Context: an optimization exercise on an open-source flow, tuned for small area, a short achievable clock period and few clock cycles per item. The choices shown serve that exercise and are no tape-out recipe. Where RTL was checked, it was by simulation tests only, not by an equivalence proof against the original. Not every run is shown, and edits may drop behaviour that the tests do not exercise. The RTL of runs 2 to 5 was laid out without a check of its function.

## flow/design.v in outline (module list and top-level ports)
// module multiplierIEEE754_verilog: 91 lines
// module mul24: 1596 lines
// module mul24_add: 136 lines
// module fa: 6 lines
// module hai: 6 lines
module multiplierIEEE754_verilog(
    op1,
    op2,
    in_rdy,
    res,
    res_rdy,
    clk,
    rst
    );
  // ...
==> flow/run.sh <==
#!/bin/bash
# synth_recipe.tcl (not shown) runs the flow's synth.tcl, then flattens the netlist and writes it again
# the make line also repeats each setting of config.mk as NAME=value (left out here)
make -C /OpenROAD-flow-scripts/flow DESIGN_CONFIG=/design/flow/config.mk WORK_HOME=/design/flow/orfs CLKGATE_MAP_FILE= SYNTH_SCRIPT=/design/flow/synth_recipe.tcl finish
==> flow/config.mk <==
export PLATFORM = sky130hd
export DESIGN_NAME = multiplierIEEE754_verilog
export DESIGN_NICKNAME = multiplierIEEE754_verilog
export VERILOG_FILES = /design/flow/design.v
export SDC_FILE = /design/flow/constraint.sdc
export NUM_CORES = 4
export LEC_CHECK = 0
export ABC_AREA = 1
export CAP_MARGIN = 20
export CORE_MARGIN = 2
export CORE_UTILIZATION = 40
export SLEW_MARGIN = 20
export SYNTH_HIERARCHICAL = 1
==> flow/constraint.sdc <==
create_clock -name core_clock -period 12.0 [get_ports {clk}]
set_input_delay 2.4000 -clock core_clock [delete_from_list [all_inputs] [get_ports {clk}]]
set_output_delay 2.4000 -clock core_clock [all_outputs]
set_load 0.01 [all_outputs]
==> run_1/clock_map.png <==
Drawn at 2 px/um.
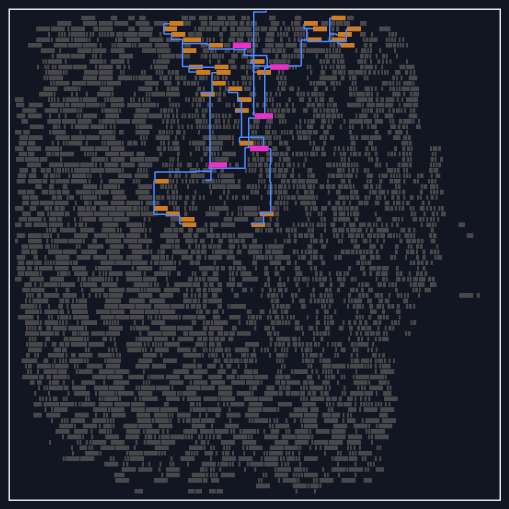
[blue] clock wires | length: 626 um
[magenta] cells driving clock nets | count: 5
[orange] flip-flops | count: 33
routed clock nets	6

==> run_1/final_all.png <==
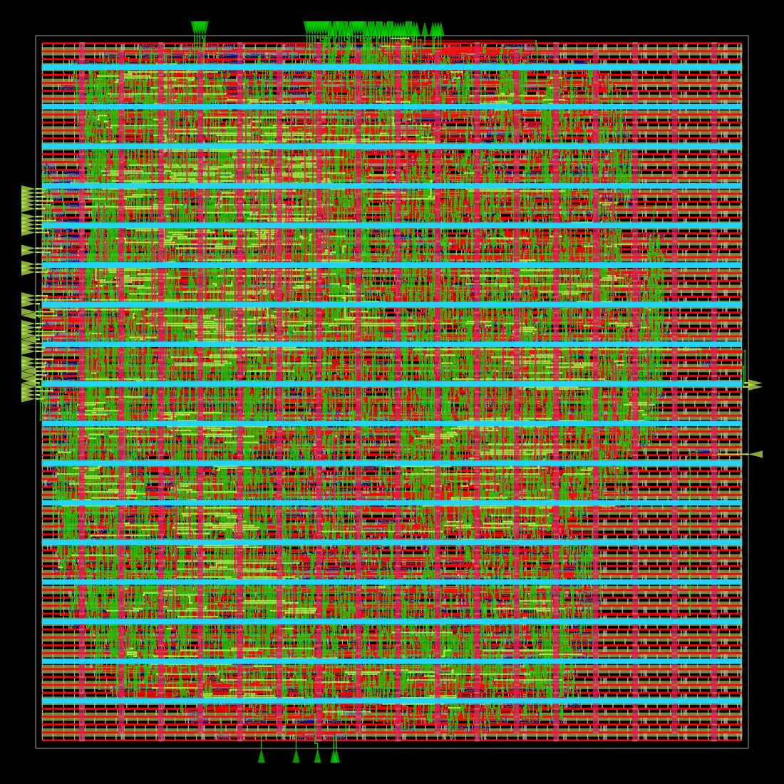
WL final: 83.87 mm
cell row count: 88
post-layout instance area: 0.02782 mm^2
Top Ports: 100

==> run_1/cell_classes.png <==
Drawn at 3 px/um. Fill, decap, tap and diode cells in gray.
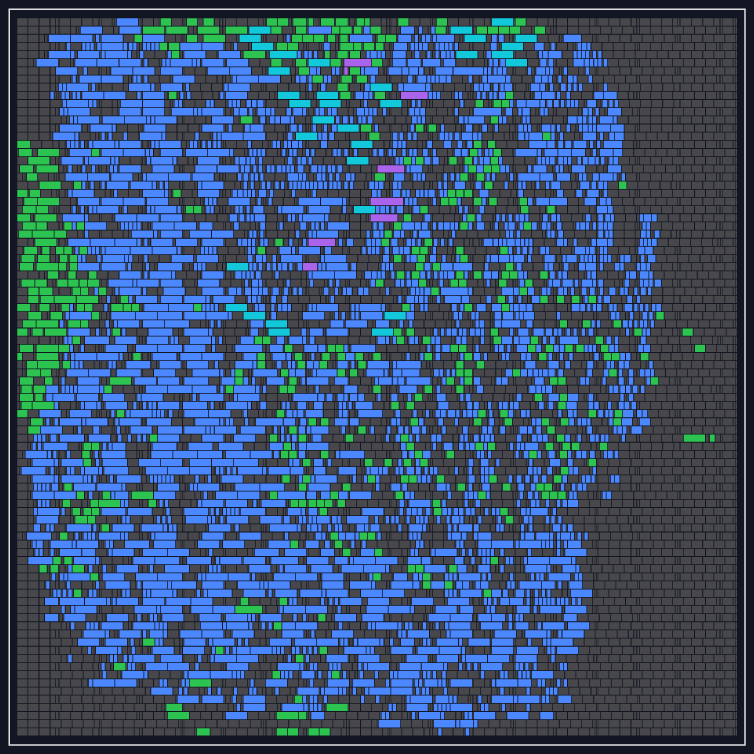
color	class	cells	share of their area
green	other buffers and delay cells	471	16%
purple	clock drivers and dummy loads	8	0.64%
blue	all other logic	2,763	81%
cyan	flip-flops	33	2.5%
flip-flop and latch share of the layout cell area: 2.393%
final core utilization: 48.41%
core footprint: 0.05748 mm^2

==> metrics.log, run 1 <==
INFO  metric synth_top_cells_by_count = nand2_1 (1,084), fa_1 (510), inv_1 (307), nand3_1 (239), nor2_1 (136)
INFO  metric n_antenna_cell = 0
INFO  metric wire_per_inst = 20.76 um
INFO  metric syn_inst = 2,954
INFO  metric arrival = 11,780 ps
INFO  metric seq_area_frac_synth = 2.872%
INFO  metric well_tap_count = 765
INFO  metric grt_pass1_wl = 130.1 mm
INFO  metric cts-buffers-inserted = 5
INFO  metric final_gp_congestion = 0.9552
INFO  metric initial_utilization = 40.33%
INFO  metric area_delta_synth_final = 20.03%
INFO  metric layout.area.seq = 665.6 um^2
INFO  metric flip_flop_and_latch_count_after_synthesis = 33
INFO  metric cp.required = 12,140 ps
INFO  metric clock_tree_area_fraction = 0.6206%
INFO  metric final_critical_path_setup_slack = 363.6 ps
INFO  metric worstSetupStartpointType = input pin
INFO  metric clkSlewWorstSetupHoldPaths = 60 ps
INFO  metric fp.dieArea = 0.05989 mm^2
INFO  metric crit_path_frequent_cell = nand2_1
INFO  metric hold_viol_final = 0
INFO  metric postSynthAreaPerCell = 7.846 um^2
INFO  metric grt_pass1_vias = 23.15k
INFO  metric critPathKind = in -> reg
INFO  metric htreeDepth = 2
INFO  metric multi_input_area_share = 73.79%
INFO  metric critPathSlowestCell = fa_1
INFO  metric status = no timing/DRC/antenna violations
INFO  metric dp_hpwl = 67.21 mm
INFO  metric yosysTopAreaCell = fa_1
INFO  metric finish.net_count = 3,952
INFO  metric synthMostInstantiatedCell = nand2_1
INFO  metric max_reg_flops = 32
INFO  metric drt-pass1-iter-count = 9
INFO  metric layout.filler_cells = 5,619
INFO  metric timing.critical_path.slowest_cell_delay = 590 ps
INFO  metric critical_path_peak_fanout = 7
INFO  metric cts_buffer_depth = 2
INFO  metric drtAntennaViolNets = 0
INFO  metric tritoncts = yes
INFO  metric grt_max_degree = 43
INFO  metric worstHoldPathType = in -> async
INFO  metric die-width = 244.7 um
INFO  metric worstSetupEndpointType = register
INFO  metric route.detailed.drc = 0
INFO  metric multiInputGateArea = 0.02053 mm^2
INFO  metric nonClockBufferCount = 471
INFO  metric slew_violations = 0
INFO  metric yosys_warnings = 7
INFO  metric worstMarginPinSlew = 995.5 ps
INFO  metric synth_area_leaders = fa_1 (44%), nand2_1 (18%), ha_1 (5.5%)
INFO  metric max_fclk = 85.94 MHz
INFO  metric ctsRootBufferMaster = clkbuf_16
INFO  metric maxCapViolations = 0
INFO  metric yosys_most_used_dff = dfxtp_1
INFO  metric slew-limit-headroom = 33.49%
INFO  metric post_route_cells_drive_above_1_share = 20.24%
INFO  metric design.seq.count = 33
INFO  metric routed-via-count = 21.91k
INFO  metric finalSetupViolCount = 0
INFO  metric final.clkbuf_count = 7
INFO  metric grt_antenna_before_repair = 1
INFO  metric dieHeight = 244.7 um
INFO  metric overflow = 0
INFO  metric inverters_excl_clock = 318
INFO  metric placement_stage_worst_setup_slack = -694.1 ps
INFO  metric clock_sinks = 33
INFO  metric avgViaCountPerCell = 5.423
INFO  metric async_reset_ff_share = 3.030%
INFO  metric io_buffer_count = 99
INFO  metric synth_top_area_share = 44.05%
INFO  metric number_of_flops_mapped_to_enable_cells_by_yosys = 0
INFO  metric number_of_multi_input_combinational_cells_in_the_layout = 2,445
INFO  metric detail_route.iter0.violations = 2,278
INFO  metric syn-cell-area = 0.02318 mm^2
INFO  metric clock_period_minus_worst_slack = 11,640 ps
INFO  metric dominant_cells = multi-input combinational cells
INFO  metric non_clock_buffer_area_share = 15.44%
INFO  metric grt_use_total = 27.88%
INFO  metric synth.lib_cells_used.distinct = 65
INFO  metric fin_crit_sh = 96.97%
Testbench counts for the RTL of run 1, summed over its fixed seeds: cycles 6,392, items 3,200.
==> run 1: per-layer routing <==
metal / wire length (um) / vias to the layer above / GRT usage [%] / share of wire (%)
met1: 34960 / 10890 / 37.22 / 42
met5: 0 / - / 0 / 0
met4: 2506 / 0 / 8.806 / 3.0
met2: 40130 / 1103 / 47.18 / 48
li1: - / 9752 / - / -
met3: 6275 / 168 / 3.433 / 7.5
==> run 1: per-stage QoR <==
step	hold WS (ps)	cells	TNS [ps]	instance area [um^2]
after floorplan	2129	2956	0	23190
after global placement	2542	4009	-1696	26620
after detailed placement	2553	4009	-2538	26620
after CTS	2252	4025	0	27080
after global routing	2252	4040	-202.7	27820
final	2250	4040	0	27820
==> run 1: worst max-delay path, delay by kind of cell <==
family / cells / cell delay, ps
buffers and inverters: 10 / 900
AND/OR/NAND/NOR: 26 / 2640
AO/OA/AOI/OAI: 6 / 900
adder cells (fa/ha/maj): 13 / 4880
==> run 1: placed cells by master (no fill, tap or decap), drive strengths merged, types with 13 or more instances in the layout <==
master	count
xor2	25
ha	101
nand2	1114
o21ai	100
dlymetal6s2s	25
fa	510
clkdlybuf4s50	67
nand4	18
inv	316
a21oi	63
nor4	13
dfxtp	32
clkbuf	13
nor2	151
buf	373
nand3	251
==> run 1: timing repair <==
| action | 4_1_cts | 5_1_grt |
|---|---|---|
| setup endpoints to repair | 4 | 16 |
| pin swaps | 48 | 109 |
| cloned | 0 | 1 |
| setup buffers | 8 | 14 |
| hold buffers | 0 | 0 |
| resized for setup | 68 | 209 |
| hold endpoints to repair | 0 | 0 |
==> run 1: cells by family (layout without fill, tap and decap cells) <==
logic type / Yosys count / count (layout) / share of synthesized area [%]
simple gates: 1560 / 1560 / 28.09
fa+ha+maj: 611 / 611 / 49.50
buf+inv: 478 / 797 / 11.73
compound gates: 230 / 230 / 6.067
xor+xnor: 36 / 36 / 1.506
flops: 33 / 33 / 2.872
mux: 5 / 5 / 0.2159
other cells: 1 / 3 / 0.01618
==> run 2, diff against run 1 <==
--- a/flow/design.v
+++ b/flow/design.v
@@ -61,14 +61,41 @@
     wire        late  = extra & ~y[25];
     wire [24:0] qr    = late ? y[24:0] : y[25:1];
-    wire [7:0]  tr    = extra ? ({3'd0, a} - b[7:0] - {7'd0, late}) : 8'd0;
+    reg         pend;
+    reg  [24:0] qr_r;
+    reg  [7:0]  eb_r;
+    reg         s_r;
+    wire [7:0]  eb_p = eb_r + 8'd1;
     wire [24:0] qn = p47 ? p[47:23] : p[46:22];
-    wire [7:0]  tn = t0[7:0] + {7'd0, p47};
-    wire [24:0] q  = rare ? qr : qn;
-    wire [7:0]  t  = rare ? tr : tn;
-    wire [24:0] mr = {1'b0, q[24:1]} + {24'd0, q[0]};
-    wire [7:0]  te = t + {7'd0, mr[24]};
+    wire [24:0] q = pend ? qr_r : qn;
+    wire [24:0] c1, c2, c3, c4, c5;
+    genvar k;
+    generate
+        for (k = 0; k < 25; k = k + 1) begin : g_pre
+            assign c1[k] = (k % 2  >= 1) ? (q[k]  & q[k - k % 2 + 0]  ) : q[k];
+        end
+        for (k = 0; k < 25; k = k + 1) begin : g_pre2
+            assign c2[k] = (k % 4  >= 2) ? (c1[k] & c1[k - k % 4 + 1] ) : c1[k];
+            assign c3[k] = (k % 8  >= 4) ? (c2[k] & c2[k - k % 8 + 3] ) : c2[k];
+            assign c4[k] = (k % 16 >= 8) ? (c3[k] & c3[k - k % 16 + 7]) : c3[k];
+            assign c5[k] = (k % 32 >= 16) ? (c4[k] & c4[k - k % 32 + 15]) : c4[k];
+        end
+    endgenerate
+    wire [22:0] mr  = q[23:1] ^ c5[22:0];
+    wire        ovf = c5[24];
+    wire [7:0]  tx0  = t0[7:0];
+    wire [7:0]  tx1 = t0[7:0] + 8'd1;
+    wire [7:0]  tx2 = t0[7:0] + 8'd2;
+    wire [7:0]  ab  = {3'd0, a} - b[7:0];
+    wire [7:0]  abm = ab - 8'd1;
+    wire [7:0]  en  = (p47 & ovf) ? tx2 : ((p47 | ovf) ? tx1 : tx0);
+    wire [7:0]  eb  = ~extra ? 8'd0 : (late ? abm : ab);
+    wire [7:0]  te  = pend ? (ovf ? eb_p : eb_r) : en;
+    wire special = nan1 | nan2 | inf1 | inf2 | zer1 | zer2 | (e1_0 & e2_0);
+    wire slow    = rare & ~special;
     reg [31:0] r;
     always @(*) begin
-        if (nan1)
+        if (pend | ~special)
+            r = {pend ? s_r : s, te, mr};
+        else if (nan1)
             r = {s1, 8'hFF, 1'b1, f1[21:0]};
         else if (nan2)
@@ -78,16 +105,21 @@
         else if (inf1 | inf2)
             r = {s, 8'hFF, 23'd0};
-        else if (zer1 | zer2 | (e1_0 & e2_0))
-            r = {s, 31'd0};
         else
-            r = {s, te, mr[22:0]};
+            r = {s, 31'd0};
+    end
+    always @(posedge clk) begin
+        res  <= r;
+        qr_r <= qr;
+        eb_r <= eb;
+        s_r  <= s;
     end
-    always @(posedge clk)
-        res <= r;
     always @(posedge clk, posedge rst)
-        if (rst)
+        if (rst) begin
+            pend    <= 1'b0;
             res_rdy <= 1'b0;
-        else
-            res_rdy <= in_rdy;
+        end else begin
+            pend    <= in_rdy & slow;
+            res_rdy <= (in_rdy & ~slow) | pend;
+        end
 endmodule
 module mul24(a, b, p);
--- a/flow/config.mk
+++ b/flow/config.mk
@@ -10,4 +10,5 @@
 export CORE_MARGIN = 2
 export CORE_UTILIZATION = 40
+export GPL_TIMING_DRIVEN = 0
 export SLEW_MARGIN = 20
 export SYNTH_HIERARCHICAL = 1
==> metrics.log, run 2 <==
INFO  metric flip_flop_and_latch_count_after_synthesis = 68 (+110%)
INFO  metric critical_path_peak_fanout = 18 (+11)
INFO  metric synth_top_cells_by_count = nand2_1 (1,124), fa_1 (509), inv_1 (277), nand3_1 (187), nor2_1 (114)
INFO  metric async_reset_ff_share = 2.941% (-0.089 points)
INFO  metric worstHoldPathType = reg -> reg
INFO  metric r2r_cells = 24
INFO  metric final_gp_congestion = 0.9810 (+2.7%)
INFO  metric die-width = 247.4 um (+1.1%)
INFO  metric overflow = 0 (unchanged)
INFO  metric dieHeight = 247.4 um (+1.1%)
INFO  metric slew-limit-headroom = 36.78% (+3.3 points)
INFO  metric n_antenna_cell = 0 (unchanged)
INFO  metric yosys_warnings = 7 (unchanged)
INFO  metric reg2reg_setup_slack = 7620 ps
INFO  metric design_area = 0.02625 mm^2 (-5.6%)
INFO  metric placement_stage_worst_setup_slack = -1729 ps (-1035 ps)
INFO  metric timing.critical_path.slowest_cell_delay = 820 ps (+230 ps)
INFO  metric final_critical_path_setup_slack = 357.2 ps (-6.459 ps)
INFO  metric detail_route.iter0.violations = 1,692 (-26%)
INFO  metric cts_buffer_depth = 2 (unchanged)
INFO  metric worstSetupEndpointType = register
INFO  metric top_library_cells_by_usage_in_the_layout_fill_and_taps_aside = nand2_1 (1,117), fa_1 (504), inv_1 (276)
INFO  metric final.hold.worst_slack = 523.0 ps (-1728 ps)
INFO  metric slew_violations = 0 (unchanged)
INFO  metric number_of_flops_mapped_to_enable_cells_by_yosys = 0 (unchanged)
INFO  metric max_fclk = 85.89 MHz (about the same)
INFO  metric clock_period_minus_worst_slack = 11,640 ps (+6.459 ps)
INFO  metric area_delta_synth_final = 10.81%
INFO  metric drt-pass1-iter-count = 6 (-3)
INFO  metric final_common_cell = nand2_1
INFO  metric avgViaCountPerCell = 5.509 (+1.6%)
INFO  metric clkSlewWorstSetupHoldPaths = 70 ps (about the same)
INFO  metric max_reg_flops = 32 (unchanged)
INFO  metric route.detailed.drc = 0 (unchanged)
INFO  metric fin_crit_sh = 97.02% (about the same)
INFO  metric setup_tns = 0 ps (unchanged)
INFO  metric crit_path_frequent_cell = fa_1
INFO  metric cp.required = 12,240 ps (+100 ps)
INFO  metric postRouteWirelength = 85.66 mm (+2.1%)
INFO  metric grt_pass1_vias = 22.56k (-2.6%)
INFO  metric worstMarginPinSlew = 948.3 ps (-47.18 ps)
INFO  metric grt_antenna_before_repair = 2 (+1)
INFO  metric synth_top_area_share = 43.01% (-1.0 points)
INFO  metric status = no timing/DRC/antenna violations
INFO  metric finish.net_count = 3,753 (-5.0%)
INFO  metric fp.dieArea = 0.06118 mm^2 (+2.2%)
INFO  metric drtAntennaViolNets = 0 (unchanged)
INFO  metric yosysTopAreaCell = fa_1
INFO  metric grt_pass1_wl = 131.1 mm (+0.77%)
INFO  metric clock_sinks = 68 (+110%)
INFO  metric routed-via-count = 21.28k (-2.9%)
INFO  metric core = 0.05880 mm^2 (+2.3%)
INFO  metric yosys_most_used_dff = dfxtp_1
INFO  metric dp_hpwl = 70.65 mm (+5.1%)
INFO  metric design.portCount = 100 (unchanged)
INFO  metric worstSetupStartpointType = input pin
INFO  metric critPathKind = in -> reg
INFO  metric layout.filler_cells = 5,910 (+5.2%)
INFO  metric grt_max_degree = 19 (-56%)
INFO  metric syn-cell-area = 0.02369 mm^2 (+2.2%)
INFO  metric io_buffer_count = 99 (unchanged)
INFO  metric place_area = 0.02565 mm^2 (-3.6%)
INFO  metric hold_viol_final = 0 (unchanged)
INFO  metric depth_of_the_worst_hold_timing_path = 1
INFO  metric synthMostInstantiatedCell = nand2_1
INFO  metric critPathSlowestCell = dlygate4sd2_1
INFO  metric post_route_cells_drive_above_1_share = 8.220% (-12 points)
INFO  metric synth_area_leaders = fa_1 (43%), nand2_1 (18%), dfxtp_1 (5.6%)
INFO  metric cell_total_after_placement = 3,842 (-4.2%)
INFO  metric seq_area_frac_synth = 5.789% (+2.9 points)
INFO  metric cts-buffers-inserted = 9 (+4)
INFO  metric synth.lib_cells_used.distinct = 66 (+1.5%)
INFO  metric htreeDepth = 3 (+1)
INFO  metric fin_cells = 3,863 (-4.4%)
INFO  metric syn_inst = 2,968 (+0.47%)
INFO  metric tritoncts = yes
INFO  metric std_cell_rows = 89 (+1.1%)
INFO  metric finalSetupViolCount = 0 (unchanged)
INFO  metric postSynthAreaPerCell = 7.981 um^2 (+1.7%)
INFO  metric initial_utilization = 40.29% (about the same)
INFO  metric ctsRootBufferMaster = clkbuf_16
INFO  metric arrival = 11,880 ps (+100 ps)
INFO  metric maxCapViolations = 0 (unchanged)
-- run 2: cell types whose count changed after synthesis, moves of 18 or more --
cell / before / now
a22oi_1: 4 / 22
nand2_1: 1084 / 1124
inv_1: 307 / 277
dfxtp_1: 32 / 66
nor2_1: 136 / 114
nand3_1: 239 / 187
-- run 2: timing repair --
action,4_1_cts,5_1_grt
pin swaps,1,14
buffers inserted,3,3
resized for setup,24,56
hold buffers,0,0
endpoints found under the setup margin,36,16
-- run 2: metal layers --
| layer | vias up | share of wire [%] | global-route usage [%] | routed length, um |
|---|---|---|---|---|
| met1 | 10740 | 41 | 37.28 | 35280 |
| li1 | 9476 | - | - | - |
| met2 | 907 | 47 | 47.15 | 40550 |
| met5 | - | 0.10 | 0.8744 | 86 |
| met4 | 4 | 3.5 | 9.510 | 3004 |
| met3 | 158 | 7.9 | 5.688 | 6741 |
-- run 2: worst max-delay path, delay by kind of cell --
kind | cells | cell delay (ps)
buffers and inverters | 8 | 1710
XOR/XNOR | 1 | 190
AO/OA/AOI/OAI | 8 | 1430
AND/OR/NAND/NOR | 19 | 1910
adder cells (fa/ha/maj) | 9 | 4180
-- run 2: area by class of cell --
| class | count | area [um^2] | share of cell area, % |
|---|---|---|---|
| Multi-Input combinational cell | 2446 | 19940 | 75.95 |
| Buffer | 163 | 1459 | 5.558 |
| Sequential cell | 68 | 1371 | 5.224 |
| Inverter | 292 | 1100 | 4.190 |
| Timing Repair Buffer | 105 | 1085 | 4.133 |
| Tap cell | 773 | 967.2 | 3.684 |
| Clock buffer | 9 | 225.2 | 0.8580 |
| Clock inverter | 7 | 105.1 | 0.4004 |
-- run 2: logic make-up (layout without fill, tap and decap cells) --
family	after synthesis	after routing	share of synthesized area (%)
DFF	68	68	5.789
buffers and inverters	456	576	10.75
other	1	3	0.01583
and+or+nand+nor	1526	1526	26.51
adders and majority gates	601	601	47.87
AOI/OAI and AO/OA	257	257	6.571
xor gates and xnor gates	57	57	2.409
muxes	2	2	0.08451
==> run_2/clock_map.png <==
Drawn at 2 px/um.
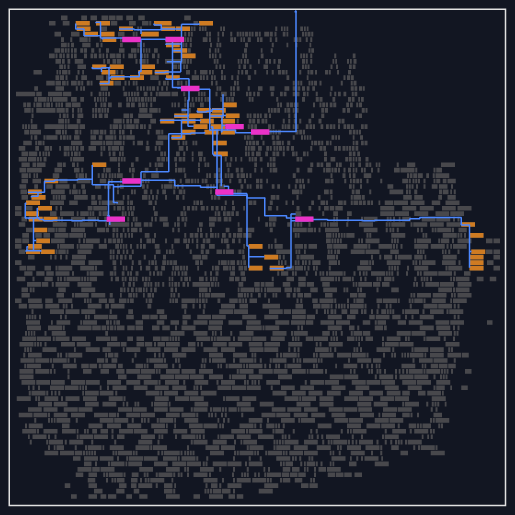
worst clock skew: 16.03 ps
source-to-sink clock delay at the later pin of the worst-skew pair: 360 ps

==> run_2/final_routing.png <==
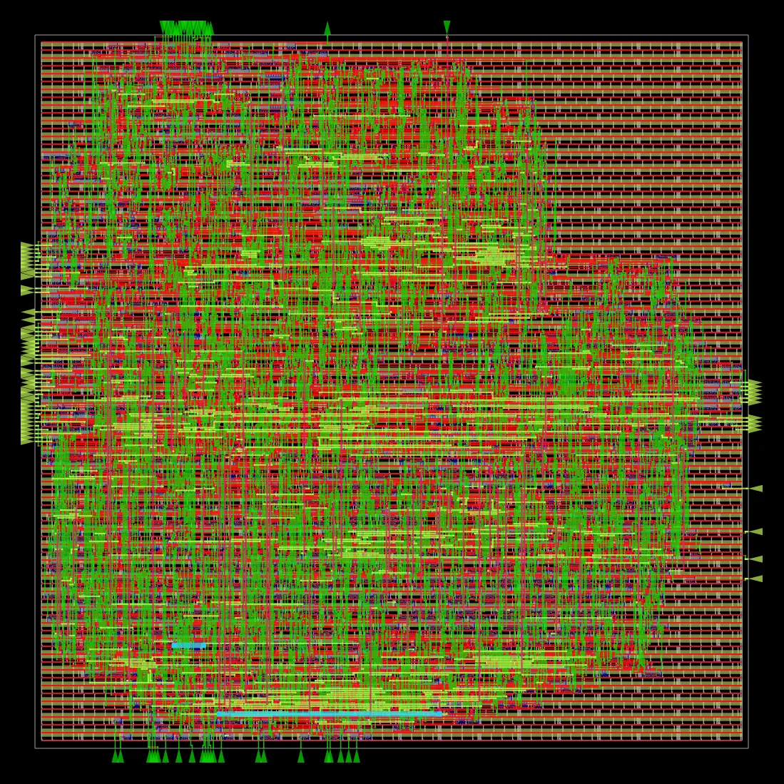
final routed wire length divided by cell count: 22.17 um
length of routed met3 wiring: 6.741 mm
WL met1: 35.28 mm
DR top layer: met5
total track usage: 28.48%

==> run_2/registers.png <==
Drawn at 2 px/um. Other sequential cells in the stronger gray, the rest of the logic in the fainter gray.
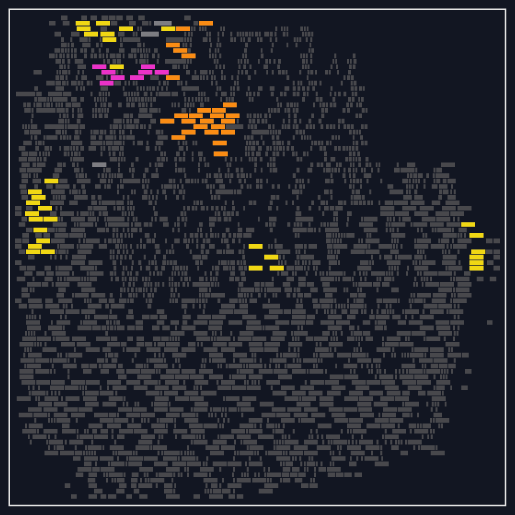
color	signal	flops
magenta	`eb_r`	8
orange	`qr_r`	25
yellow	`res`	32
not colored	3
sequential cell area in the final layout: 0.001371 mm^2
flip-flop and latch share of the layout cell area: 5.224%
final core utilization: 44.65%

==> run_2/cell_classes.png <==
Drawn at 3 px/um. Fill, decap, tap and diode cells in gray.
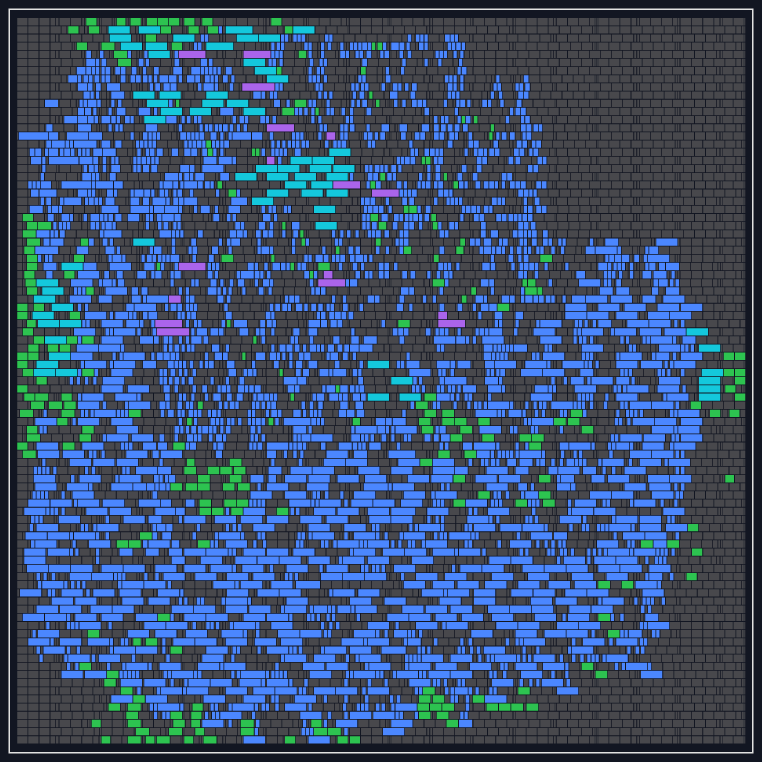
color	class	cells	share of their area
cyan	flip-flops	68	5.4%
blue	all other logic	2,738	83%
green	other buffers and delay cells	268	10%
purple	clock drivers and dummy loads	16	1.3%

==> run 3, diff against run 2 <==
--- a/flow/config.mk
+++ b/flow/config.mk
@@ -10,5 +10,4 @@
 export CORE_MARGIN = 2
 export CORE_UTILIZATION = 40
-export GPL_TIMING_DRIVEN = 0
 export SLEW_MARGIN = 20
 export SYNTH_HIERARCHICAL = 1
==> metrics.log, run 3 <==
INFO  metric fin_crit_sh = 93.53% (-3.5 points)
INFO  metric status = no timing/DRC/antenna violations
INFO  metric crit_buf_inv = 8 (unchanged)
INFO  metric depth_of_the_worst_hold_timing_path = 1 (unchanged)
INFO  metric critPathKind = in -> reg
INFO  metric number_of_flops_mapped_to_enable_cells_by_yosys = 0 (unchanged)
INFO  metric finalSetupViolCount = 0 (unchanged)
INFO  metric arrival = 11,470 ps (-410 ps)
INFO  metric layout.filler_cells = 5,942 (+0.54%)
INFO  metric hold_viol_final = 0 (unchanged)
INFO  metric post_route_cells_drive_above_1_share = 6.842% (-1.4 points)
INFO  metric area_delta_synth_final = 7.431%
INFO  metric placement_stage_worst_setup_slack = 291.2 ps (+2020 ps)
INFO  metric dp_hpwl = 63.11 mm (-11%)
INFO  metric htreeDepth = 3 (unchanged)
INFO  metric std_cell_rows = 89 (unchanged)
INFO  metric final_critical_path_setup_slack = 776.3 ps (+419.2 ps)
INFO  metric tritoncts = yes
INFO  metric avgViaCountPerCell = 5.527 (+0.32%)
INFO  metric grt_pass1_wl = 126.7 mm (-3.3%)
INFO  metric flip_flop_and_latch_count_after_synthesis = 68 (unchanged)
INFO  metric max_reg_flops = 32 (unchanged)
INFO  metric initial_utilization = 40.29% (unchanged)
INFO  metric postSynthAreaPerCell = 7.981 um^2 (unchanged)
INFO  metric critPathSlowestCell = clkdlybuf4s50_1
INFO  metric crit_path_cell_count = 42 (-6.7%)
INFO  metric final.hold.worst_slack = 545.9 ps (+22.99 ps)
INFO  metric clkSlewWorstSetupHoldPaths = 70 ps (about the same)
INFO  metric skew = 13.87 ps (-2.164 ps)
INFO  metric grt_pass1_vias = 22.62k (+0.28%)
INFO  metric clock_period_minus_worst_slack = 11,220 ps (-419.2 ps)
INFO  metric timing.critical_path.slowest_cell_delay = 840 ps (+20 ps)
INFO  metric grt_max_degree = 61 (+42)
INFO  metric io_buffer_count = 99 (unchanged)
INFO  metric yosys_most_used_dff = dfxtp_1
INFO  metric seq_area_frac_synth = 5.789% (unchanged)
INFO  metric synth.lib_cells_used.distinct = 66 (unchanged)
INFO  metric synthMostInstantiatedCell = nand2_1
INFO  metric n_antenna_cell = 0 (unchanged)
INFO  metric critical_path_peak_fanout = 17 (-1)
INFO  metric wire_per_inst = 20.89 um (-5.8%)
INFO  metric syn_inst = 2,968 (unchanged)
INFO  metric final_gp_congestion = 0.9473 (-3.4%)
INFO  metric drtAntennaViolNets = 0 (unchanged)
INFO  metric clock_sinks = 68 (unchanged)
INFO  metric worstSetupEndpointType = register
INFO  metric cts_buffer_depth = 2 (unchanged)
INFO  metric detail_route.iter0.violations = 2,009 (+19%)
INFO  metric final_common_cell = nand2_1
INFO  metric finish.net_count = 3,703 (-1.3%)
INFO  metric insertion_delay = 370 ps (about the same)
INFO  metric overflow = 0 (unchanged)
INFO  metric cts-buffers-inserted = 9 (unchanged)
INFO  metric postRouteWirelength = 79.65 mm (-7.0%)
INFO  metric max_fclk = 89.10 MHz (+3.7%)
INFO  metric slew_violations = 0 (unchanged)
INFO  metric post-cts-setup-buffers = 0 (-3)
run 3: layout make-up:
class                   count  area [um^2]  area share (%)
flip-flops and latches     68         1371           5.388
clock inverters             7        52.55          0.2065
clock buffers               9        225.2          0.8850
well taps                 773        967.2           3.800
repair buffers            218         1913           7.517
multi-input cells        2446        19820           77.89
inverters                 292         1099           4.317
run 3: metal layers:
metal / up-vias / routed length (um) / global-route usage (%)
met3: 170 / 6436 / 4.531
li1: 9334 / - / -
met4: 2 / 2463 / 8.507
met1: 10530 / 33070 / 36.23
met2: 1036 / 37670 / 44.30
met5: - / 11 / 0
run 3: metrics by stage:
stage | cell area, um^2 | std cells
final | 25450 | 3813
after global routing | 25450 | 3813
after CTS | 25410 | 3812
after detailed placement | 25130 | 3796
after global placement | 25130 | 3796
after floorplan | 23700 | 2970
run 3: worst register-to-register path, delay by kind of cell (launching register included):
family / cells / cell delay [ps]
flops: 1 / 330
buf+inv: 6 / 1010
simple gates: 11 / 1380
compound gates: 3 / 580
run 3: what timing repair did:
item                                    4_1_cts  5_1_grt
hold buffers                                  0        0
resized for setup                             0        7
endpoints found under the setup margin        0        5
run 3: logic make-up after synthesis:
family,count (synthesis),share of synthesized area [%]
and+or+nand+nor,1526,26.51
adders and majority gates,601,47.87
buffers and inverters,456,10.75
AOI/OAI and AO/OA,257,6.571
DFF,68,5.789
xor gates and xnor gates,57,2.409
muxes,2,0.08451
other,1,0.01583
==> run_3/met1.png <==
Drawn at 2 px/um. Supply wires on this layer in gray. Cells faint in the background.
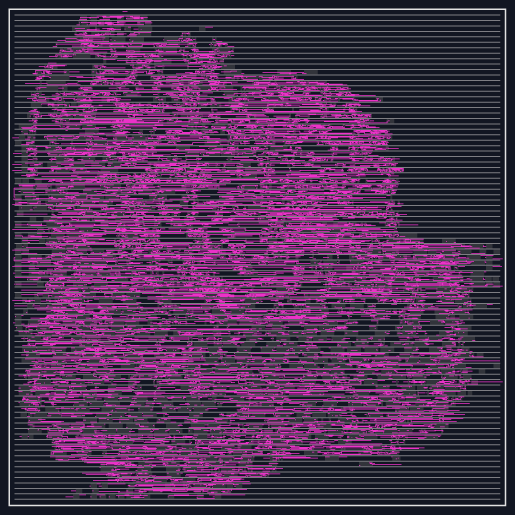
wire length on this layer	33.1 mm
longest straight run	73.6 um
nets with wire on the layer	3,391
share of all routed wire	42%
main direction	horizontal

==> run_3/final_all.png <==
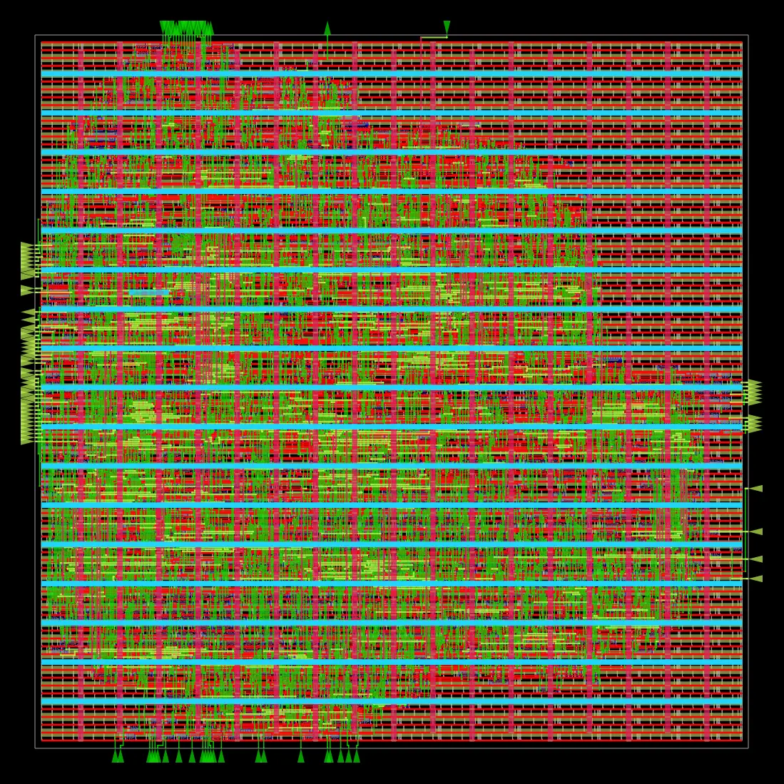
die width: 247.4 um
die outline area: 0.06118 mm^2
non-filler instance count after layout: 3,813
height of the chip: 247.4 um

==> run_3/cell_classes.png <==
Drawn at 3 px/um. Fill, decap, tap and diode cells in gray.
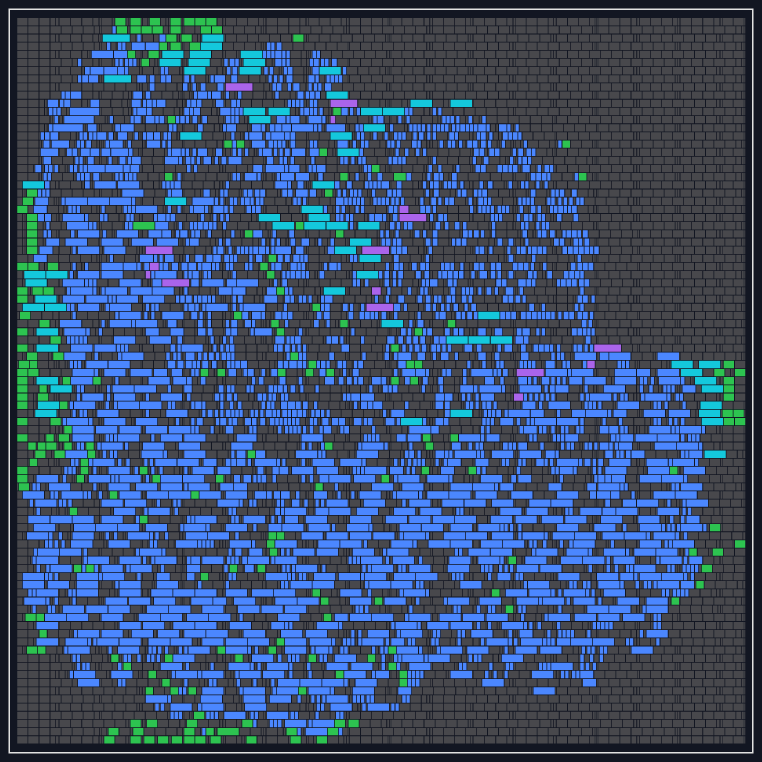
color	class	cells	share of their area
cyan	flip-flops	68	5.6%
purple	clock drivers and dummy loads	16	1.1%
green	other buffers and delay cells	218	7.8%
blue	all other logic	2,738	85%
final core utilization: 43.28%
flip-flop and latch share of the layout cell area: 5.388%

==> run_3/final_routing.png <==
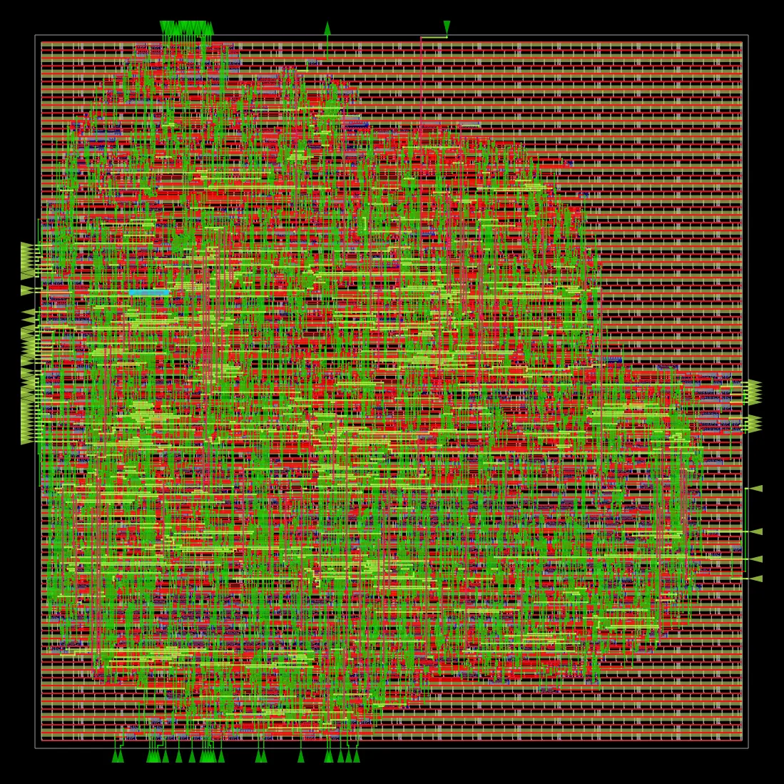
WL met1: 33.07 mm
total met2 wirelength after detailed routing: 37.67 mm
total via count after detailed routing: 21.07k

==> run 4, diff against run 3 <==
--- a/flow/config.mk
+++ b/flow/config.mk
@@ -10,4 +10,5 @@
 export CORE_MARGIN = 2
 export CORE_UTILIZATION = 40
+export SETUP_SLACK_MARGIN = 2
 export SLEW_MARGIN = 20
 export SYNTH_HIERARCHICAL = 1
==> metrics.log, run 4 <==
INFO  metric synthAdderAreaFrac = 47.87% (unchanged)
INFO  metric post_route_cells_drive_above_1_share = 15.56% (+8.7 points)
INFO  metric synth.lib_cells_used.distinct = 66 (unchanged)
INFO  metric fin_crit_sh = 87.53% (-6.0 points)
INFO  metric crit_buf_inv = 7 (-1)
INFO  metric dieHeight = 247.4 um (unchanged)
INFO  metric grt_pass1_wl = 128.9 mm (+1.7%)
INFO  metric cts_hold_buf = 0 (unchanged)
INFO  metric io_buffer_count = 99 (unchanged)
INFO  metric cts_buffer_depth = 2 (unchanged)
INFO  metric overflow = 0 (unchanged)
INFO  metric postSynthAreaPerCell = 7.981 um^2 (unchanged)
INFO  metric syn_inst = 2,968 (unchanged)
INFO  metric finalSetupViolCount = 0 (unchanged)
INFO  metric final_gp_congestion = 0.9731 (+2.7%)
INFO  metric timing.critical_path.slowest_cell_delay = 580 ps (-260 ps)
INFO  metric final.hold.worst_slack = 566.5 ps (+20.57 ps)
INFO  metric worstHoldPathType = reg -> reg
INFO  metric seq_area_frac_synth = 5.789% (unchanged)
INFO  metric routed-via-count = 21.83k (+3.6%)
INFO  metric ctsRootBufferMaster = clkbuf_16
INFO  metric number_of_flops_mapped_to_enable_cells_by_yosys = 0 (unchanged)
INFO  metric wire_per_inst = 21.50 um (+2.9%)
INFO  metric depth_of_the_worst_hold_timing_path = 1 (unchanged)
INFO  metric detail_route.iter0.violations = 1,993 (-0.80%)
INFO  metric max_reg_flops = 32 (unchanged)
INFO  metric worstSetupEndpointType = register
INFO  metric cp.required = 12,240 ps
INFO  metric clock_period_minus_worst_slack = 10,500 ps (-719.7 ps)
INFO  metric synthXorXnorAreaFrac = 2.408% (unchanged)
INFO  metric yosys_most_used_dff = dfxtp_1
INFO  metric status = no timing/DRC/antenna violations
INFO  metric design.portCount = 100
INFO  metric avgViaCountPerCell = 5.620 (+1.7%)
INFO  metric area_delta_synth_final = 13.48%
INFO  metric finish.net_count = 3,774 (+1.9%)
INFO  metric fp.dieArea = 0.06118 mm^2 (unchanged)
INFO  metric tritoncts = yes
INFO  metric clkSlewWorstSetupHoldPaths = 70 ps (about the same)
INFO  metric grt_pass1_vias = 23.14k (+2.3%)
INFO  metric setup_tns = 0 ps
INFO  metric htreeDepth = 3 (unchanged)
INFO  metric synthMostInstantiatedCell = nand2_1
INFO  metric n_antenna_cell = 0 (unchanged)
INFO  metric flip_flop_and_latch_count_after_synthesis = 68 (unchanged)
INFO  metric final_critical_path_setup_slack = 1496 ps (+719.7 ps)
INFO  metric critPathKind = in -> reg
INFO  metric synth_compound_area_share = 6.571% (unchanged)
INFO  metric grt_max_degree = 61 (unchanged)
INFO  metric muxShareOfSynthArea = 0.08451% (unchanged)
INFO  metric drtAntennaViolNets = 0 (unchanged)
INFO  metric cell_total_after_placement = 3,785 (-0.29%)
INFO  metric crit_path_cell_count = 46 (+9.5%)
INFO  metric clock_sinks = 68 (unchanged)
INFO  metric arrival = 10,740 ps (-730 ps)
INFO  metric post_synth_and_or_nand_nor_area_fraction = 26.51% (unchanged)
INFO  metric placement_stage_worst_setup_slack = 57.21 ps (-234.0 ps)
INFO  metric critical_path_peak_fanout = 7 (-10)
INFO  metric critPathSlowestCell = fa_1
INFO  metric dp_hpwl = 64.67 mm (+2.5%)
INFO  metric die-width = 247.4 um (unchanged)
INFO  metric place_area = 0.02520 mm^2 (+0.29%)
INFO  metric slew_violations = 0 (unchanged)
INFO  metric initial_utilization = 40.29% (unchanged)
INFO  metric max_fclk = 95.20 MHz (+6.9%)
INFO  metric final_common_cell = nand2_1
==> run 4: changes by cell type in the layout (fill, tap and decap cells not counted), sizes merged, moves of 2 or more <==
cell,change
dlygate4sd2,+8
dlymetal6s2s,+3
buf,+76
clkbuf,+15
clkdlybuf4s50,-44
clkdlybuf4s15,+11
nand3,+2
clkinv,-2
==> run 4: routing by layer <==
metal  share of wire (%)  global-route usage, %
met1                  41                  37.17
met2                  47                  44.45
met3                 8.8                  4.401
met4                 3.7                  10.00
met5                   0                      0
==> run 4: what timing repair did <==
action,CTS,global route
setup endpoints to repair,63,61
resized for setup,194,159
buffers inserted,46,32
pin swaps,66,41
gates cloned,2,2
==> run 4: final cells by class <==
cell class | instances | area, um^2
clock buffer | 10 | 229.0
tap | 773 | 967.2
fill | 5845 | 31910
timing repair buffer | 286 | 2517
sequential | 68 | 1373
multi-input combinational | 2449 | 20610
inverter | 292 | 1110
clock inverter | 6 | 72.57
==> run 4: cell families (layout without fill, tap and decap cells) <==
logic type / count (synthesis) / count (layout)
mux: 2 / 2
compound gates: 257 / 257
xor+xnor: 57 / 58
fa+ha+maj: 601 / 601
buf+inv: 456 / 594
other cells: 1 / 3
flops: 68 / 68
simple gates: 1526 / 1528
==> run_4/clock_map.png <==
Drawn at 2 px/um.
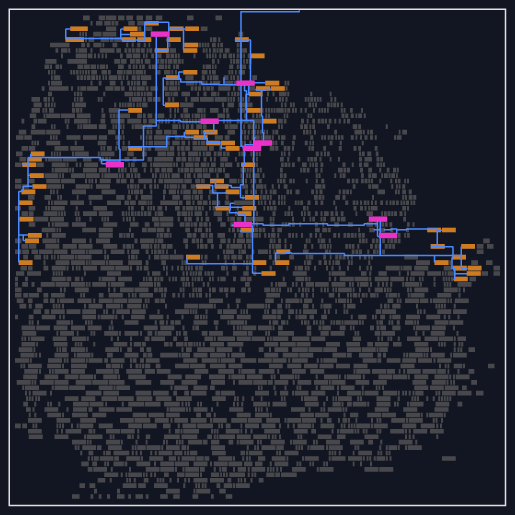
[blue] clock wires | length: 1,350 um
[orange] flip-flops | count: 68
[magenta] cells driving clock nets | count: 9
routed clock nets	10
source-to-sink clock delay at the later pin of the worst-skew pair: 370 ps
worst clock skew: 11.56 ps

==> run_4/registers.png <==
Drawn at 2 px/um. Other sequential cells in the stronger gray, the rest of the logic in the fainter gray.
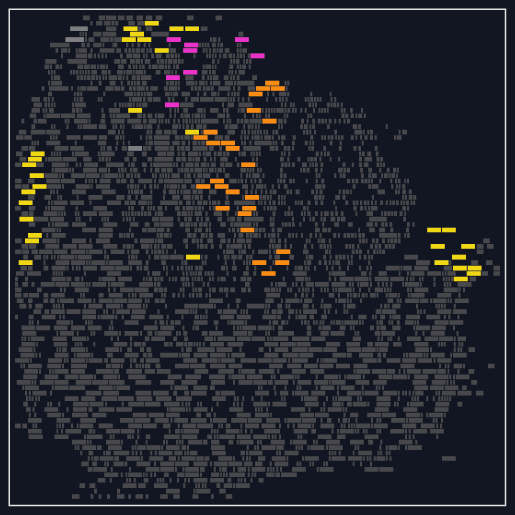
color	signal	flops
orange	`qr_r`	25
magenta	`eb_r`	8
yellow	`res`	32

==> run_4/final_routing.png <==
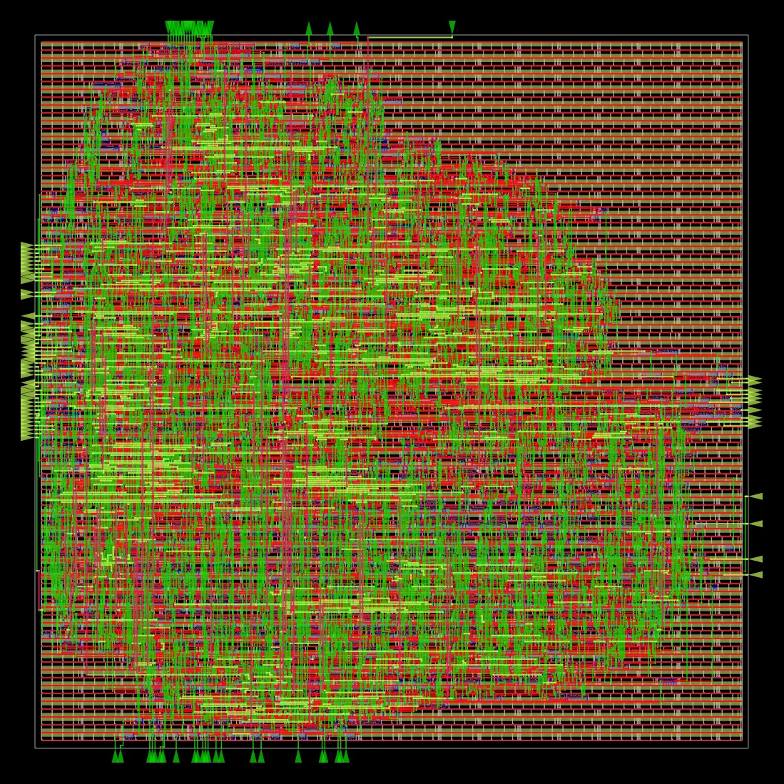
DR top layer: met4
length of routed met3 wiring: 7.312 mm
WL final: 83.49 mm
total track usage: 27.44%

==> run_4/final_all.png <==
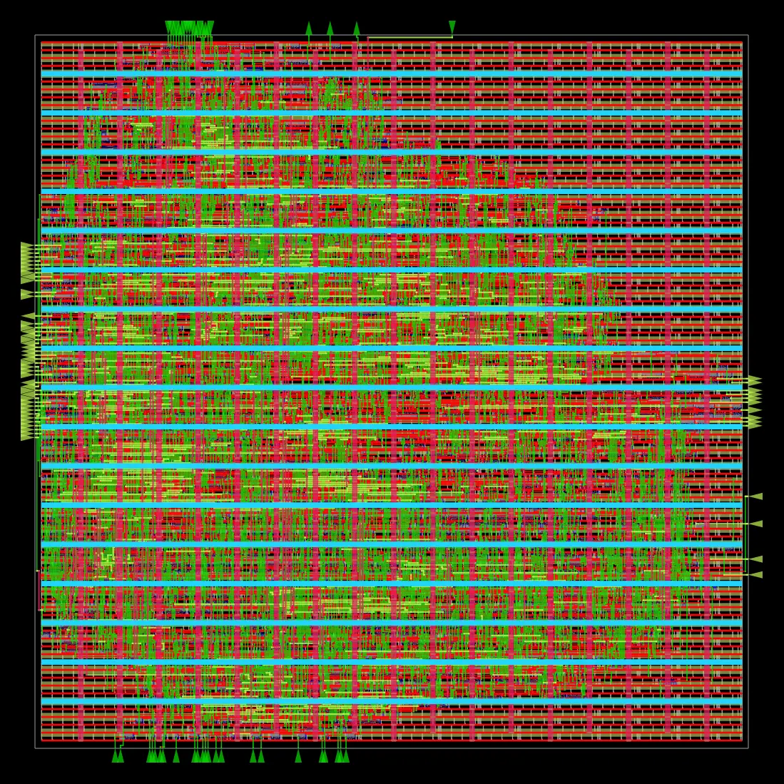
final core utilization: 45.72%
post-layout instance area: 0.02688 mm^2
cell row count: 89
non-filler instance count after layout: 3,884

==> run 5, diff against run 4 <==
--- a/flow/config.mk
+++ b/flow/config.mk
@@ -10,5 +10,5 @@
 export CORE_MARGIN = 2
 export CORE_UTILIZATION = 40
-export SETUP_SLACK_MARGIN = 2
+export SETUP_SLACK_MARGIN = 1
 export SLEW_MARGIN = 20
 export SYNTH_HIERARCHICAL = 1
==> metrics.log, run 5 <==
INFO  metric critical_path_peak_fanout = 10 (+3)
INFO  metric finish.net_count = 3,725 (-1.3%)
INFO  metric grt_antenna_before_repair = 3
INFO  metric max_fclk = 93.38 MHz (-1.9%)
INFO  metric design.portCount = 100 (unchanged)
INFO  metric critPathKind = in -> reg
INFO  metric syn-cell-area = 0.02369 mm^2
INFO  metric grt_use_total = 26.94% (-0.50 points)
INFO  metric r2r_cells = 7
INFO  metric yosys_warnings = 7
INFO  metric final_common_cell = nand2_1
INFO  metric syn_inst = 2,968 (unchanged)
INFO  metric cts-buffers-inserted = 9
INFO  metric tritoncts = yes
INFO  metric worstSetupStartpointType = input pin
INFO  metric slew_violations = 0 (unchanged)
INFO  metric layout.area.seq = 0.001371 mm^2 (about the same)
INFO  metric drtAntennaViolNets = 0 (unchanged)
INFO  metric synthMostInstantiatedCell = nand2_1
INFO  metric critPathSlowestCell = fa_1
INFO  metric worstMarginPinSlew = 1097 ps
INFO  metric final_critical_path_setup_slack = 1291 ps (-204.6 ps)
INFO  metric initial_utilization = 40.29% (unchanged)
INFO  metric arrival = 10,960 ps (+220 ps)
INFO  metric synth_top_area_share = 43.01%
INFO  metric synth_area_leaders = fa_1 (43%), nand2_1 (18%), dfxtp_1 (5.6%)
INFO  metric post_route_cells_drive_above_1_share = 9.993% (-5.6 points)
INFO  metric async_reset_ff_share = 2.941%
INFO  metric grt_pass1_wl = 126.8 mm (-1.7%)
INFO  metric synth_top_cells_by_count = nand2_1 (1,124), fa_1 (509), inv_1 (277), nand3_1 (187), nor2_1 (114)
INFO  metric slew-limit-headroom = 26.73%
INFO  metric avgViaCountPerCell = 5.542 (-1.4%)
INFO  metric fp.dieArea = 0.06118 mm^2 (unchanged)
INFO  metric core = 0.05880 mm^2
INFO  metric maxCapViolations = 0
INFO  metric dieHeight = 247.4 um (unchanged)
INFO  metric fin_crit_sh = 89.24% (+1.7 points)
INFO  metric layout.filler_cells = 5,901 (+0.96%)
INFO  metric setup_tns = 0 ps (unchanged)
INFO  metric postSynthAreaPerCell = 7.981 um^2 (unchanged)
INFO  metric max_reg_flops = 32 (unchanged)
INFO  metric io_buffer_count = 99 (unchanged)
INFO  metric placement_stage_worst_setup_slack = 291.2 ps (+234.0 ps)
INFO  metric overflow = 0 (unchanged)
INFO  metric route.detailed.drc = 0
INFO  metric skew = 15.61 ps (+4.052 ps)
INFO  metric grt_pass1_vias = 22.60k (-2.4%)
INFO  metric clock_sinks = 68 (unchanged)
INFO  metric setup_repair_after_global_routing_missed_its_margin = true
INFO  metric grt_max_degree = 61 (unchanged)
INFO  metric cp.required = 12,250 ps (about the same)
INFO  metric top_library_cells_by_usage_in_the_layout_fill_and_taps_aside = nand2_1 (1,112), fa_1 (486), inv_1 (271)
INFO  metric cts_buffer_depth = 2 (unchanged)
INFO  metric hold_viol_final = 0
INFO  metric number_of_flops_mapped_to_enable_cells_by_yosys = 0 (unchanged)
INFO  metric insertion_delay = 370 ps (about the same)
INFO  metric ctsRootBufferMaster = clkbuf_16
INFO  metric yosysTopAreaCell = fa_1
INFO  metric clock_period_minus_worst_slack = 10,710 ps (+204.6 ps)
INFO  metric flip_flop_and_latch_count_after_synthesis = 68 (unchanged)
INFO  metric reg2reg_setup_slack = 8570 ps
INFO  metric multiInputGateArea = 0.02012 mm^2 (-2.4%)
INFO  metric htreeDepth = 3 (unchanged)
INFO  metric finalSetupViolCount = 0 (unchanged)
INFO  metric timing.critical_path.slowest_cell_delay = 590 ps (about the same)
INFO  metric die-width = 247.4 um (unchanged)
INFO  metric final_gp_congestion = 0.9473 (-2.7%)
INFO  metric synth.lib_cells_used.distinct = 66 (unchanged)
INFO  metric std_cell_rows = 89 (unchanged)
INFO  metric depth_of_the_worst_hold_timing_path = 1 (unchanged)
INFO  metric yosys_most_used_dff = dfxtp_1
INFO  metric drt-pass1-iter-count = 5
INFO  metric status = no timing/DRC/antenna violations
INFO  metric detail_route.iter0.violations = 2,020 (+1.4%)
INFO  metric worstHoldPathType = reg -> reg
INFO  metric area_delta_synth_final = 9.814%
INFO  metric dp_hpwl = 63.11 mm (-2.4%)
INFO  metric worstSetupEndpointType = register
INFO  metric seq_area_frac_synth = 5.789% (unchanged)
INFO  metric routed-via-count = 21.26k (-2.6%)
INFO  metric clkSlewWorstSetupHoldPaths = 70 ps (about the same)
-- run 5: cell counts after synthesis --
Identical to the previous run, type by type.
-- run 5: per-stage QoR --
step / cell area (um^2) / cells / hold slack (ps) / utilization (%)
after detailed placement: 25130 / 3796 / 521.2 / 42.74
final: 26010 / 3836 / 546.5 / 44.24
after global placement: 25130 / 3796 / 525.1 / 42.74
after CTS: 25550 / 3815 / 547.0 / 43.45
after global routing: 26010 / 3835 / 578.6 / 44.24
after floorplan: 23700 / 2970 / 437.7 / -
-- run 5: kinds of logic (layout without fill, tap and decap cells) --
| logic type | after synthesis | count (layout) | synth area share (%) |
|---|---|---|---|
| flip-flops | 68 | 68 | 5.789 |
| AO/OA/AOI/OAI | 257 | 257 | 6.571 |
| AND/OR/NAND/NOR | 1526 | 1526 | 26.51 |
| buffers and inverters | 456 | 547 | 10.75 |
| XOR/XNOR | 57 | 58 | 2.409 |
| multiplexers | 2 | 2 | 0.08451 |
| adder cells (fa/ha/maj) | 601 | 601 | 47.87 |
| other | 1 | 4 | 0.01583 |
-- run 5: layer usage --
layer | vias to the layer above | GRT usage (%) | routed length, um
li1 | 9385 | - | -
met3 | 177 | 4.390 | 6413
met2 | 1075 | 44.33 | 38120
met5 | - | 0 | 14
met1 | 10620 | 36.40 | 33520
met4 | 2 | 8.454 | 2680
-- run 5: worst max-delay path, delay by kind of cell --
family	cells	cell delay, ps
buffers and inverters	7	1160
AOI/OAI and AO/OA	7	1070
and+or+nand+nor	17	1760
adders and majority gates	9	4200
xor gates and xnor gates	2	360
-- run 5: area by class of cell --
class                      instances  area share, %
sequential                        68          5.272
inverter                         292          4.233
clock inverter                     7         0.2020
timing repair buffer             239          8.374
multi-input combinational       2447          77.33
antenna                            1       0.009620
tap                              773          3.718
clock buffer                       9         0.8658
-- run 5: repair_timing --
action | in CTS | in global routing
gates cloned | 1 | 1
pin swaps | 21 | 73
hold buffers | 0 | 0
resized for setup | 34 | 145
endpoints found under the setup margin | 12 | 34
buffers inserted | 2 | 18
==> run_5/cell_classes.png <==
Drawn at 3 px/um. Fill, decap, tap and diode cells in gray.
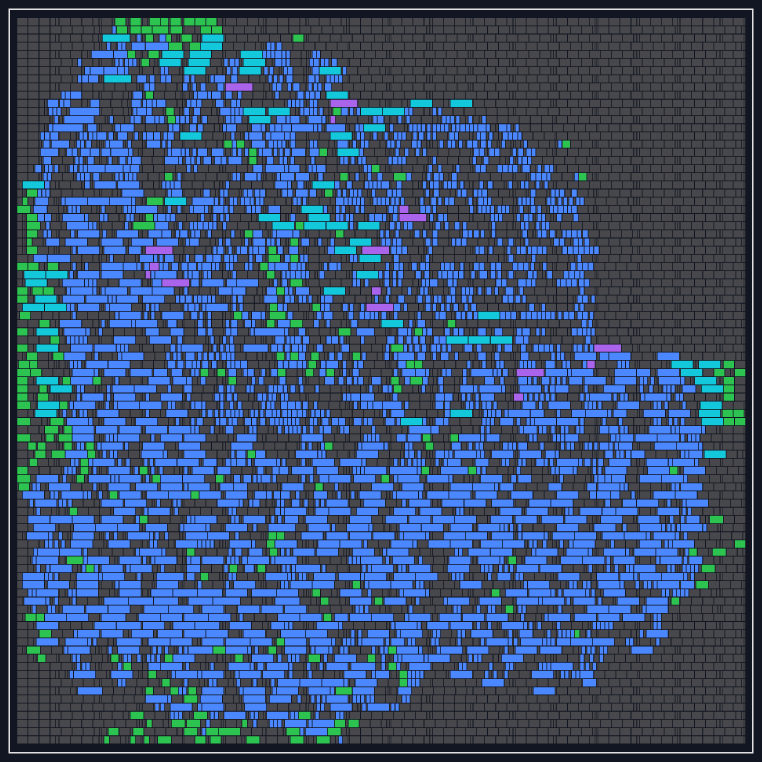
color	class	cells	share of their area
green	other buffers and delay cells	239	8.7%
cyan	flip-flops	68	5.5%
purple	clock drivers and dummy loads	16	1.1%
blue	all other logic	2,739	85%

==> run_5/final_routing.png <==
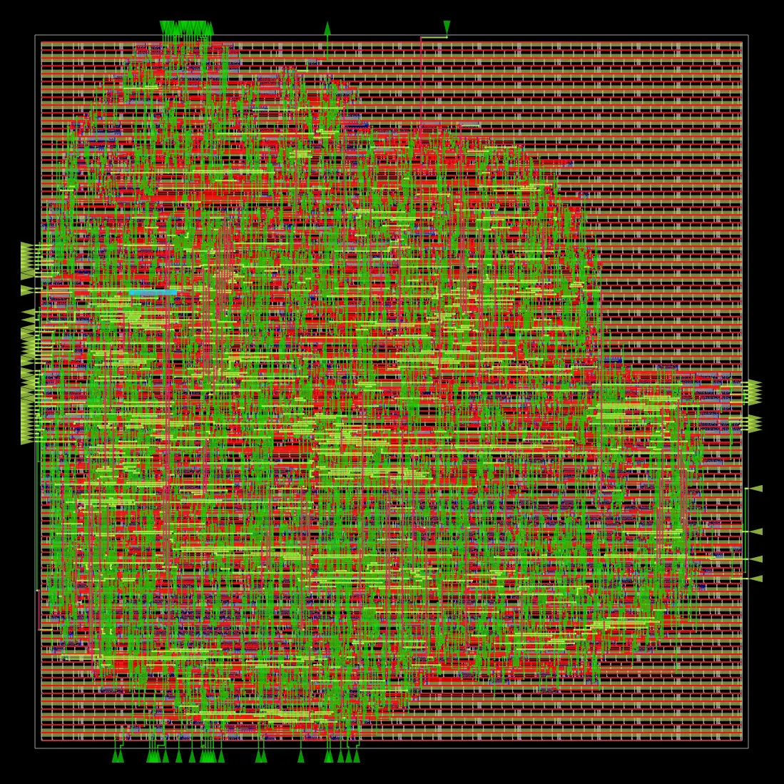
DR top layer: met5
WL final: 80.75 mm
final routed wire length divided by cell count: 21.05 um

==> run_5/registers.png <==
Drawn at 2 px/um. Other sequential cells in the stronger gray, the rest of the logic in the fainter gray.
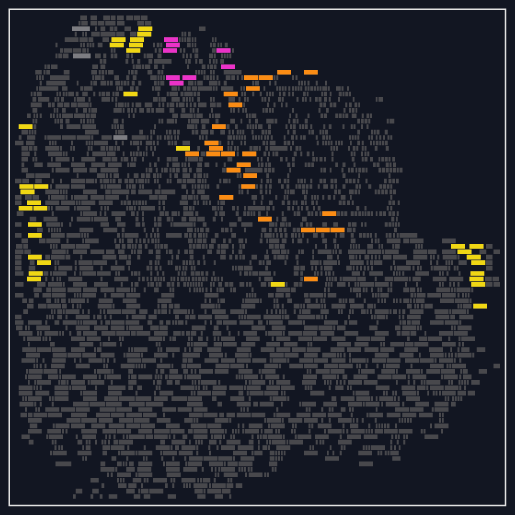
color	signal	flops
magenta	`eb_r`	8
yellow	`res`	32
orange	`qr_r`	25
not colored	3

==> run_5/met1.png <==
Drawn at 2 px/um. Supply wires on this layer in gray. Cells faint in the background.
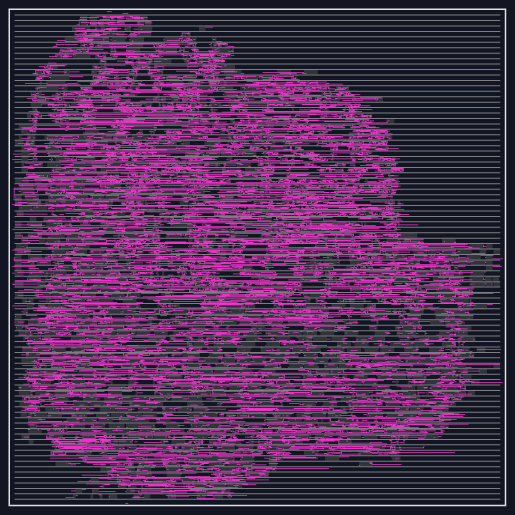
longest straight run	69.0 um
nets with wire on the layer	3,413
wire length on this layer	33.5 mm
main direction	horizontal

==> run 6, diff against run 5 <==
--- a/flow/design.v
+++ b/flow/design.v
@@ -29,8 +29,4 @@
     wire zer1 = e1_0 & f1_0;
     wire zer2 = e2_0 & f2_0;
-    wire [47:0] np;
-    mul24 u_mul(.a({~e1_0, f1}), .b({~e2_0, f2}), .p(np));
-    wire [47:0] p = ~np;
-    wire p47 = p[47];
     wire [8:0]  sum   = {1'b0, e1} + {1'b0, e2};
     wire [8:0]  t0    = sum - 9'd127;              
@@ -38,4 +34,8 @@
     wire        dn    = e1_0 | e2_0;               
     wire        rare  = under | dn;
+    wire [47:0] np;
+    mul24 u_mul(.a({~e1_0, f1}), .b({~e2_0, f2}), .rn(rare), .p(np));
+    wire [47:0] p = ~np;
+    wire p47 = p[47];
     wire [22:0] fd = e1_0 ? f1 : f2;
     reg  [4:0]  lead;
@@ -66,6 +66,7 @@
     reg         s_r;
     wire [7:0]  eb_p = eb_r + 8'd1;
-    wire [24:0] qn = p47 ? p[47:23] : p[46:22];
-    wire [24:0] q = pend ? qr_r : qn;
+    wire [23:0] x  = pend ? qr_r[24:1] : p[47:24];
+    wire        xc = pend ? qr_r[0] : (p[23] & p[22]);
+    wire [24:0] q = {x, xc};
     wire [24:0] c1, c2, c3, c4, c5;
     genvar k;
@@ -73,6 +74,4 @@
         for (k = 0; k < 25; k = k + 1) begin : g_pre
             assign c1[k] = (k % 2  >= 1) ? (q[k]  & q[k - k % 2 + 0]  ) : q[k];
-        end
-        for (k = 0; k < 25; k = k + 1) begin : g_pre2
             assign c2[k] = (k % 4  >= 2) ? (c1[k] & c1[k - k % 4 + 1] ) : c1[k];
             assign c3[k] = (k % 8  >= 4) ? (c2[k] & c2[k - k % 8 + 3] ) : c2[k];
@@ -81,12 +80,14 @@
         end
     endgenerate
-    wire [22:0] mr  = q[23:1] ^ c5[22:0];
+    wire [22:0] mr  = x[22:0] ^ c5[22:0];
     wire        ovf = c5[24];
-    wire [7:0]  tx0  = t0[7:0];
+    wire        sh  = pend | p47;
+    wire [22:0] mm  = sh ? mr : p[45:23];
+    wire [7:0]  tx0 = t0[7:0];
     wire [7:0]  tx1 = t0[7:0] + 8'd1;
     wire [7:0]  tx2 = t0[7:0] + 8'd2;
     wire [7:0]  ab  = {3'd0, a} - b[7:0];
     wire [7:0]  abm = ab - 8'd1;
-    wire [7:0]  en  = (p47 & ovf) ? tx2 : ((p47 | ovf) ? tx1 : tx0);
+    wire [7:0]  en  = p47 ? (ovf ? tx2 : tx1) : tx0;
     wire [7:0]  eb  = ~extra ? 8'd0 : (late ? abm : ab);
     wire [7:0]  te  = pend ? (ovf ? eb_p : eb_r) : en;
@@ -96,5 +97,5 @@
     always @(*) begin
         if (pend | ~special)
-            r = {pend ? s_r : s, te, mr};
+            r = {pend ? s_r : s, te, mm};
         else if (nan1)
             r = {s1, 8'hFF, 1'b1, f1[21:0]};
@@ -123,7 +124,8 @@
         end
 endmodule
-module mul24(a, b, p);
+module mul24(a, b, rn, p);
     input  wire [23:0] a;
     input  wire [23:0] b;
+    input  wire rn;        
     output wire [47:0] p;
     wire pp0_0 = ~(a[0] & b[0]);
@@ -722,5 +724,5 @@
     fa u_t17 (.a(pp6_16), .b(pp7_15), .c(pp8_14), .s(t17), .co(t18));
     wire t19, t20;
-    hai u_t19 (.a(pp9_13), .b(pp10_12), .s(t19), .co(t20));
+    fa u_t19 (.a(pp9_13), .b(pp10_12), .c(pp11_11), .s(t19), .co(t20));
     wire t21, t22;
     fa u_t21 (.a(pp0_23), .b(pp1_22), .c(pp2_21), .s(t21), .co(t22));
@@ -846,11 +848,11 @@
     fa u_t141 (.a(t13), .b(t15), .c(t17), .s(t141), .co(t142));
     wire t143, t144;
-    fa u_t143 (.a(t19), .b(pp11_11), .c(pp12_10), .s(t143), .co(t144));
+    fa u_t143 (.a(t19), .b(pp12_10), .c(pp13_9), .s(t143), .co(t144));
     wire t145, t146;
-    fa u_t145 (.a(pp13_9), .b(pp14_8), .c(pp15_7), .s(t145), .co(t146));
+    fa u_t145 (.a(pp14_8), .b(pp15_7), .c(pp16_6), .s(t145), .co(t146));
     wire t147, t148;
-    fa u_t147 (.a(pp16_6), .b(pp17_5), .c(pp18_4), .s(t147), .co(t148));
+    fa u_t147 (.a(pp17_5), .b(pp18_4), .c(pp19_3), .s(t147), .co(t148));
     wire t149, t150;
-    fa u_t149 (.a(pp19_3), .b(pp20_2), .c(pp21_1), .s(t149), .co(t150));
+    fa u_t149 (.a(pp20_2), .b(pp21_1), .c(pp22_0), .s(t149), .co(t150));
     wire t151, t152;
     fa u_t151 (.a(t14), .b(t16), .c(t18), .s(t151), .co(t152));
@@ -1278,5 +1280,5 @@
     fa u_t573 (.a(t356), .b(t357), .c(t359), .s(t573), .co(t574));
     wire t575, t576;
-    fa u_t575 (.a(t361), .b(t363), .c(pp22_0), .s(t575), .co(t576));
+    fa u_t575 (.a(t361), .b(t363), .c(rn), .s(t575), .co(t576));
     wire t577, t578;
     fa u_t577 (.a(t358), .b(t360), .c(t362), .s(t577), .co(t578));
@@ -1861,4 +1863,10 @@
     assign co = (a & b) | (a & c) | (b & c);
 endmodule
+module ha(a, b, s, co);
+    input  wire a, b;
+    output wire s, co;
+    assign s  = a ^ b;
+    assign co = a & b;
+endmodule
 module hai(a, b, s, co);
     input  wire a, b;
--- a/flow/config.mk
+++ b/flow/config.mk
@@ -10,5 +10,5 @@
 export CORE_MARGIN = 2
 export CORE_UTILIZATION = 40
-export SETUP_SLACK_MARGIN = 1
+export SETUP_SLACK_MARGIN = 0.5
 export SLEW_MARGIN = 20
 export SYNTH_HIERARCHICAL = 1
==> metrics.log, run 6 <==
INFO  metric n_antenna_cell = 0 (-1)
INFO  metric postSynthAreaPerCell = 7.971 um^2 (-0.13%)
INFO  metric synth_top_cells_by_count = nand2_1 (1,136), fa_1 (510), inv_1 (279), nand3_1 (199)
INFO  metric max_reg_flops = 32 (unchanged)
INFO  metric worstSetupEndpointType = register
INFO  metric cts-buffers-inserted = 9 (unchanged)
INFO  metric timing.critical_path.slowest_cell_delay = 790 ps (+200 ps)
INFO  metric seq_area_frac_synth = 5.794% (about the same)
INFO  metric critical_path_peak_fanout = 7 (-3)
INFO  metric std_cell_rows = 89 (unchanged)
INFO  metric worstMarginPinSlew = 1061 ps (-36.76 ps)
INFO  metric skew = 11.06 ps (-4.555 ps)
INFO  metric yosys_warnings = 7 (unchanged)
INFO  metric syn_inst = 2,969 (+0.034%)
INFO  metric flip_flop_and_latch_count_after_synthesis = 68 (unchanged)
INFO  metric insertion_delay = 370 ps (about the same)
INFO  metric io_buffer_count = 99 (unchanged)
INFO  metric yosysTopAreaCell = fa_1
INFO  metric cp.required = 12,250 ps (about the same)
INFO  metric layout.area.seq = 0.001371 mm^2 (unchanged)
INFO  metric drt-pass1-iter-count = 7 (+2)
INFO  metric grt_max_degree = 56 (-8.2%)
INFO  metric clock_sinks = 68 (unchanged)
INFO  metric worstSetupStartpointType = input pin
INFO  metric status = no timing/DRC/antenna violations
INFO  metric synth_area_leaders = fa_1 (43%), nand2_1 (18%), dfxtp_1 (5.6%)
INFO  metric tritoncts = yes
INFO  metric setup_tns = 0 ps (unchanged)
INFO  metric fin_crit_sh = 91.72% (+2.5 points)
INFO  metric clock_period_minus_worst_slack = 11,010 ps (+298.4 ps)
INFO  metric detail_route.iter0.violations = 1,999 (-1.0%)
INFO  metric depth_of_the_worst_hold_timing_path = 1 (unchanged)
INFO  metric synthMostInstantiatedCell = nand2_1
INFO  metric synth_top_area_share = 43.14% (+0.13 points)
INFO  metric hold_viol_final = 0 (unchanged)
INFO  metric crit_path_frequent_cell = nand2_1
INFO  metric finish.net_count = 3,700 (-0.67%)
INFO  metric slew_violations = 0 (unchanged)
INFO  metric crit_buf_inv = 8 (+1)
INFO  metric post_route_cells_drive_above_1_share = 7.178% (-2.8 points)
INFO  metric maxCapViolations = 0 (unchanged)
INFO  metric reg2reg_setup_slack = 7920 ps (-650 ps)
INFO  metric critPathSlowestCell = clkdlybuf4s50_1
INFO  metric design.portCount = 100 (unchanged)
INFO  metric route.detailed.drc = 0 (unchanged)
INFO  metric grt_pass1_vias = 22.19k (-1.8%)
INFO  metric clkSlewWorstSetupHoldPaths = 60 ps (about the same)
INFO  metric cts_buffer_depth = 2 (unchanged)
INFO  metric max_fclk = 90.85 MHz (-2.7%)
INFO  metric finalSetupViolCount = 0 (unchanged)
INFO  metric htreeDepth = 3 (unchanged)
INFO  metric initial_utilization = 40.25% (about the same)
INFO  metric cell_total_after_placement = 3,791 (-0.13%)
INFO  metric final_common_cell = nand2_1
INFO  metric critPathKind = in -> reg
INFO  metric worstHoldPathType = reg -> reg
INFO  metric cts_hold_buf = 0 (unchanged)
INFO  metric arrival = 11,260 ps (+300 ps)
INFO  metric area_delta_synth_final = 7.507%
INFO  metric setup_repair_after_global_routing_missed_its_margin = false
INFO  metric async_reset_ff_share = 2.941% (unchanged)
INFO  metric layout.filler_cells = 5,987 (+1.5%)
INFO  metric overflow = 0 (unchanged)
INFO  metric syn-cell-area = 0.02367 mm^2 (about the same)
INFO  metric r2r_cells = 26 (+19)
INFO  metric yosys_most_used_dff = dfxtp_1
INFO  metric cpLargestDelayFamily = adder cells
INFO  metric number_of_flops_mapped_to_enable_cells_by_yosys = 0 (unchanged)
INFO  metric final_gp_congestion = 0.9452 (-0.22%)
INFO  metric grt_pass1_wl = 127.4 mm (+0.47%)
INFO  metric avgViaCountPerCell = 5.591 (+0.90%)
INFO  metric dp_hpwl = 63.84 mm (+1.2%)
INFO  metric slew-limit-headroom = 29.18% (+2.5 points)
INFO  metric top_library_cells_by_usage_in_the_layout_fill_and_taps_aside = nand2_1 (1,129), fa_1 (509), inv_1 (279)
INFO  metric crit_path_cell_count = 43 (+2.4%)
INFO  metric multiInputGateArea = 0.01977 mm^2 (-1.7%)
INFO  metric ctsRootBufferMaster = clkbuf_16
INFO  metric drtAntennaViolNets = 0 (unchanged)
INFO  metric synth.lib_cells_used.distinct = 63 (-4.5%)
INFO  metric fp.dieArea = 0.06113 mm^2 (about the same)
INFO  metric grt_antenna_before_repair = 3 (unchanged)
Testbench counts for the RTL of run 6, summed over its fixed seeds: cycles 6,488, items 3,200.
==> run 6: cell count changes after synthesis, sizes merged, moves of 5 or more <==
cell	change
nand2	+13
nand3	+12
a21oi	-11
nor3	+8
and2	-7
inv	+6
o22ai	-6
clkinv	-5
nand3b	-5
nor2	-5
o21ai	+5
==> run 6: timing repair <==
item                                    4_1_cts  5_1_grt
resized for setup                             0       33
endpoints found under the setup margin        0        7
buffers inserted                              0        2
==> run 6: through the flow <==
| step | hold slack, ps | area [um^2] | worst slack [ps] |
|---|---|---|---|
| after floorplan | 437.4 | 23670 | 1897 |
| after global placement | 503.5 | 25000 | 511.0 |
| after detailed placement | 504.3 | 25000 | 520.1 |
| after CTS | 518.5 | 25300 | 868.7 |
| after global routing | 519.2 | 25440 | 462.2 |
| final | 516.8 | 25440 | 993.0 |
==> run 6: final cells by class <==
type	count	share of cell area, %
clock inverter	4	0.1869
inverter	293	4.332
clock buffer	12	1.008
multi-input combinational	2444	77.71
tap	773	3.801
sequential	68	5.390
timing repair buffer	216	7.573
==> run 6: routing by layer <==
metal | vias to the layer above | share of wire (%) | routed length (um) | GRT usage [%]
li1 | 9312 | - | - | -
met1 | 10660 | 41 | 33670 | 36.60
met2 | 1110 | 46 | 37170 | 43.48
met3 | 219 | 9.0 | 7367 | 5.578
met4 | 4 | 4.2 | 3425 | 10.67
met5 | - | 0.051 | 42 | 0.4085
==> run 6: cells by family after synthesis <==
family / share of synthesized area (%)
simple gates: 26.76
fa+ha+maj: 47.95
buf+inv: 11.01
compound gates: 6.339
flops: 5.794
xor+xnor: 2.088
other cells: 0.01585
mux: 0.04230
==> run_6/cell_classes.png <==
Drawn at 3 px/um. Fill, decap, tap and diode cells in gray.
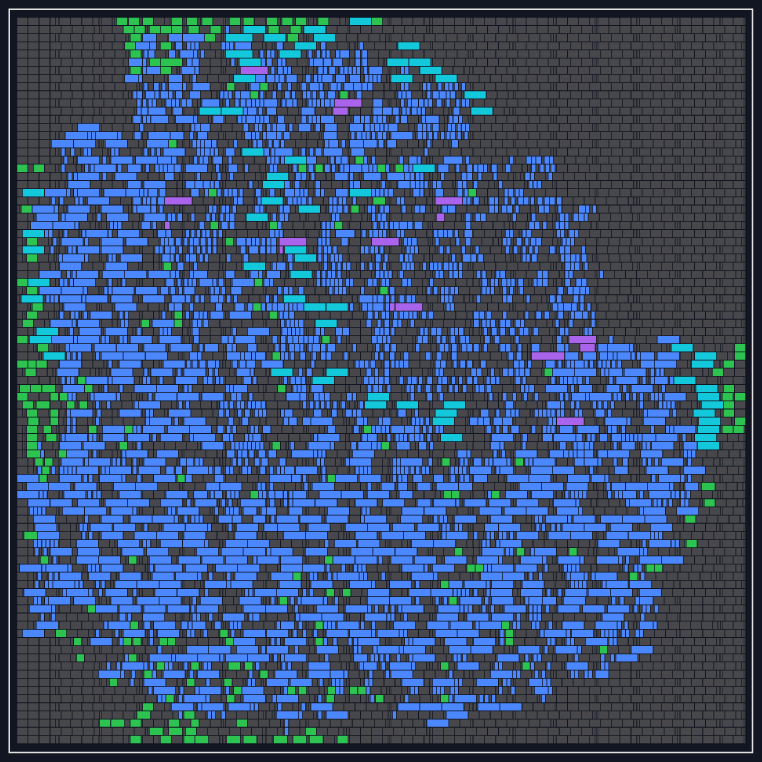
final core utilization: 43.27%
core footprint: 0.05880 mm^2
flip-flop and latch share of the layout cell area: 5.390%
post-layout instance area: 0.02544 mm^2

==> run_6/met1.png <==
Drawn at 2 px/um. Supply wires on this layer in gray. Cells faint in the background.
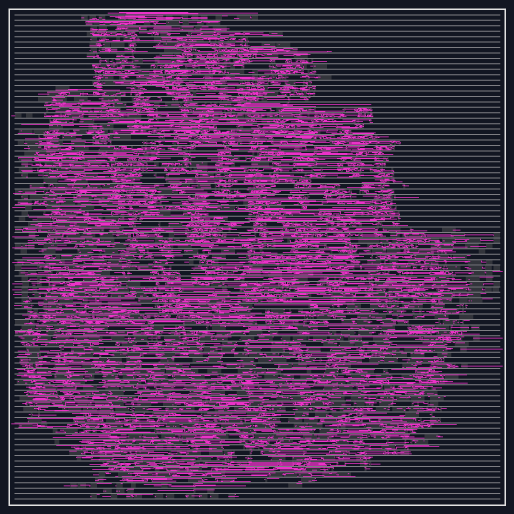
share of all routed wire	41%
main direction	horizontal

==> run_6/final_routing.png <==
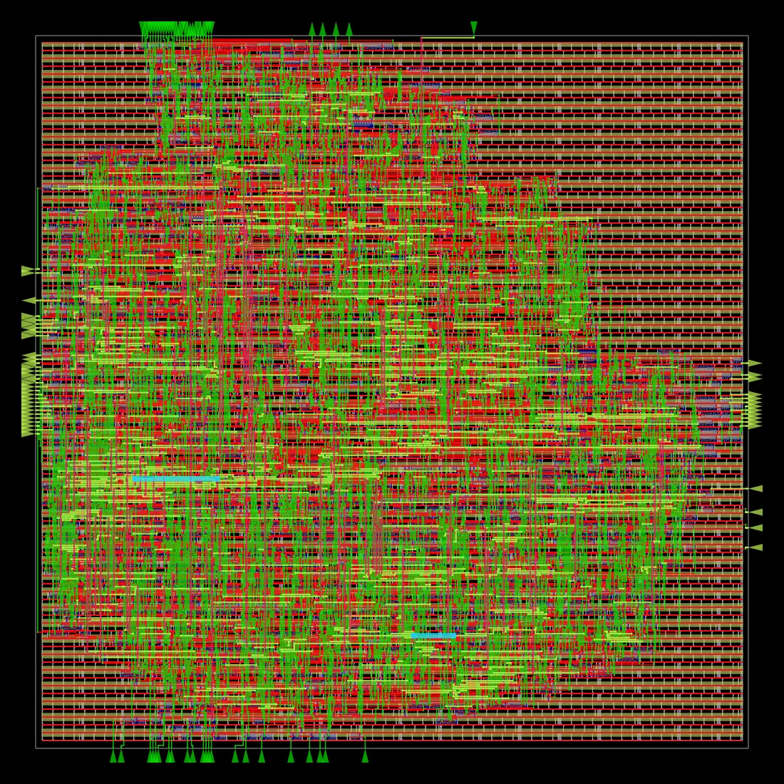
total met2 wirelength after detailed routing: 37.17 mm
final routed wire length divided by cell count: 21.43 um
total track usage: 27.36%
WL met1: 33.67 mm
total via count after detailed routing: 21.30k

==> run_6/final_all.png <==
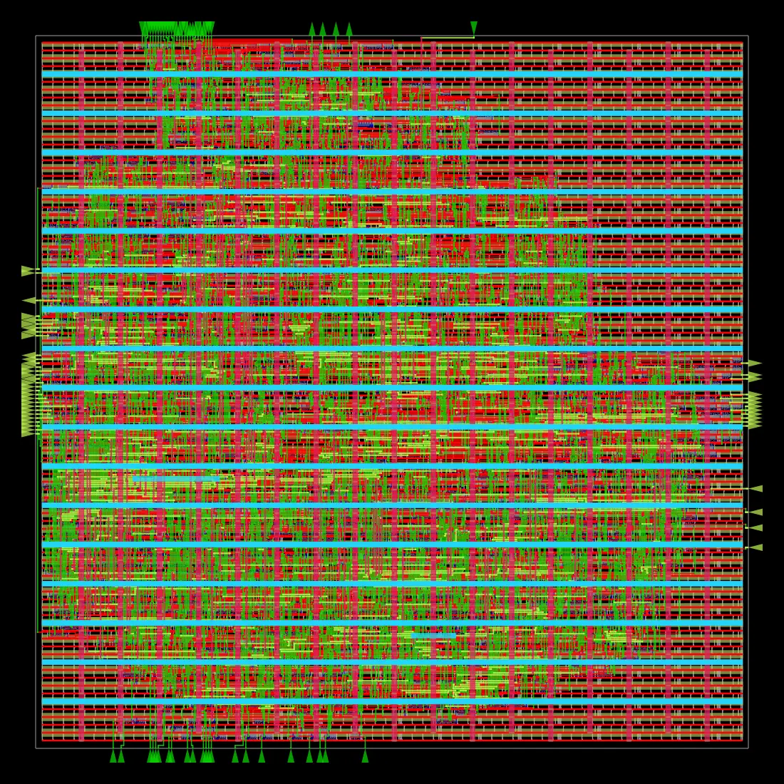
non-filler instance count after layout: 3,810
height of the chip: 247.2 um
WL final: 81.67 mm
die width: 247.2 um

==> run 7, diff against run 6 <==
--- a/flow/config.mk
+++ b/flow/config.mk
@@ -10,5 +10,5 @@
 export CORE_MARGIN = 2
 export CORE_UTILIZATION = 40
-export SETUP_SLACK_MARGIN = 0.5
+export SETUP_SLACK_MARGIN = 1.5
 export SLEW_MARGIN = 20
 export SYNTH_HIERARCHICAL = 1
==> metrics.log, run 7 <==
INFO  metric status = no timing/DRC/antenna violations
INFO  metric critPathKind = in -> reg
INFO  metric reg2reg_setup_slack = 8000 ps (+80 ps)
INFO  metric overflow = 0 (unchanged)
INFO  metric globalRouteMet2Util = 43.92% (+0.44 points)
INFO  metric ctsRootBufferMaster = clkbuf_16
INFO  metric yosys_most_used_dff = dfxtp_1
INFO  metric depth_of_the_worst_hold_timing_path = 1 (unchanged)
INFO  metric syn-cell-area = 0.02367 mm^2 (unchanged)
INFO  metric yosys_warnings = 7 (unchanged)
INFO  metric grt_util_met3 = 5.654% (+0.076 points)
INFO  metric syn_inst = 2,969 (unchanged)
INFO  metric n_antenna_cell = 0 (unchanged)
INFO  metric clkSlewWorstSetupHoldPaths = 60 ps (about the same)
INFO  metric setup_repair_after_global_routing_missed_its_margin = true
INFO  metric synth_top_area_share = 43.14% (unchanged)
INFO  metric worstHoldPathType = reg -> reg
INFO  metric cp.required = 12,250 ps (about the same)
INFO  metric cts-buffers-inserted = 9 (unchanged)
INFO  metric post_route_cells_drive_above_1_share = 11.81% (+4.6 points)
INFO  metric peak_usage_layer_in_the_global_routing_report = met2
INFO  metric async_reset_ff_share = 2.941% (unchanged)
INFO  metric dp_hpwl = 63.84 mm (unchanged)
INFO  metric area_delta_synth_final = 10.05%
INFO  metric crit_path_cell_count = 49 (+14%)
INFO  metric final_critical_path_setup_slack = 1696 ps (+702.6 ps)
INFO  metric insertion_delay = 370 ps (about the same)
INFO  metric finish.net_count = 3,728 (+0.76%)
INFO  metric r2r_cells = 26 (unchanged)
INFO  metric synthMostInstantiatedCell = nand2_1
INFO  metric timing.critical_path.slowest_cell_delay = 580 ps (-210 ps)
INFO  metric io_buffer_count = 99 (unchanged)
INFO  metric final_common_cell = nand2_1
INFO  metric grt_max_degree = 56 (unchanged)
INFO  metric grt_pass1_vias = 22.39k (+0.89%)
INFO  metric wire_per_inst = 21.76 um (+1.5%)
INFO  metric critPathSlowestCell = fa_1
INFO  metric htreeDepth = 3 (unchanged)
INFO  metric max_reg_flops = 32 (unchanged)
INFO  metric top_library_cells_by_usage_in_the_layout_fill_and_taps_aside = nand2_1 (1,126), fa_1 (469), inv_1 (275)
INFO  metric tritoncts = yes
INFO  metric cpLargestDelayFamily = adder cells
INFO  metric yosysTopAreaCell = fa_1
INFO  metric postSynthAreaPerCell = 7.971 um^2 (unchanged)
INFO  metric grt_antenna_before_repair = 4 (+1)
INFO  metric fin_crit_sh = 85.87% (-5.9 points)
INFO  metric drtAntennaViolNets = 0 (unchanged)
INFO  metric clock_sinks = 68 (unchanged)
INFO  metric core = 0.05880 mm^2 (unchanged)
INFO  metric detail_route.iter0.violations = 2,096 (+4.9%)
INFO  metric worstSetupStartpointType = input pin
INFO  metric synth_top_cells_by_count = nand2_1 (1,136), fa_1 (510), inv_1 (279), nand3_1 (199)
INFO  metric setup_tns = 0 ps (unchanged)
INFO  metric place_area = 0.02500 mm^2 (unchanged)
INFO  metric dieHeight = 247.2 um (unchanged)
INFO  metric arrival = 10,560 ps (-700 ps)
INFO  metric die-width = 247.2 um (unchanged)
INFO  metric maxCapViolations = 0 (unchanged)
INFO  metric layout.filler_cells = 5,923 (-1.1%)
INFO  metric clock_period_minus_worst_slack = 10,300 ps (-702.6 ps)
INFO  metric design.portCount = 100 (unchanged)
INFO  metric synth.lib_cells_used.distinct = 63 (unchanged)
INFO  metric number_of_flops_mapped_to_enable_cells_by_yosys = 0 (unchanged)
INFO  metric layout.area.seq = 0.001371 mm^2 (unchanged)
INFO  metric placement_stage_worst_setup_slack = 520.1 ps (unchanged)
INFO  metric flip_flop_and_latch_count_after_synthesis = 68 (unchanged)
INFO  metric slew_violations = 0 (unchanged)
INFO  metric initial_utilization = 40.25% (unchanged)
INFO  metric grt_pass1_wl = 128.1 mm (+0.57%)
INFO  metric finalSetupViolCount = 0 (unchanged)
INFO  metric synth_area_leaders = fa_1 (43%), nand2_1 (18%), dfxtp_1 (5.6%)
INFO  metric multiInputGateArea = 0.02011 mm^2 (+1.7%)
INFO  metric worstSetupEndpointType = register
INFO  metric worstMarginPinSlew = 939.9 ps (-120.6 ps)
INFO  metric globalRouteMet1Util = 36.59% (about the same)
INFO  metric crit_path_frequent_cell = nand2_1
INFO  metric critical_path_peak_fanout = 6 (-1)
INFO  metric std_cell_rows = 89 (unchanged)
INFO  metric avgViaCountPerCell = 5.614 (+0.40%)
INFO  metric hold_viol_final = 0 (unchanged)
INFO  metric final.hold.worst_slack = 521.9 ps (+5.051 ps)
INFO  metric drt-pass1-iter-count = 6 (-1)
INFO  metric crit_buf_inv = 10 (+2)
INFO  metric route.detailed.drc = 0 (unchanged)
INFO  metric cts_buffer_depth = 2 (unchanged)
INFO  metric max_fclk = 97.05 MHz (+6.8%)
INFO  metric slew-limit-headroom = 37.34% (+8.2 points)
INFO  metric final_gp_congestion = 0.9452 (unchanged)
INFO  metric seq_area_frac_synth = 5.794% (unchanged)
[run 7: per-stage QoR]
| step | instances | util [%] |
|---|---|---|
| after floorplan | 2971 | - |
| after global routing | 3838 | 44.30 |
| final | 3838 | 44.30 |
| after global placement | 3791 | 42.51 |
| after CTS | 3819 | 43.46 |
| after detailed placement | 3791 | 42.51 |
[run 7: timing repair]
item,CTS,global route
cloned,0,3
hold buffers,0,0
pin swaps,33,65
buffers inserted,12,15
setup endpoints to repair,46,52
gates resized for setup,118,220
hold endpoints to repair,0,0
[run 7: cell families after synthesis]
kind of cell | share of synthesized area, %
simple gates | 26.76
fa+ha+maj | 47.95
buf+inv | 11.01
compound gates | 6.339
flops | 5.794
xor+xnor | 2.088
other cells | 0.01585
mux | 0.04230
[run 7: layout make-up]
class                   instances  share of cell area [%]
clock buffers                  12                  0.9848
clock inverters                 4                  0.1826
inverters                     293                   4.252
multi-input cells            2444                   77.21
flip-flops and latches         68                   5.265
well taps                     773                   3.713
repair buffers                244                   8.393
[run 7: worst reg2reg max path, delay by kind of cell, from the launching register on]
family,cells,cell delay [ps]
flops,1,860
simple gates,16,1830
compound gates,3,330
xor+xnor,1,120
buf+inv,6,750
[run 7: layer usage]
metal / vias to the layer above / wire length [um] / share of wire, %
li1: 9374 / - / -
met1: 10780 / 33960 / 41
met2: 1164 / 38350 / 46
met3: 227 / 7711 / 9.2
met4: 4 / 3463 / 4.1
met5: - / 43 / 0.051
==> run_7/final_routing.png <==
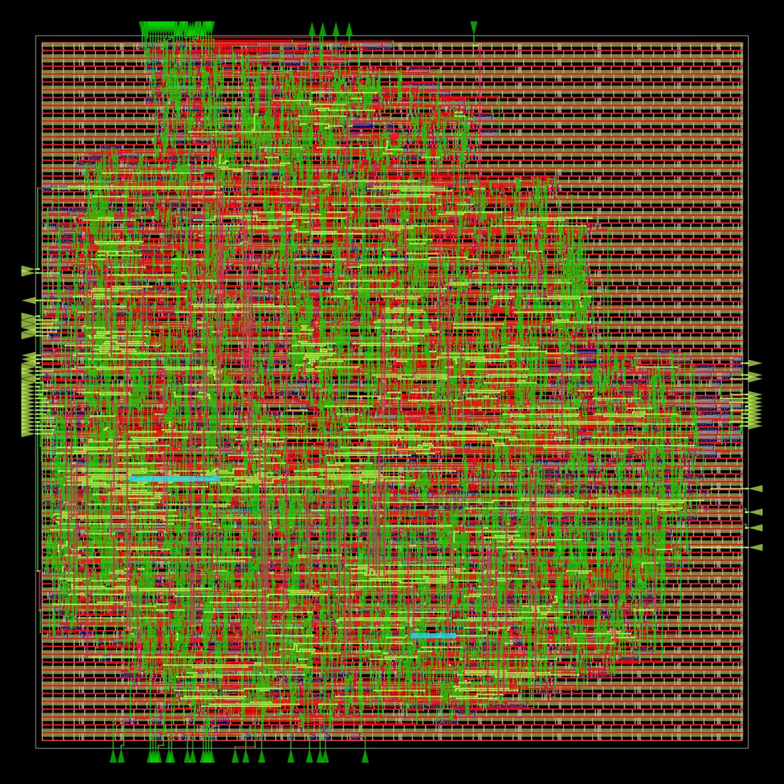
total met2 wirelength after detailed routing: 38.35 mm
total track usage: 27.51%
WL final: 83.53 mm
total via count after detailed routing: 21.55k
WL met1: 33.96 mm

==> run_7/registers.png <==
Drawn at 2 px/um. Other sequential cells in the stronger gray, the rest of the logic in the fainter gray.
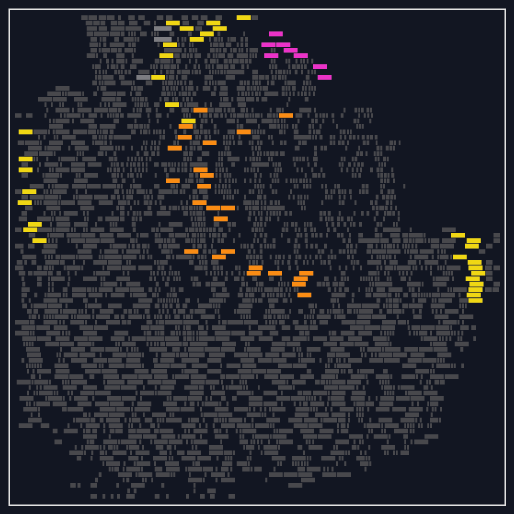
color	signal	flops
orange	`qr_r`	25
magenta	`eb_r`	8
yellow	`res`	32
not colored	3
final core utilization: 44.30%
flip-flop and latch share of the layout cell area: 5.265%

==> run_7/clock_map.png <==
Drawn at 2 px/um.
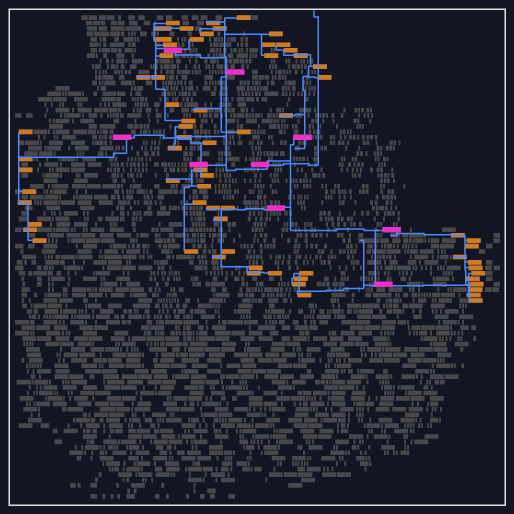
[orange] flip-flops | count: 68
[magenta] cells driving clock nets | count: 9
[blue] clock wires | length: 1,430 um
routed clock nets	10
worst clock skew: 10.45 ps

==> run_7/final_all.png <==
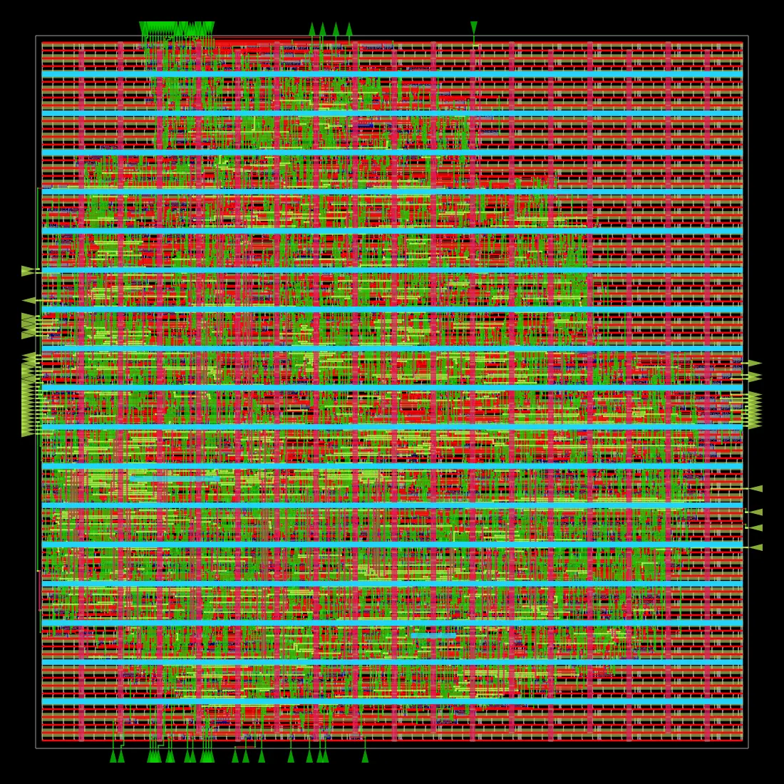
die outline area: 0.06113 mm^2
post-layout instance area: 0.02605 mm^2
non-filler instance count after layout: 3,838

==> run 8, diff against run 7 <==
--- a/flow/config.mk
+++ b/flow/config.mk
@@ -10,5 +10,5 @@
 export CORE_MARGIN = 2
 export CORE_UTILIZATION = 40
-export SETUP_SLACK_MARGIN = 1.5
+export SETUP_SLACK_MARGIN = 1
 export SLEW_MARGIN = 20
 export SYNTH_HIERARCHICAL = 1
==> metrics.log, run 8 <==
INFO  metric depth_of_the_worst_hold_timing_path = 1 (unchanged)
INFO  metric dp_hpwl = 63.84 mm (unchanged)
INFO  metric cts_hold_buf = 0 (unchanged)
INFO  metric wire_per_inst = 21.46 um (-1.4%)
INFO  metric grt_pass1_vias = 22.19k (-0.88%)
INFO  metric insertion_delay = 370 ps (about the same)
INFO  metric critical_path_peak_fanout = 13 (+7)
INFO  metric slew-limit-headroom = 33.46% (-3.9 points)
INFO  metric n_antenna_cell = 0 (unchanged)
INFO  metric critPathKind = in -> reg
INFO  metric arrival = 10,850 ps (+290 ps)
INFO  metric io_buffer_count = 99 (unchanged)
INFO  metric fp.dieArea = 0.06113 mm^2 (unchanged)
INFO  metric slew_violations = 0 (unchanged)
INFO  metric maxCapViolations = 0 (unchanged)
INFO  metric postSynthAreaPerCell = 7.971 um^2 (unchanged)
INFO  metric avgViaCountPerCell = 5.571 (-0.76%)
INFO  metric max_reg_flops = 32 (unchanged)
INFO  metric critPathSlowestCell = clkdlybuf4s50_1
INFO  metric skew = 10.14 ps (-0.3160 ps)
INFO  metric clkSlewWorstSetupHoldPaths = 60 ps (about the same)
INFO  metric async_reset_ff_share = 2.941% (unchanged)
INFO  metric dieHeight = 247.2 um (unchanged)
INFO  metric yosys_most_used_dff = dfxtp_1
INFO  metric reg2reg_setup_slack = 7960 ps (-40 ps)
INFO  metric design_area = 0.02563 mm^2 (-1.6%)
INFO  metric cell_total_after_placement = 3,791 (unchanged)
INFO  metric yosys_warnings = 7 (unchanged)
INFO  metric hold_viol_final = 0 (unchanged)
INFO  metric cp.required = 12,250 ps (about the same)
INFO  metric final_gp_congestion = 0.9452 (unchanged)
INFO  metric status = no timing/DRC/antenna violations
INFO  metric post_route_cells_drive_above_1_share = 8.768% (-3.0 points)
INFO  metric drtAntennaViolNets = 0 (unchanged)
INFO  metric crit_path_frequent_cell = nand2_1
INFO  metric syn_inst = 2,969 (unchanged)
INFO  metric setup_repair_after_global_routing_missed_its_margin = false
INFO  metric place_area = 0.02500 mm^2 (unchanged)
INFO  metric max_fclk = 94.34 MHz (-2.8%)
INFO  metric setup_tns = 0 ps (unchanged)
INFO  metric htreeDepth = 3 (unchanged)
INFO  metric final_common_cell = nand2_1
INFO  metric synth_top_cells_by_count = nand2_1 (1,136), fa_1 (510), inv_1 (279), nand3_1 (199)
INFO  metric yosysTopAreaCell = fa_1
INFO  metric r2r_cells = 26 (unchanged)
INFO  metric clock_sinks = 68 (unchanged)
INFO  metric core = 0.05880 mm^2 (unchanged)
INFO  metric worstHoldPathType = reg -> reg
INFO  metric cts_buffer_depth = 2 (unchanged)
INFO  metric initial_utilization = 40.25% (unchanged)
INFO  metric die-width = 247.2 um (unchanged)
INFO  metric cts-buffers-inserted = 9 (unchanged)
INFO  metric number_of_flops_mapped_to_enable_cells_by_yosys = 0 (unchanged)
INFO  metric synth.lib_cells_used.distinct = 63 (unchanged)
INFO  metric synth_area_leaders = fa_1 (43%), nand2_1 (18%), dfxtp_1 (5.6%)
INFO  metric grt_antenna_before_repair = 3 (-1)
INFO  metric clock_period_minus_worst_slack = 10,600 ps (+295.3 ps)
INFO  metric ctsRootBufferMaster = clkbuf_16
INFO  metric seq_area_frac_synth = 5.794% (unchanged)
INFO  metric design.portCount = 100 (unchanged)
INFO  metric top_library_cells_by_usage_in_the_layout_fill_and_taps_aside = nand2_1 (1,132), fa_1 (493), inv_1 (278)
INFO  metric finish.net_count = 3,708 (-0.54%)
INFO  metric detail_route.iter0.violations = 2,093 (-0.14%)
INFO  metric finalSetupViolCount = 0 (unchanged)
INFO  metric synth_top_area_share = 43.14% (unchanged)
INFO  metric grt_pass1_wl = 127.4 mm (-0.54%)
INFO  metric area_delta_synth_final = 8.311%
INFO  metric worstMarginPinSlew = 996.4 ps (+56.46 ps)
INFO  metric tritoncts = yes
INFO  metric syn-cell-area = 0.02367 mm^2 (unchanged)
INFO  metric worstSetupStartpointType = input pin
INFO  metric synthMostInstantiatedCell = nand2_1
INFO  metric grt_use_total = 27.36% (-0.15 points)
INFO  metric route.detailed.drc = 0 (unchanged)
INFO  metric timing.critical_path.slowest_cell_delay = 1100 ps (+520 ps)
INFO  metric fin_crit_sh = 88.33% (+2.5 points)
-- run 8: worst max-delay path, delay by kind of cell --
kind | cells | cell delay [ps]
fa+ha+maj | 8 | 3720
xor+xnor | 1 | 130
simple gates | 19 | 2270
compound gates | 6 | 830
buf+inv | 7 | 1490
-- run 8: cell type report --
class                           instances  area (um^2)
Tap cell                              773        967.2
Multi-Input combinational cell       2444        19880
Fill cell                            5961        33160
Sequential cell                        68         1371
Clock buffer                           12        256.5
Timing Repair Buffer                  224         2008
Clock inverter                          4        47.55
Inverter                              293         1102
-- run 8: cell families (layout without fill, tap and decap cells) --
family | Yosys count | in the layout | synth area share (%)
and+or+nand+nor | 1539 | 1539 | 26.76
adders and majority gates | 601 | 601 | 47.95
buffers and inverters | 459 | 533 | 11.01
AOI/OAI and AO/OA | 247 | 247 | 6.339
DFF | 68 | 68 | 5.794
xor gates and xnor gates | 53 | 53 | 2.088
other | 1 | 3 | 0.01585
muxes | 1 | 1 | 0.04230
-- run 8: repair_timing --
item / CTS / global route
pin swaps: 1 / 35
setup buffers: 1 / 9
gates resized for setup: 12 / 125
endpoints found under the setup margin: 4 / 39
-- run 8: metrics by stage --
step                setup slack (ps)  hold WS, ps
detailed placement             520.1        504.3
CTS                             1005        518.5
global placement               511.0        503.5
global route                   953.9        519.2
finish                          1400        515.8
floorplan                       1897        437.4
-- run 8: routing by layer --
layer / vias up / GRT usage, % / part of all wire [%]
li1: 9326 / - / -
met1: 10670 / 36.57 / 41
met2: 1056 / 43.48 / 46
met3: 214 / 5.633 / 9.0
met4: 4 / 10.71 / 4.0
met5: - / 0.4085 / 0.051
==> run_8/clock_map.png <==
Drawn at 2 px/um.
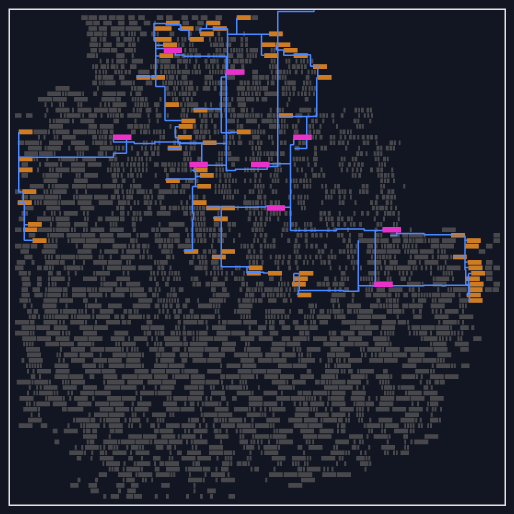
[magenta] cells driving clock nets | count: 9
[orange] flip-flops | count: 68
[blue] clock wires | length: 1,400 um
routed clock nets	10

==> run_8/cell_classes.png <==
Drawn at 3 px/um. Fill, decap, tap and diode cells in gray.
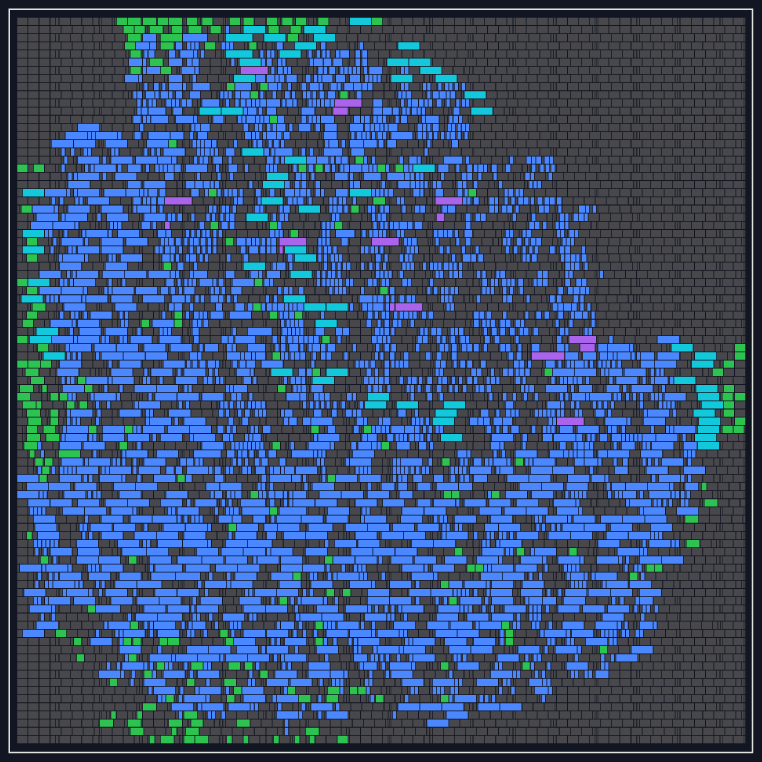
color	class	cells	share of their area
purple	clock drivers and dummy loads	16	1.2%
green	other buffers and delay cells	224	8.1%
cyan	flip-flops	68	5.6%
blue	all other logic	2,737	85%

==> run_8/met1.png <==
Drawn at 2 px/um. Supply wires on this layer in gray. Cells faint in the background.
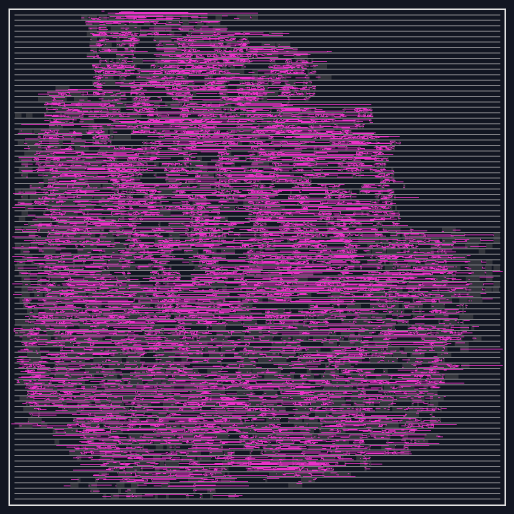
routing usage on met1: 36.57%
total via count after detailed routing: 21.27k
WL final: 81.95 mm

==> run_8/final_all.png <==
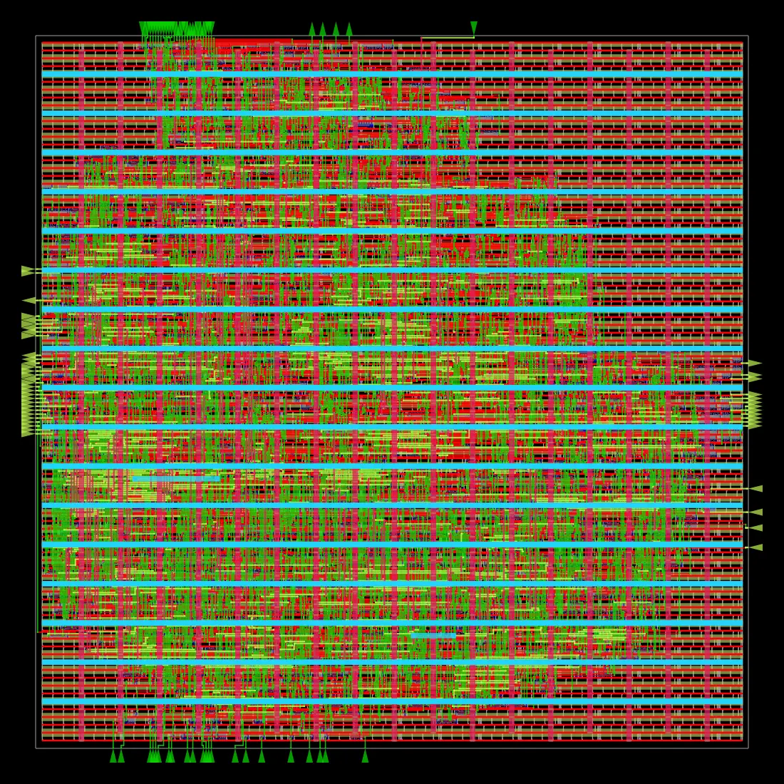
final core utilization: 43.60%
non-filler instance count after layout: 3,818

==> run 9, diff against run 8 <==
==> flow/flow/run.sh (new file) <==
#!/bin/bash
# The standard layout (standard.sh, all of ORFS from synthesis to
# finish), except that the input and output ports are buffered with buf_4
# cells instead of the cell buffer_ports picks by itself.
set -euo pipefail
bash standard.sh "BUFFER_PORTS_ARGS=-buffer_cell sky130_fd_sc_hd__buf_4" finish > standard_flow.log 2>&1
==> flow/standard.sh (new file) <==
#!/bin/bash
# synth_recipe.tcl (not shown) runs the flow's synth.tcl, then flattens the netlist and writes it again
# the make line also repeats each setting of config.mk as NAME=value (left out here)
make -C /OpenROAD-flow-scripts/flow DESIGN_CONFIG=/design/flow/config.mk WORK_HOME=/design/flow/orfs CLKGATE_MAP_FILE= SYNTH_SCRIPT=/design/flow/synth_recipe.tcl "${@:-finish}"
removed: flow/run.sh
==> metrics.log, run 9 <==
INFO  metric top_library_cells_by_usage_in_the_layout_fill_and_taps_aside = nand2_1 (1,132), fa_1 (507), inv_1 (279)
INFO  metric final_common_cell = nand2_1
INFO  metric insertion_delay = 370 ps (about the same)
INFO  metric finalSetupViolCount = 0 (unchanged)
INFO  metric tritoncts = yes
INFO  metric grt_use_total = 26.61% (-0.75 points)
INFO  metric postSynthAreaPerCell = 7.971 um^2 (unchanged)
INFO  metric initial_utilization = 40.25% (unchanged)
INFO  metric worstHoldPathType = reg -> reg
INFO  metric r2r_cells = 26 (unchanged)
INFO  metric design.portCount = 100 (unchanged)
INFO  metric syn-cell-area = 0.02367 mm^2 (unchanged)
INFO  metric status = no timing/DRC/antenna violations
INFO  metric die-width = 247.2 um (unchanged)
INFO  metric clkSlewWorstSetupHoldPaths = 70 ps (about the same)
INFO  metric route.detailed.drc = 0 (unchanged)
INFO  metric final_gp_congestion = 0.9203 (-2.6%)
INFO  metric synth.lib_cells_used.distinct = 63 (unchanged)
INFO  metric setup_repair_after_global_routing_missed_its_margin = false
INFO  metric critPathSlowestCell = fa_1
INFO  metric peak_usage_layer_in_the_global_routing_report = met2
INFO  metric avgViaCountPerCell = 5.496 (-1.3%)
INFO  metric maxCapViolations = 0 (unchanged)
INFO  metric dieHeight = 247.2 um (unchanged)
INFO  metric layout.area.seq = 0.001371 mm^2 (unchanged)
INFO  metric detail_route.iter0.violations = 1,954 (-6.6%)
INFO  metric slew_violations = 0 (unchanged)
INFO  metric synthAdderAreaFrac = 47.95% (unchanged)
INFO  metric ctsRootBufferMaster = clkbuf_16
INFO  metric grt_pass1_vias = 20.95k (-5.6%)
INFO  metric cts_buffer_depth = 2 (unchanged)
INFO  metric reg2reg_setup_slack = 7940 ps (-20 ps)
INFO  metric finish.net_count = 3,625 (-2.2%)
INFO  metric dominant_combinational_cell_family_by_area_after_synthesis = adder cells
INFO  metric grt_antenna_before_repair = 3 (unchanged)
INFO  metric fin_crit_sh = 86.91% (-1.4 points)
INFO  metric synth_top_cells_by_count = nand2_1 (1,136), fa_1 (510), inv_1 (279), nand3_1 (199)
INFO  metric yosys_warnings = 7 (unchanged)
INFO  metric globalRouteMet2Util = 41.99% (-1.5 points)
INFO  metric cts_hold_buf = 0 (unchanged)
INFO  metric fp.dieArea = 0.06113 mm^2 (unchanged)
INFO  metric routed-via-count = 20.53k (-3.5%)
INFO  metric arrival = 10,680 ps (-170 ps)
INFO  metric clock_period_minus_worst_slack = 10,430 ps (-170.3 ps)
INFO  metric yosys_most_used_dff = dfxtp_1
INFO  metric max_reg_flops = 32 (unchanged)
INFO  metric hold_viol_final = 0 (unchanged)
INFO  metric number_of_flops_mapped_to_enable_cells_by_yosys = 0 (unchanged)
INFO  metric skew = 15.97 ps (+5.835 ps)
INFO  metric max_fclk = 95.88 MHz (+1.6%)
INFO  metric timing.critical_path.slowest_cell_delay = 570 ps (-530 ps)
INFO  metric setup_tns = 0 ps (unchanged)
INFO  metric cts-buffers-inserted = 9 (unchanged)
INFO  metric slew-limit-headroom = 30.26% (-3.2 points)
INFO  metric htreeDepth = 3 (unchanged)
INFO  metric synthMostInstantiatedCell = nand2_1
INFO  metric synth_area_leaders = fa_1 (43%), nand2_1 (18%), dfxtp_1 (5.6%)
INFO  metric synth_top_area_share = 43.14% (unchanged)
INFO  metric synthXorXnorAreaFrac = 2.088% (unchanged)
INFO  metric core = 0.05880 mm^2 (unchanged)
INFO  metric depth_of_the_worst_hold_timing_path = 1 (unchanged)
INFO  metric worstSetupStartpointType = input pin
INFO  metric yosysTopAreaCell = fa_1
INFO  metric dp_hpwl = 57.05 mm (-11%)
INFO  metric wire_per_inst = 21.11 um (-1.6%)
INFO  metric globalRouteMet1Util = 37.25% (+0.67 points)
INFO  metric io_buffer_count = 99 (unchanged)
INFO  metric syn_inst = 2,969 (unchanged)
INFO  metric drtAntennaViolNets = 0 (unchanged)
INFO  metric post_synth_and_or_nand_nor_area_fraction = 26.76% (unchanged)
INFO  metric cp.required = 12,250 ps (about the same)
INFO  metric async_reset_ff_share = 2.941% (unchanged)
INFO  metric multiInputGateArea = 0.01983 mm^2 (-0.26%)
INFO  metric cell_total_after_placement = 3,707 (-2.2%)
-- run 9: layer usage --
| layer | vias up | part of all wire [%] |
|---|---|---|
| met4 | 2 | 3.0 |
| met1 | 10160 | 43 |
| met5 | - | 0.016 |
| li1 | 9172 | - |
| met3 | 158 | 9.4 |
| met2 | 1041 | 45 |
-- run 9: area by class of cell --
type,count,area share (%)
Antenna cell,1,0.01011
Clock buffer,9,0.9101
Clock inverter,7,0.3994
Inverter,293,4.454
Multi-Input combinational cell,2444,80.13
Sequential cell,68,5.542
Tap cell,773,3.908
Timing Repair Buffer,141,4.647
-- run 9: critical path, delay by kind of cell --
kind            cells  cell delay [ps]
xor+xnor            2              270
buf+inv             9              930
simple gates       24             2730
fa+ha+maj           9             4050
compound gates      3              300
-- run 9: timing repair --
item                       CTS  global route
resized for setup            0            50
buffers inserted             0            11
setup endpoints to repair    0            19
-- run 9: through the flow --
step / worst slack (ps) / util, % / cell area (um^2) / hold slack (ps)
2_1_floorplan: 1897 / - / 23670 / 437.4
3_3_place_gp: 775.8 / 41.00 / 24110 / 544.7
3_5_place_dp: 727.0 / 41.00 / 24110 / 540.4
4_1_cts: 1106 / 41.56 / 24430 / 570.0
5_1_grt: 893.0 / 42.08 / 24740 / 572.4
6_report: 1571 / 42.09 / 24750 / 557.4
-- run 9: cells by family after synthesis --
group	after synthesis
xor gates and xnor gates	53
and+or+nand+nor	1539
muxes	1
adders and majority gates	601
AOI/OAI and AO/OA	247
DFF	68
buffers and inverters	459
other	1
==> run_9/final_all.png <==
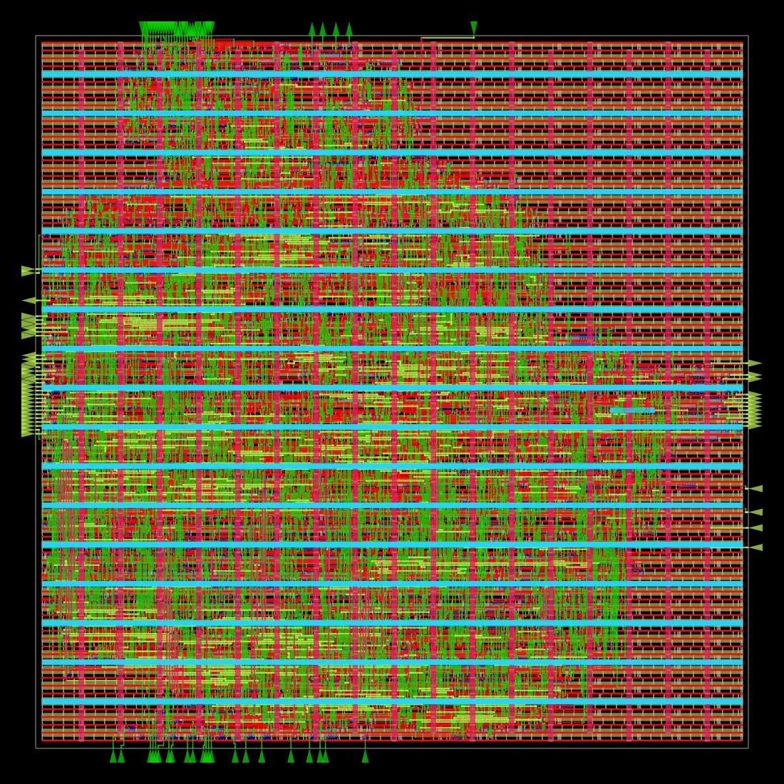
WL final: 78.89 mm
non-filler instance count after layout: 3,736

==> run_9/clock_map.png <==
Drawn at 2 px/um.
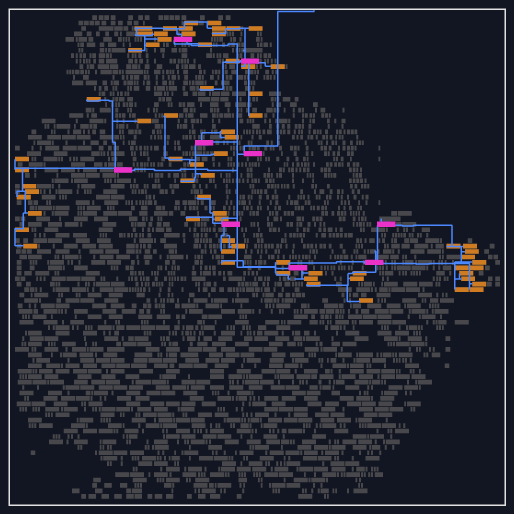
[blue] clock wires | length: 1,320 um
[orange] flip-flops | count: 68
[magenta] cells driving clock nets | count: 9
routed clock nets	10

==> run_9/registers.png <==
Drawn at 2 px/um. Other sequential cells in the stronger gray, the rest of the logic in the fainter gray.
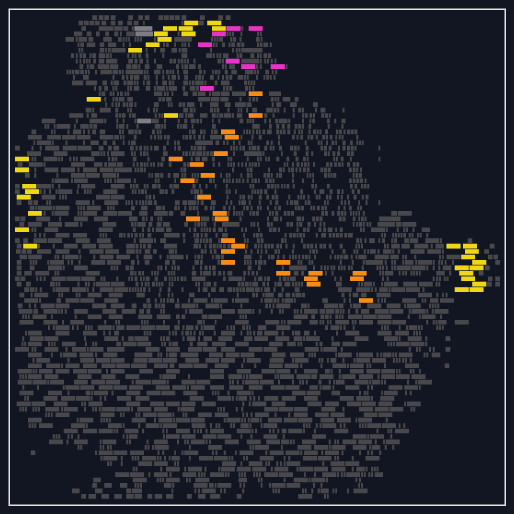
color	signal	flops
yellow	`res`	32
orange	`qr_r`	25
magenta	`eb_r`	8
not colored	3
final core utilization: 42.09%
flip-flop and latch share of the layout cell area: 5.542%

==> run_9/met1.png <==
Drawn at 2 px/um. Supply wires on this layer in gray. Cells faint in the background.
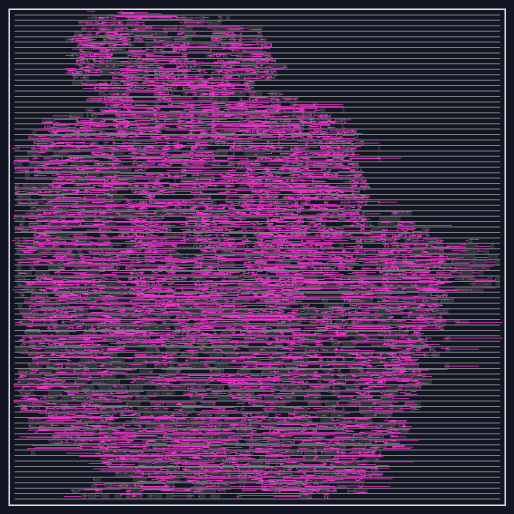
longest straight run	74.5 um
share of all routed wire	43%
main direction	horizontal

-- separate check: timing with driven ports --
No port has a modelled driver above. Below, the same layouts with a new extraction and two added sets of constraints. Step 1, drivers: a clkbuf_16 drives clk and a buf_2 each remaining input, both assumed. Step 2 also shifts input and output timing later by t, the mid clock arrival at the registers, as if the neighbouring blocks saw the same clock. Slacks: no drivers / after step 1 / after step 2; pairs: no drivers / after step 1.
run | t, ns | setup slack, ns | worst setup path at the end | clock arrival spread, ns | worst slew at a driven data input, ns
run 1 | 0.318 | 0.364 / 0.366 / 0.048 | input to register | 0.008 / 0.009 | 0.04
run 2 | 0.392 | 0.357 / 0.380 / -0.012 | input to register | 0.016 / 0.016 | 0.05
run 3 | 0.404 | 0.776 / 0.793 / 0.389 | input to register | 0.015 / 0.016 | 0.08
run 4 | 0.400 | 1.496 / 1.498 / 1.098 | input to register | 0.012 / 0.012 | 0.06
run 5 | 0.404 | 1.291 / 1.289 / 0.885 | input to register | 0.018 / 0.018 | 0.06
run 6 | 0.404 | 0.993 / 1.008 / 0.604 | input to register | 0.011 / 0.011 | 0.07
run 7 | 0.406 | 1.696 / 1.695 / 1.289 | input to register | 0.010 / 0.010 | 0.06
run 8 | 0.404 | 1.400 / 1.416 / 1.011 | input to register | 0.010 / 0.011 | 0.06
run 9 | 0.403 | 1.571 / 1.583 / 1.180 | input to register | 0.016 / 0.016 | 0.07
With both steps, setup timing fails in run 2, where it was met with ideal ports. For run 7, which loses most, drivers alone change the setup slack by -0.001 ns; drivers and shift together by -0.407 ns.
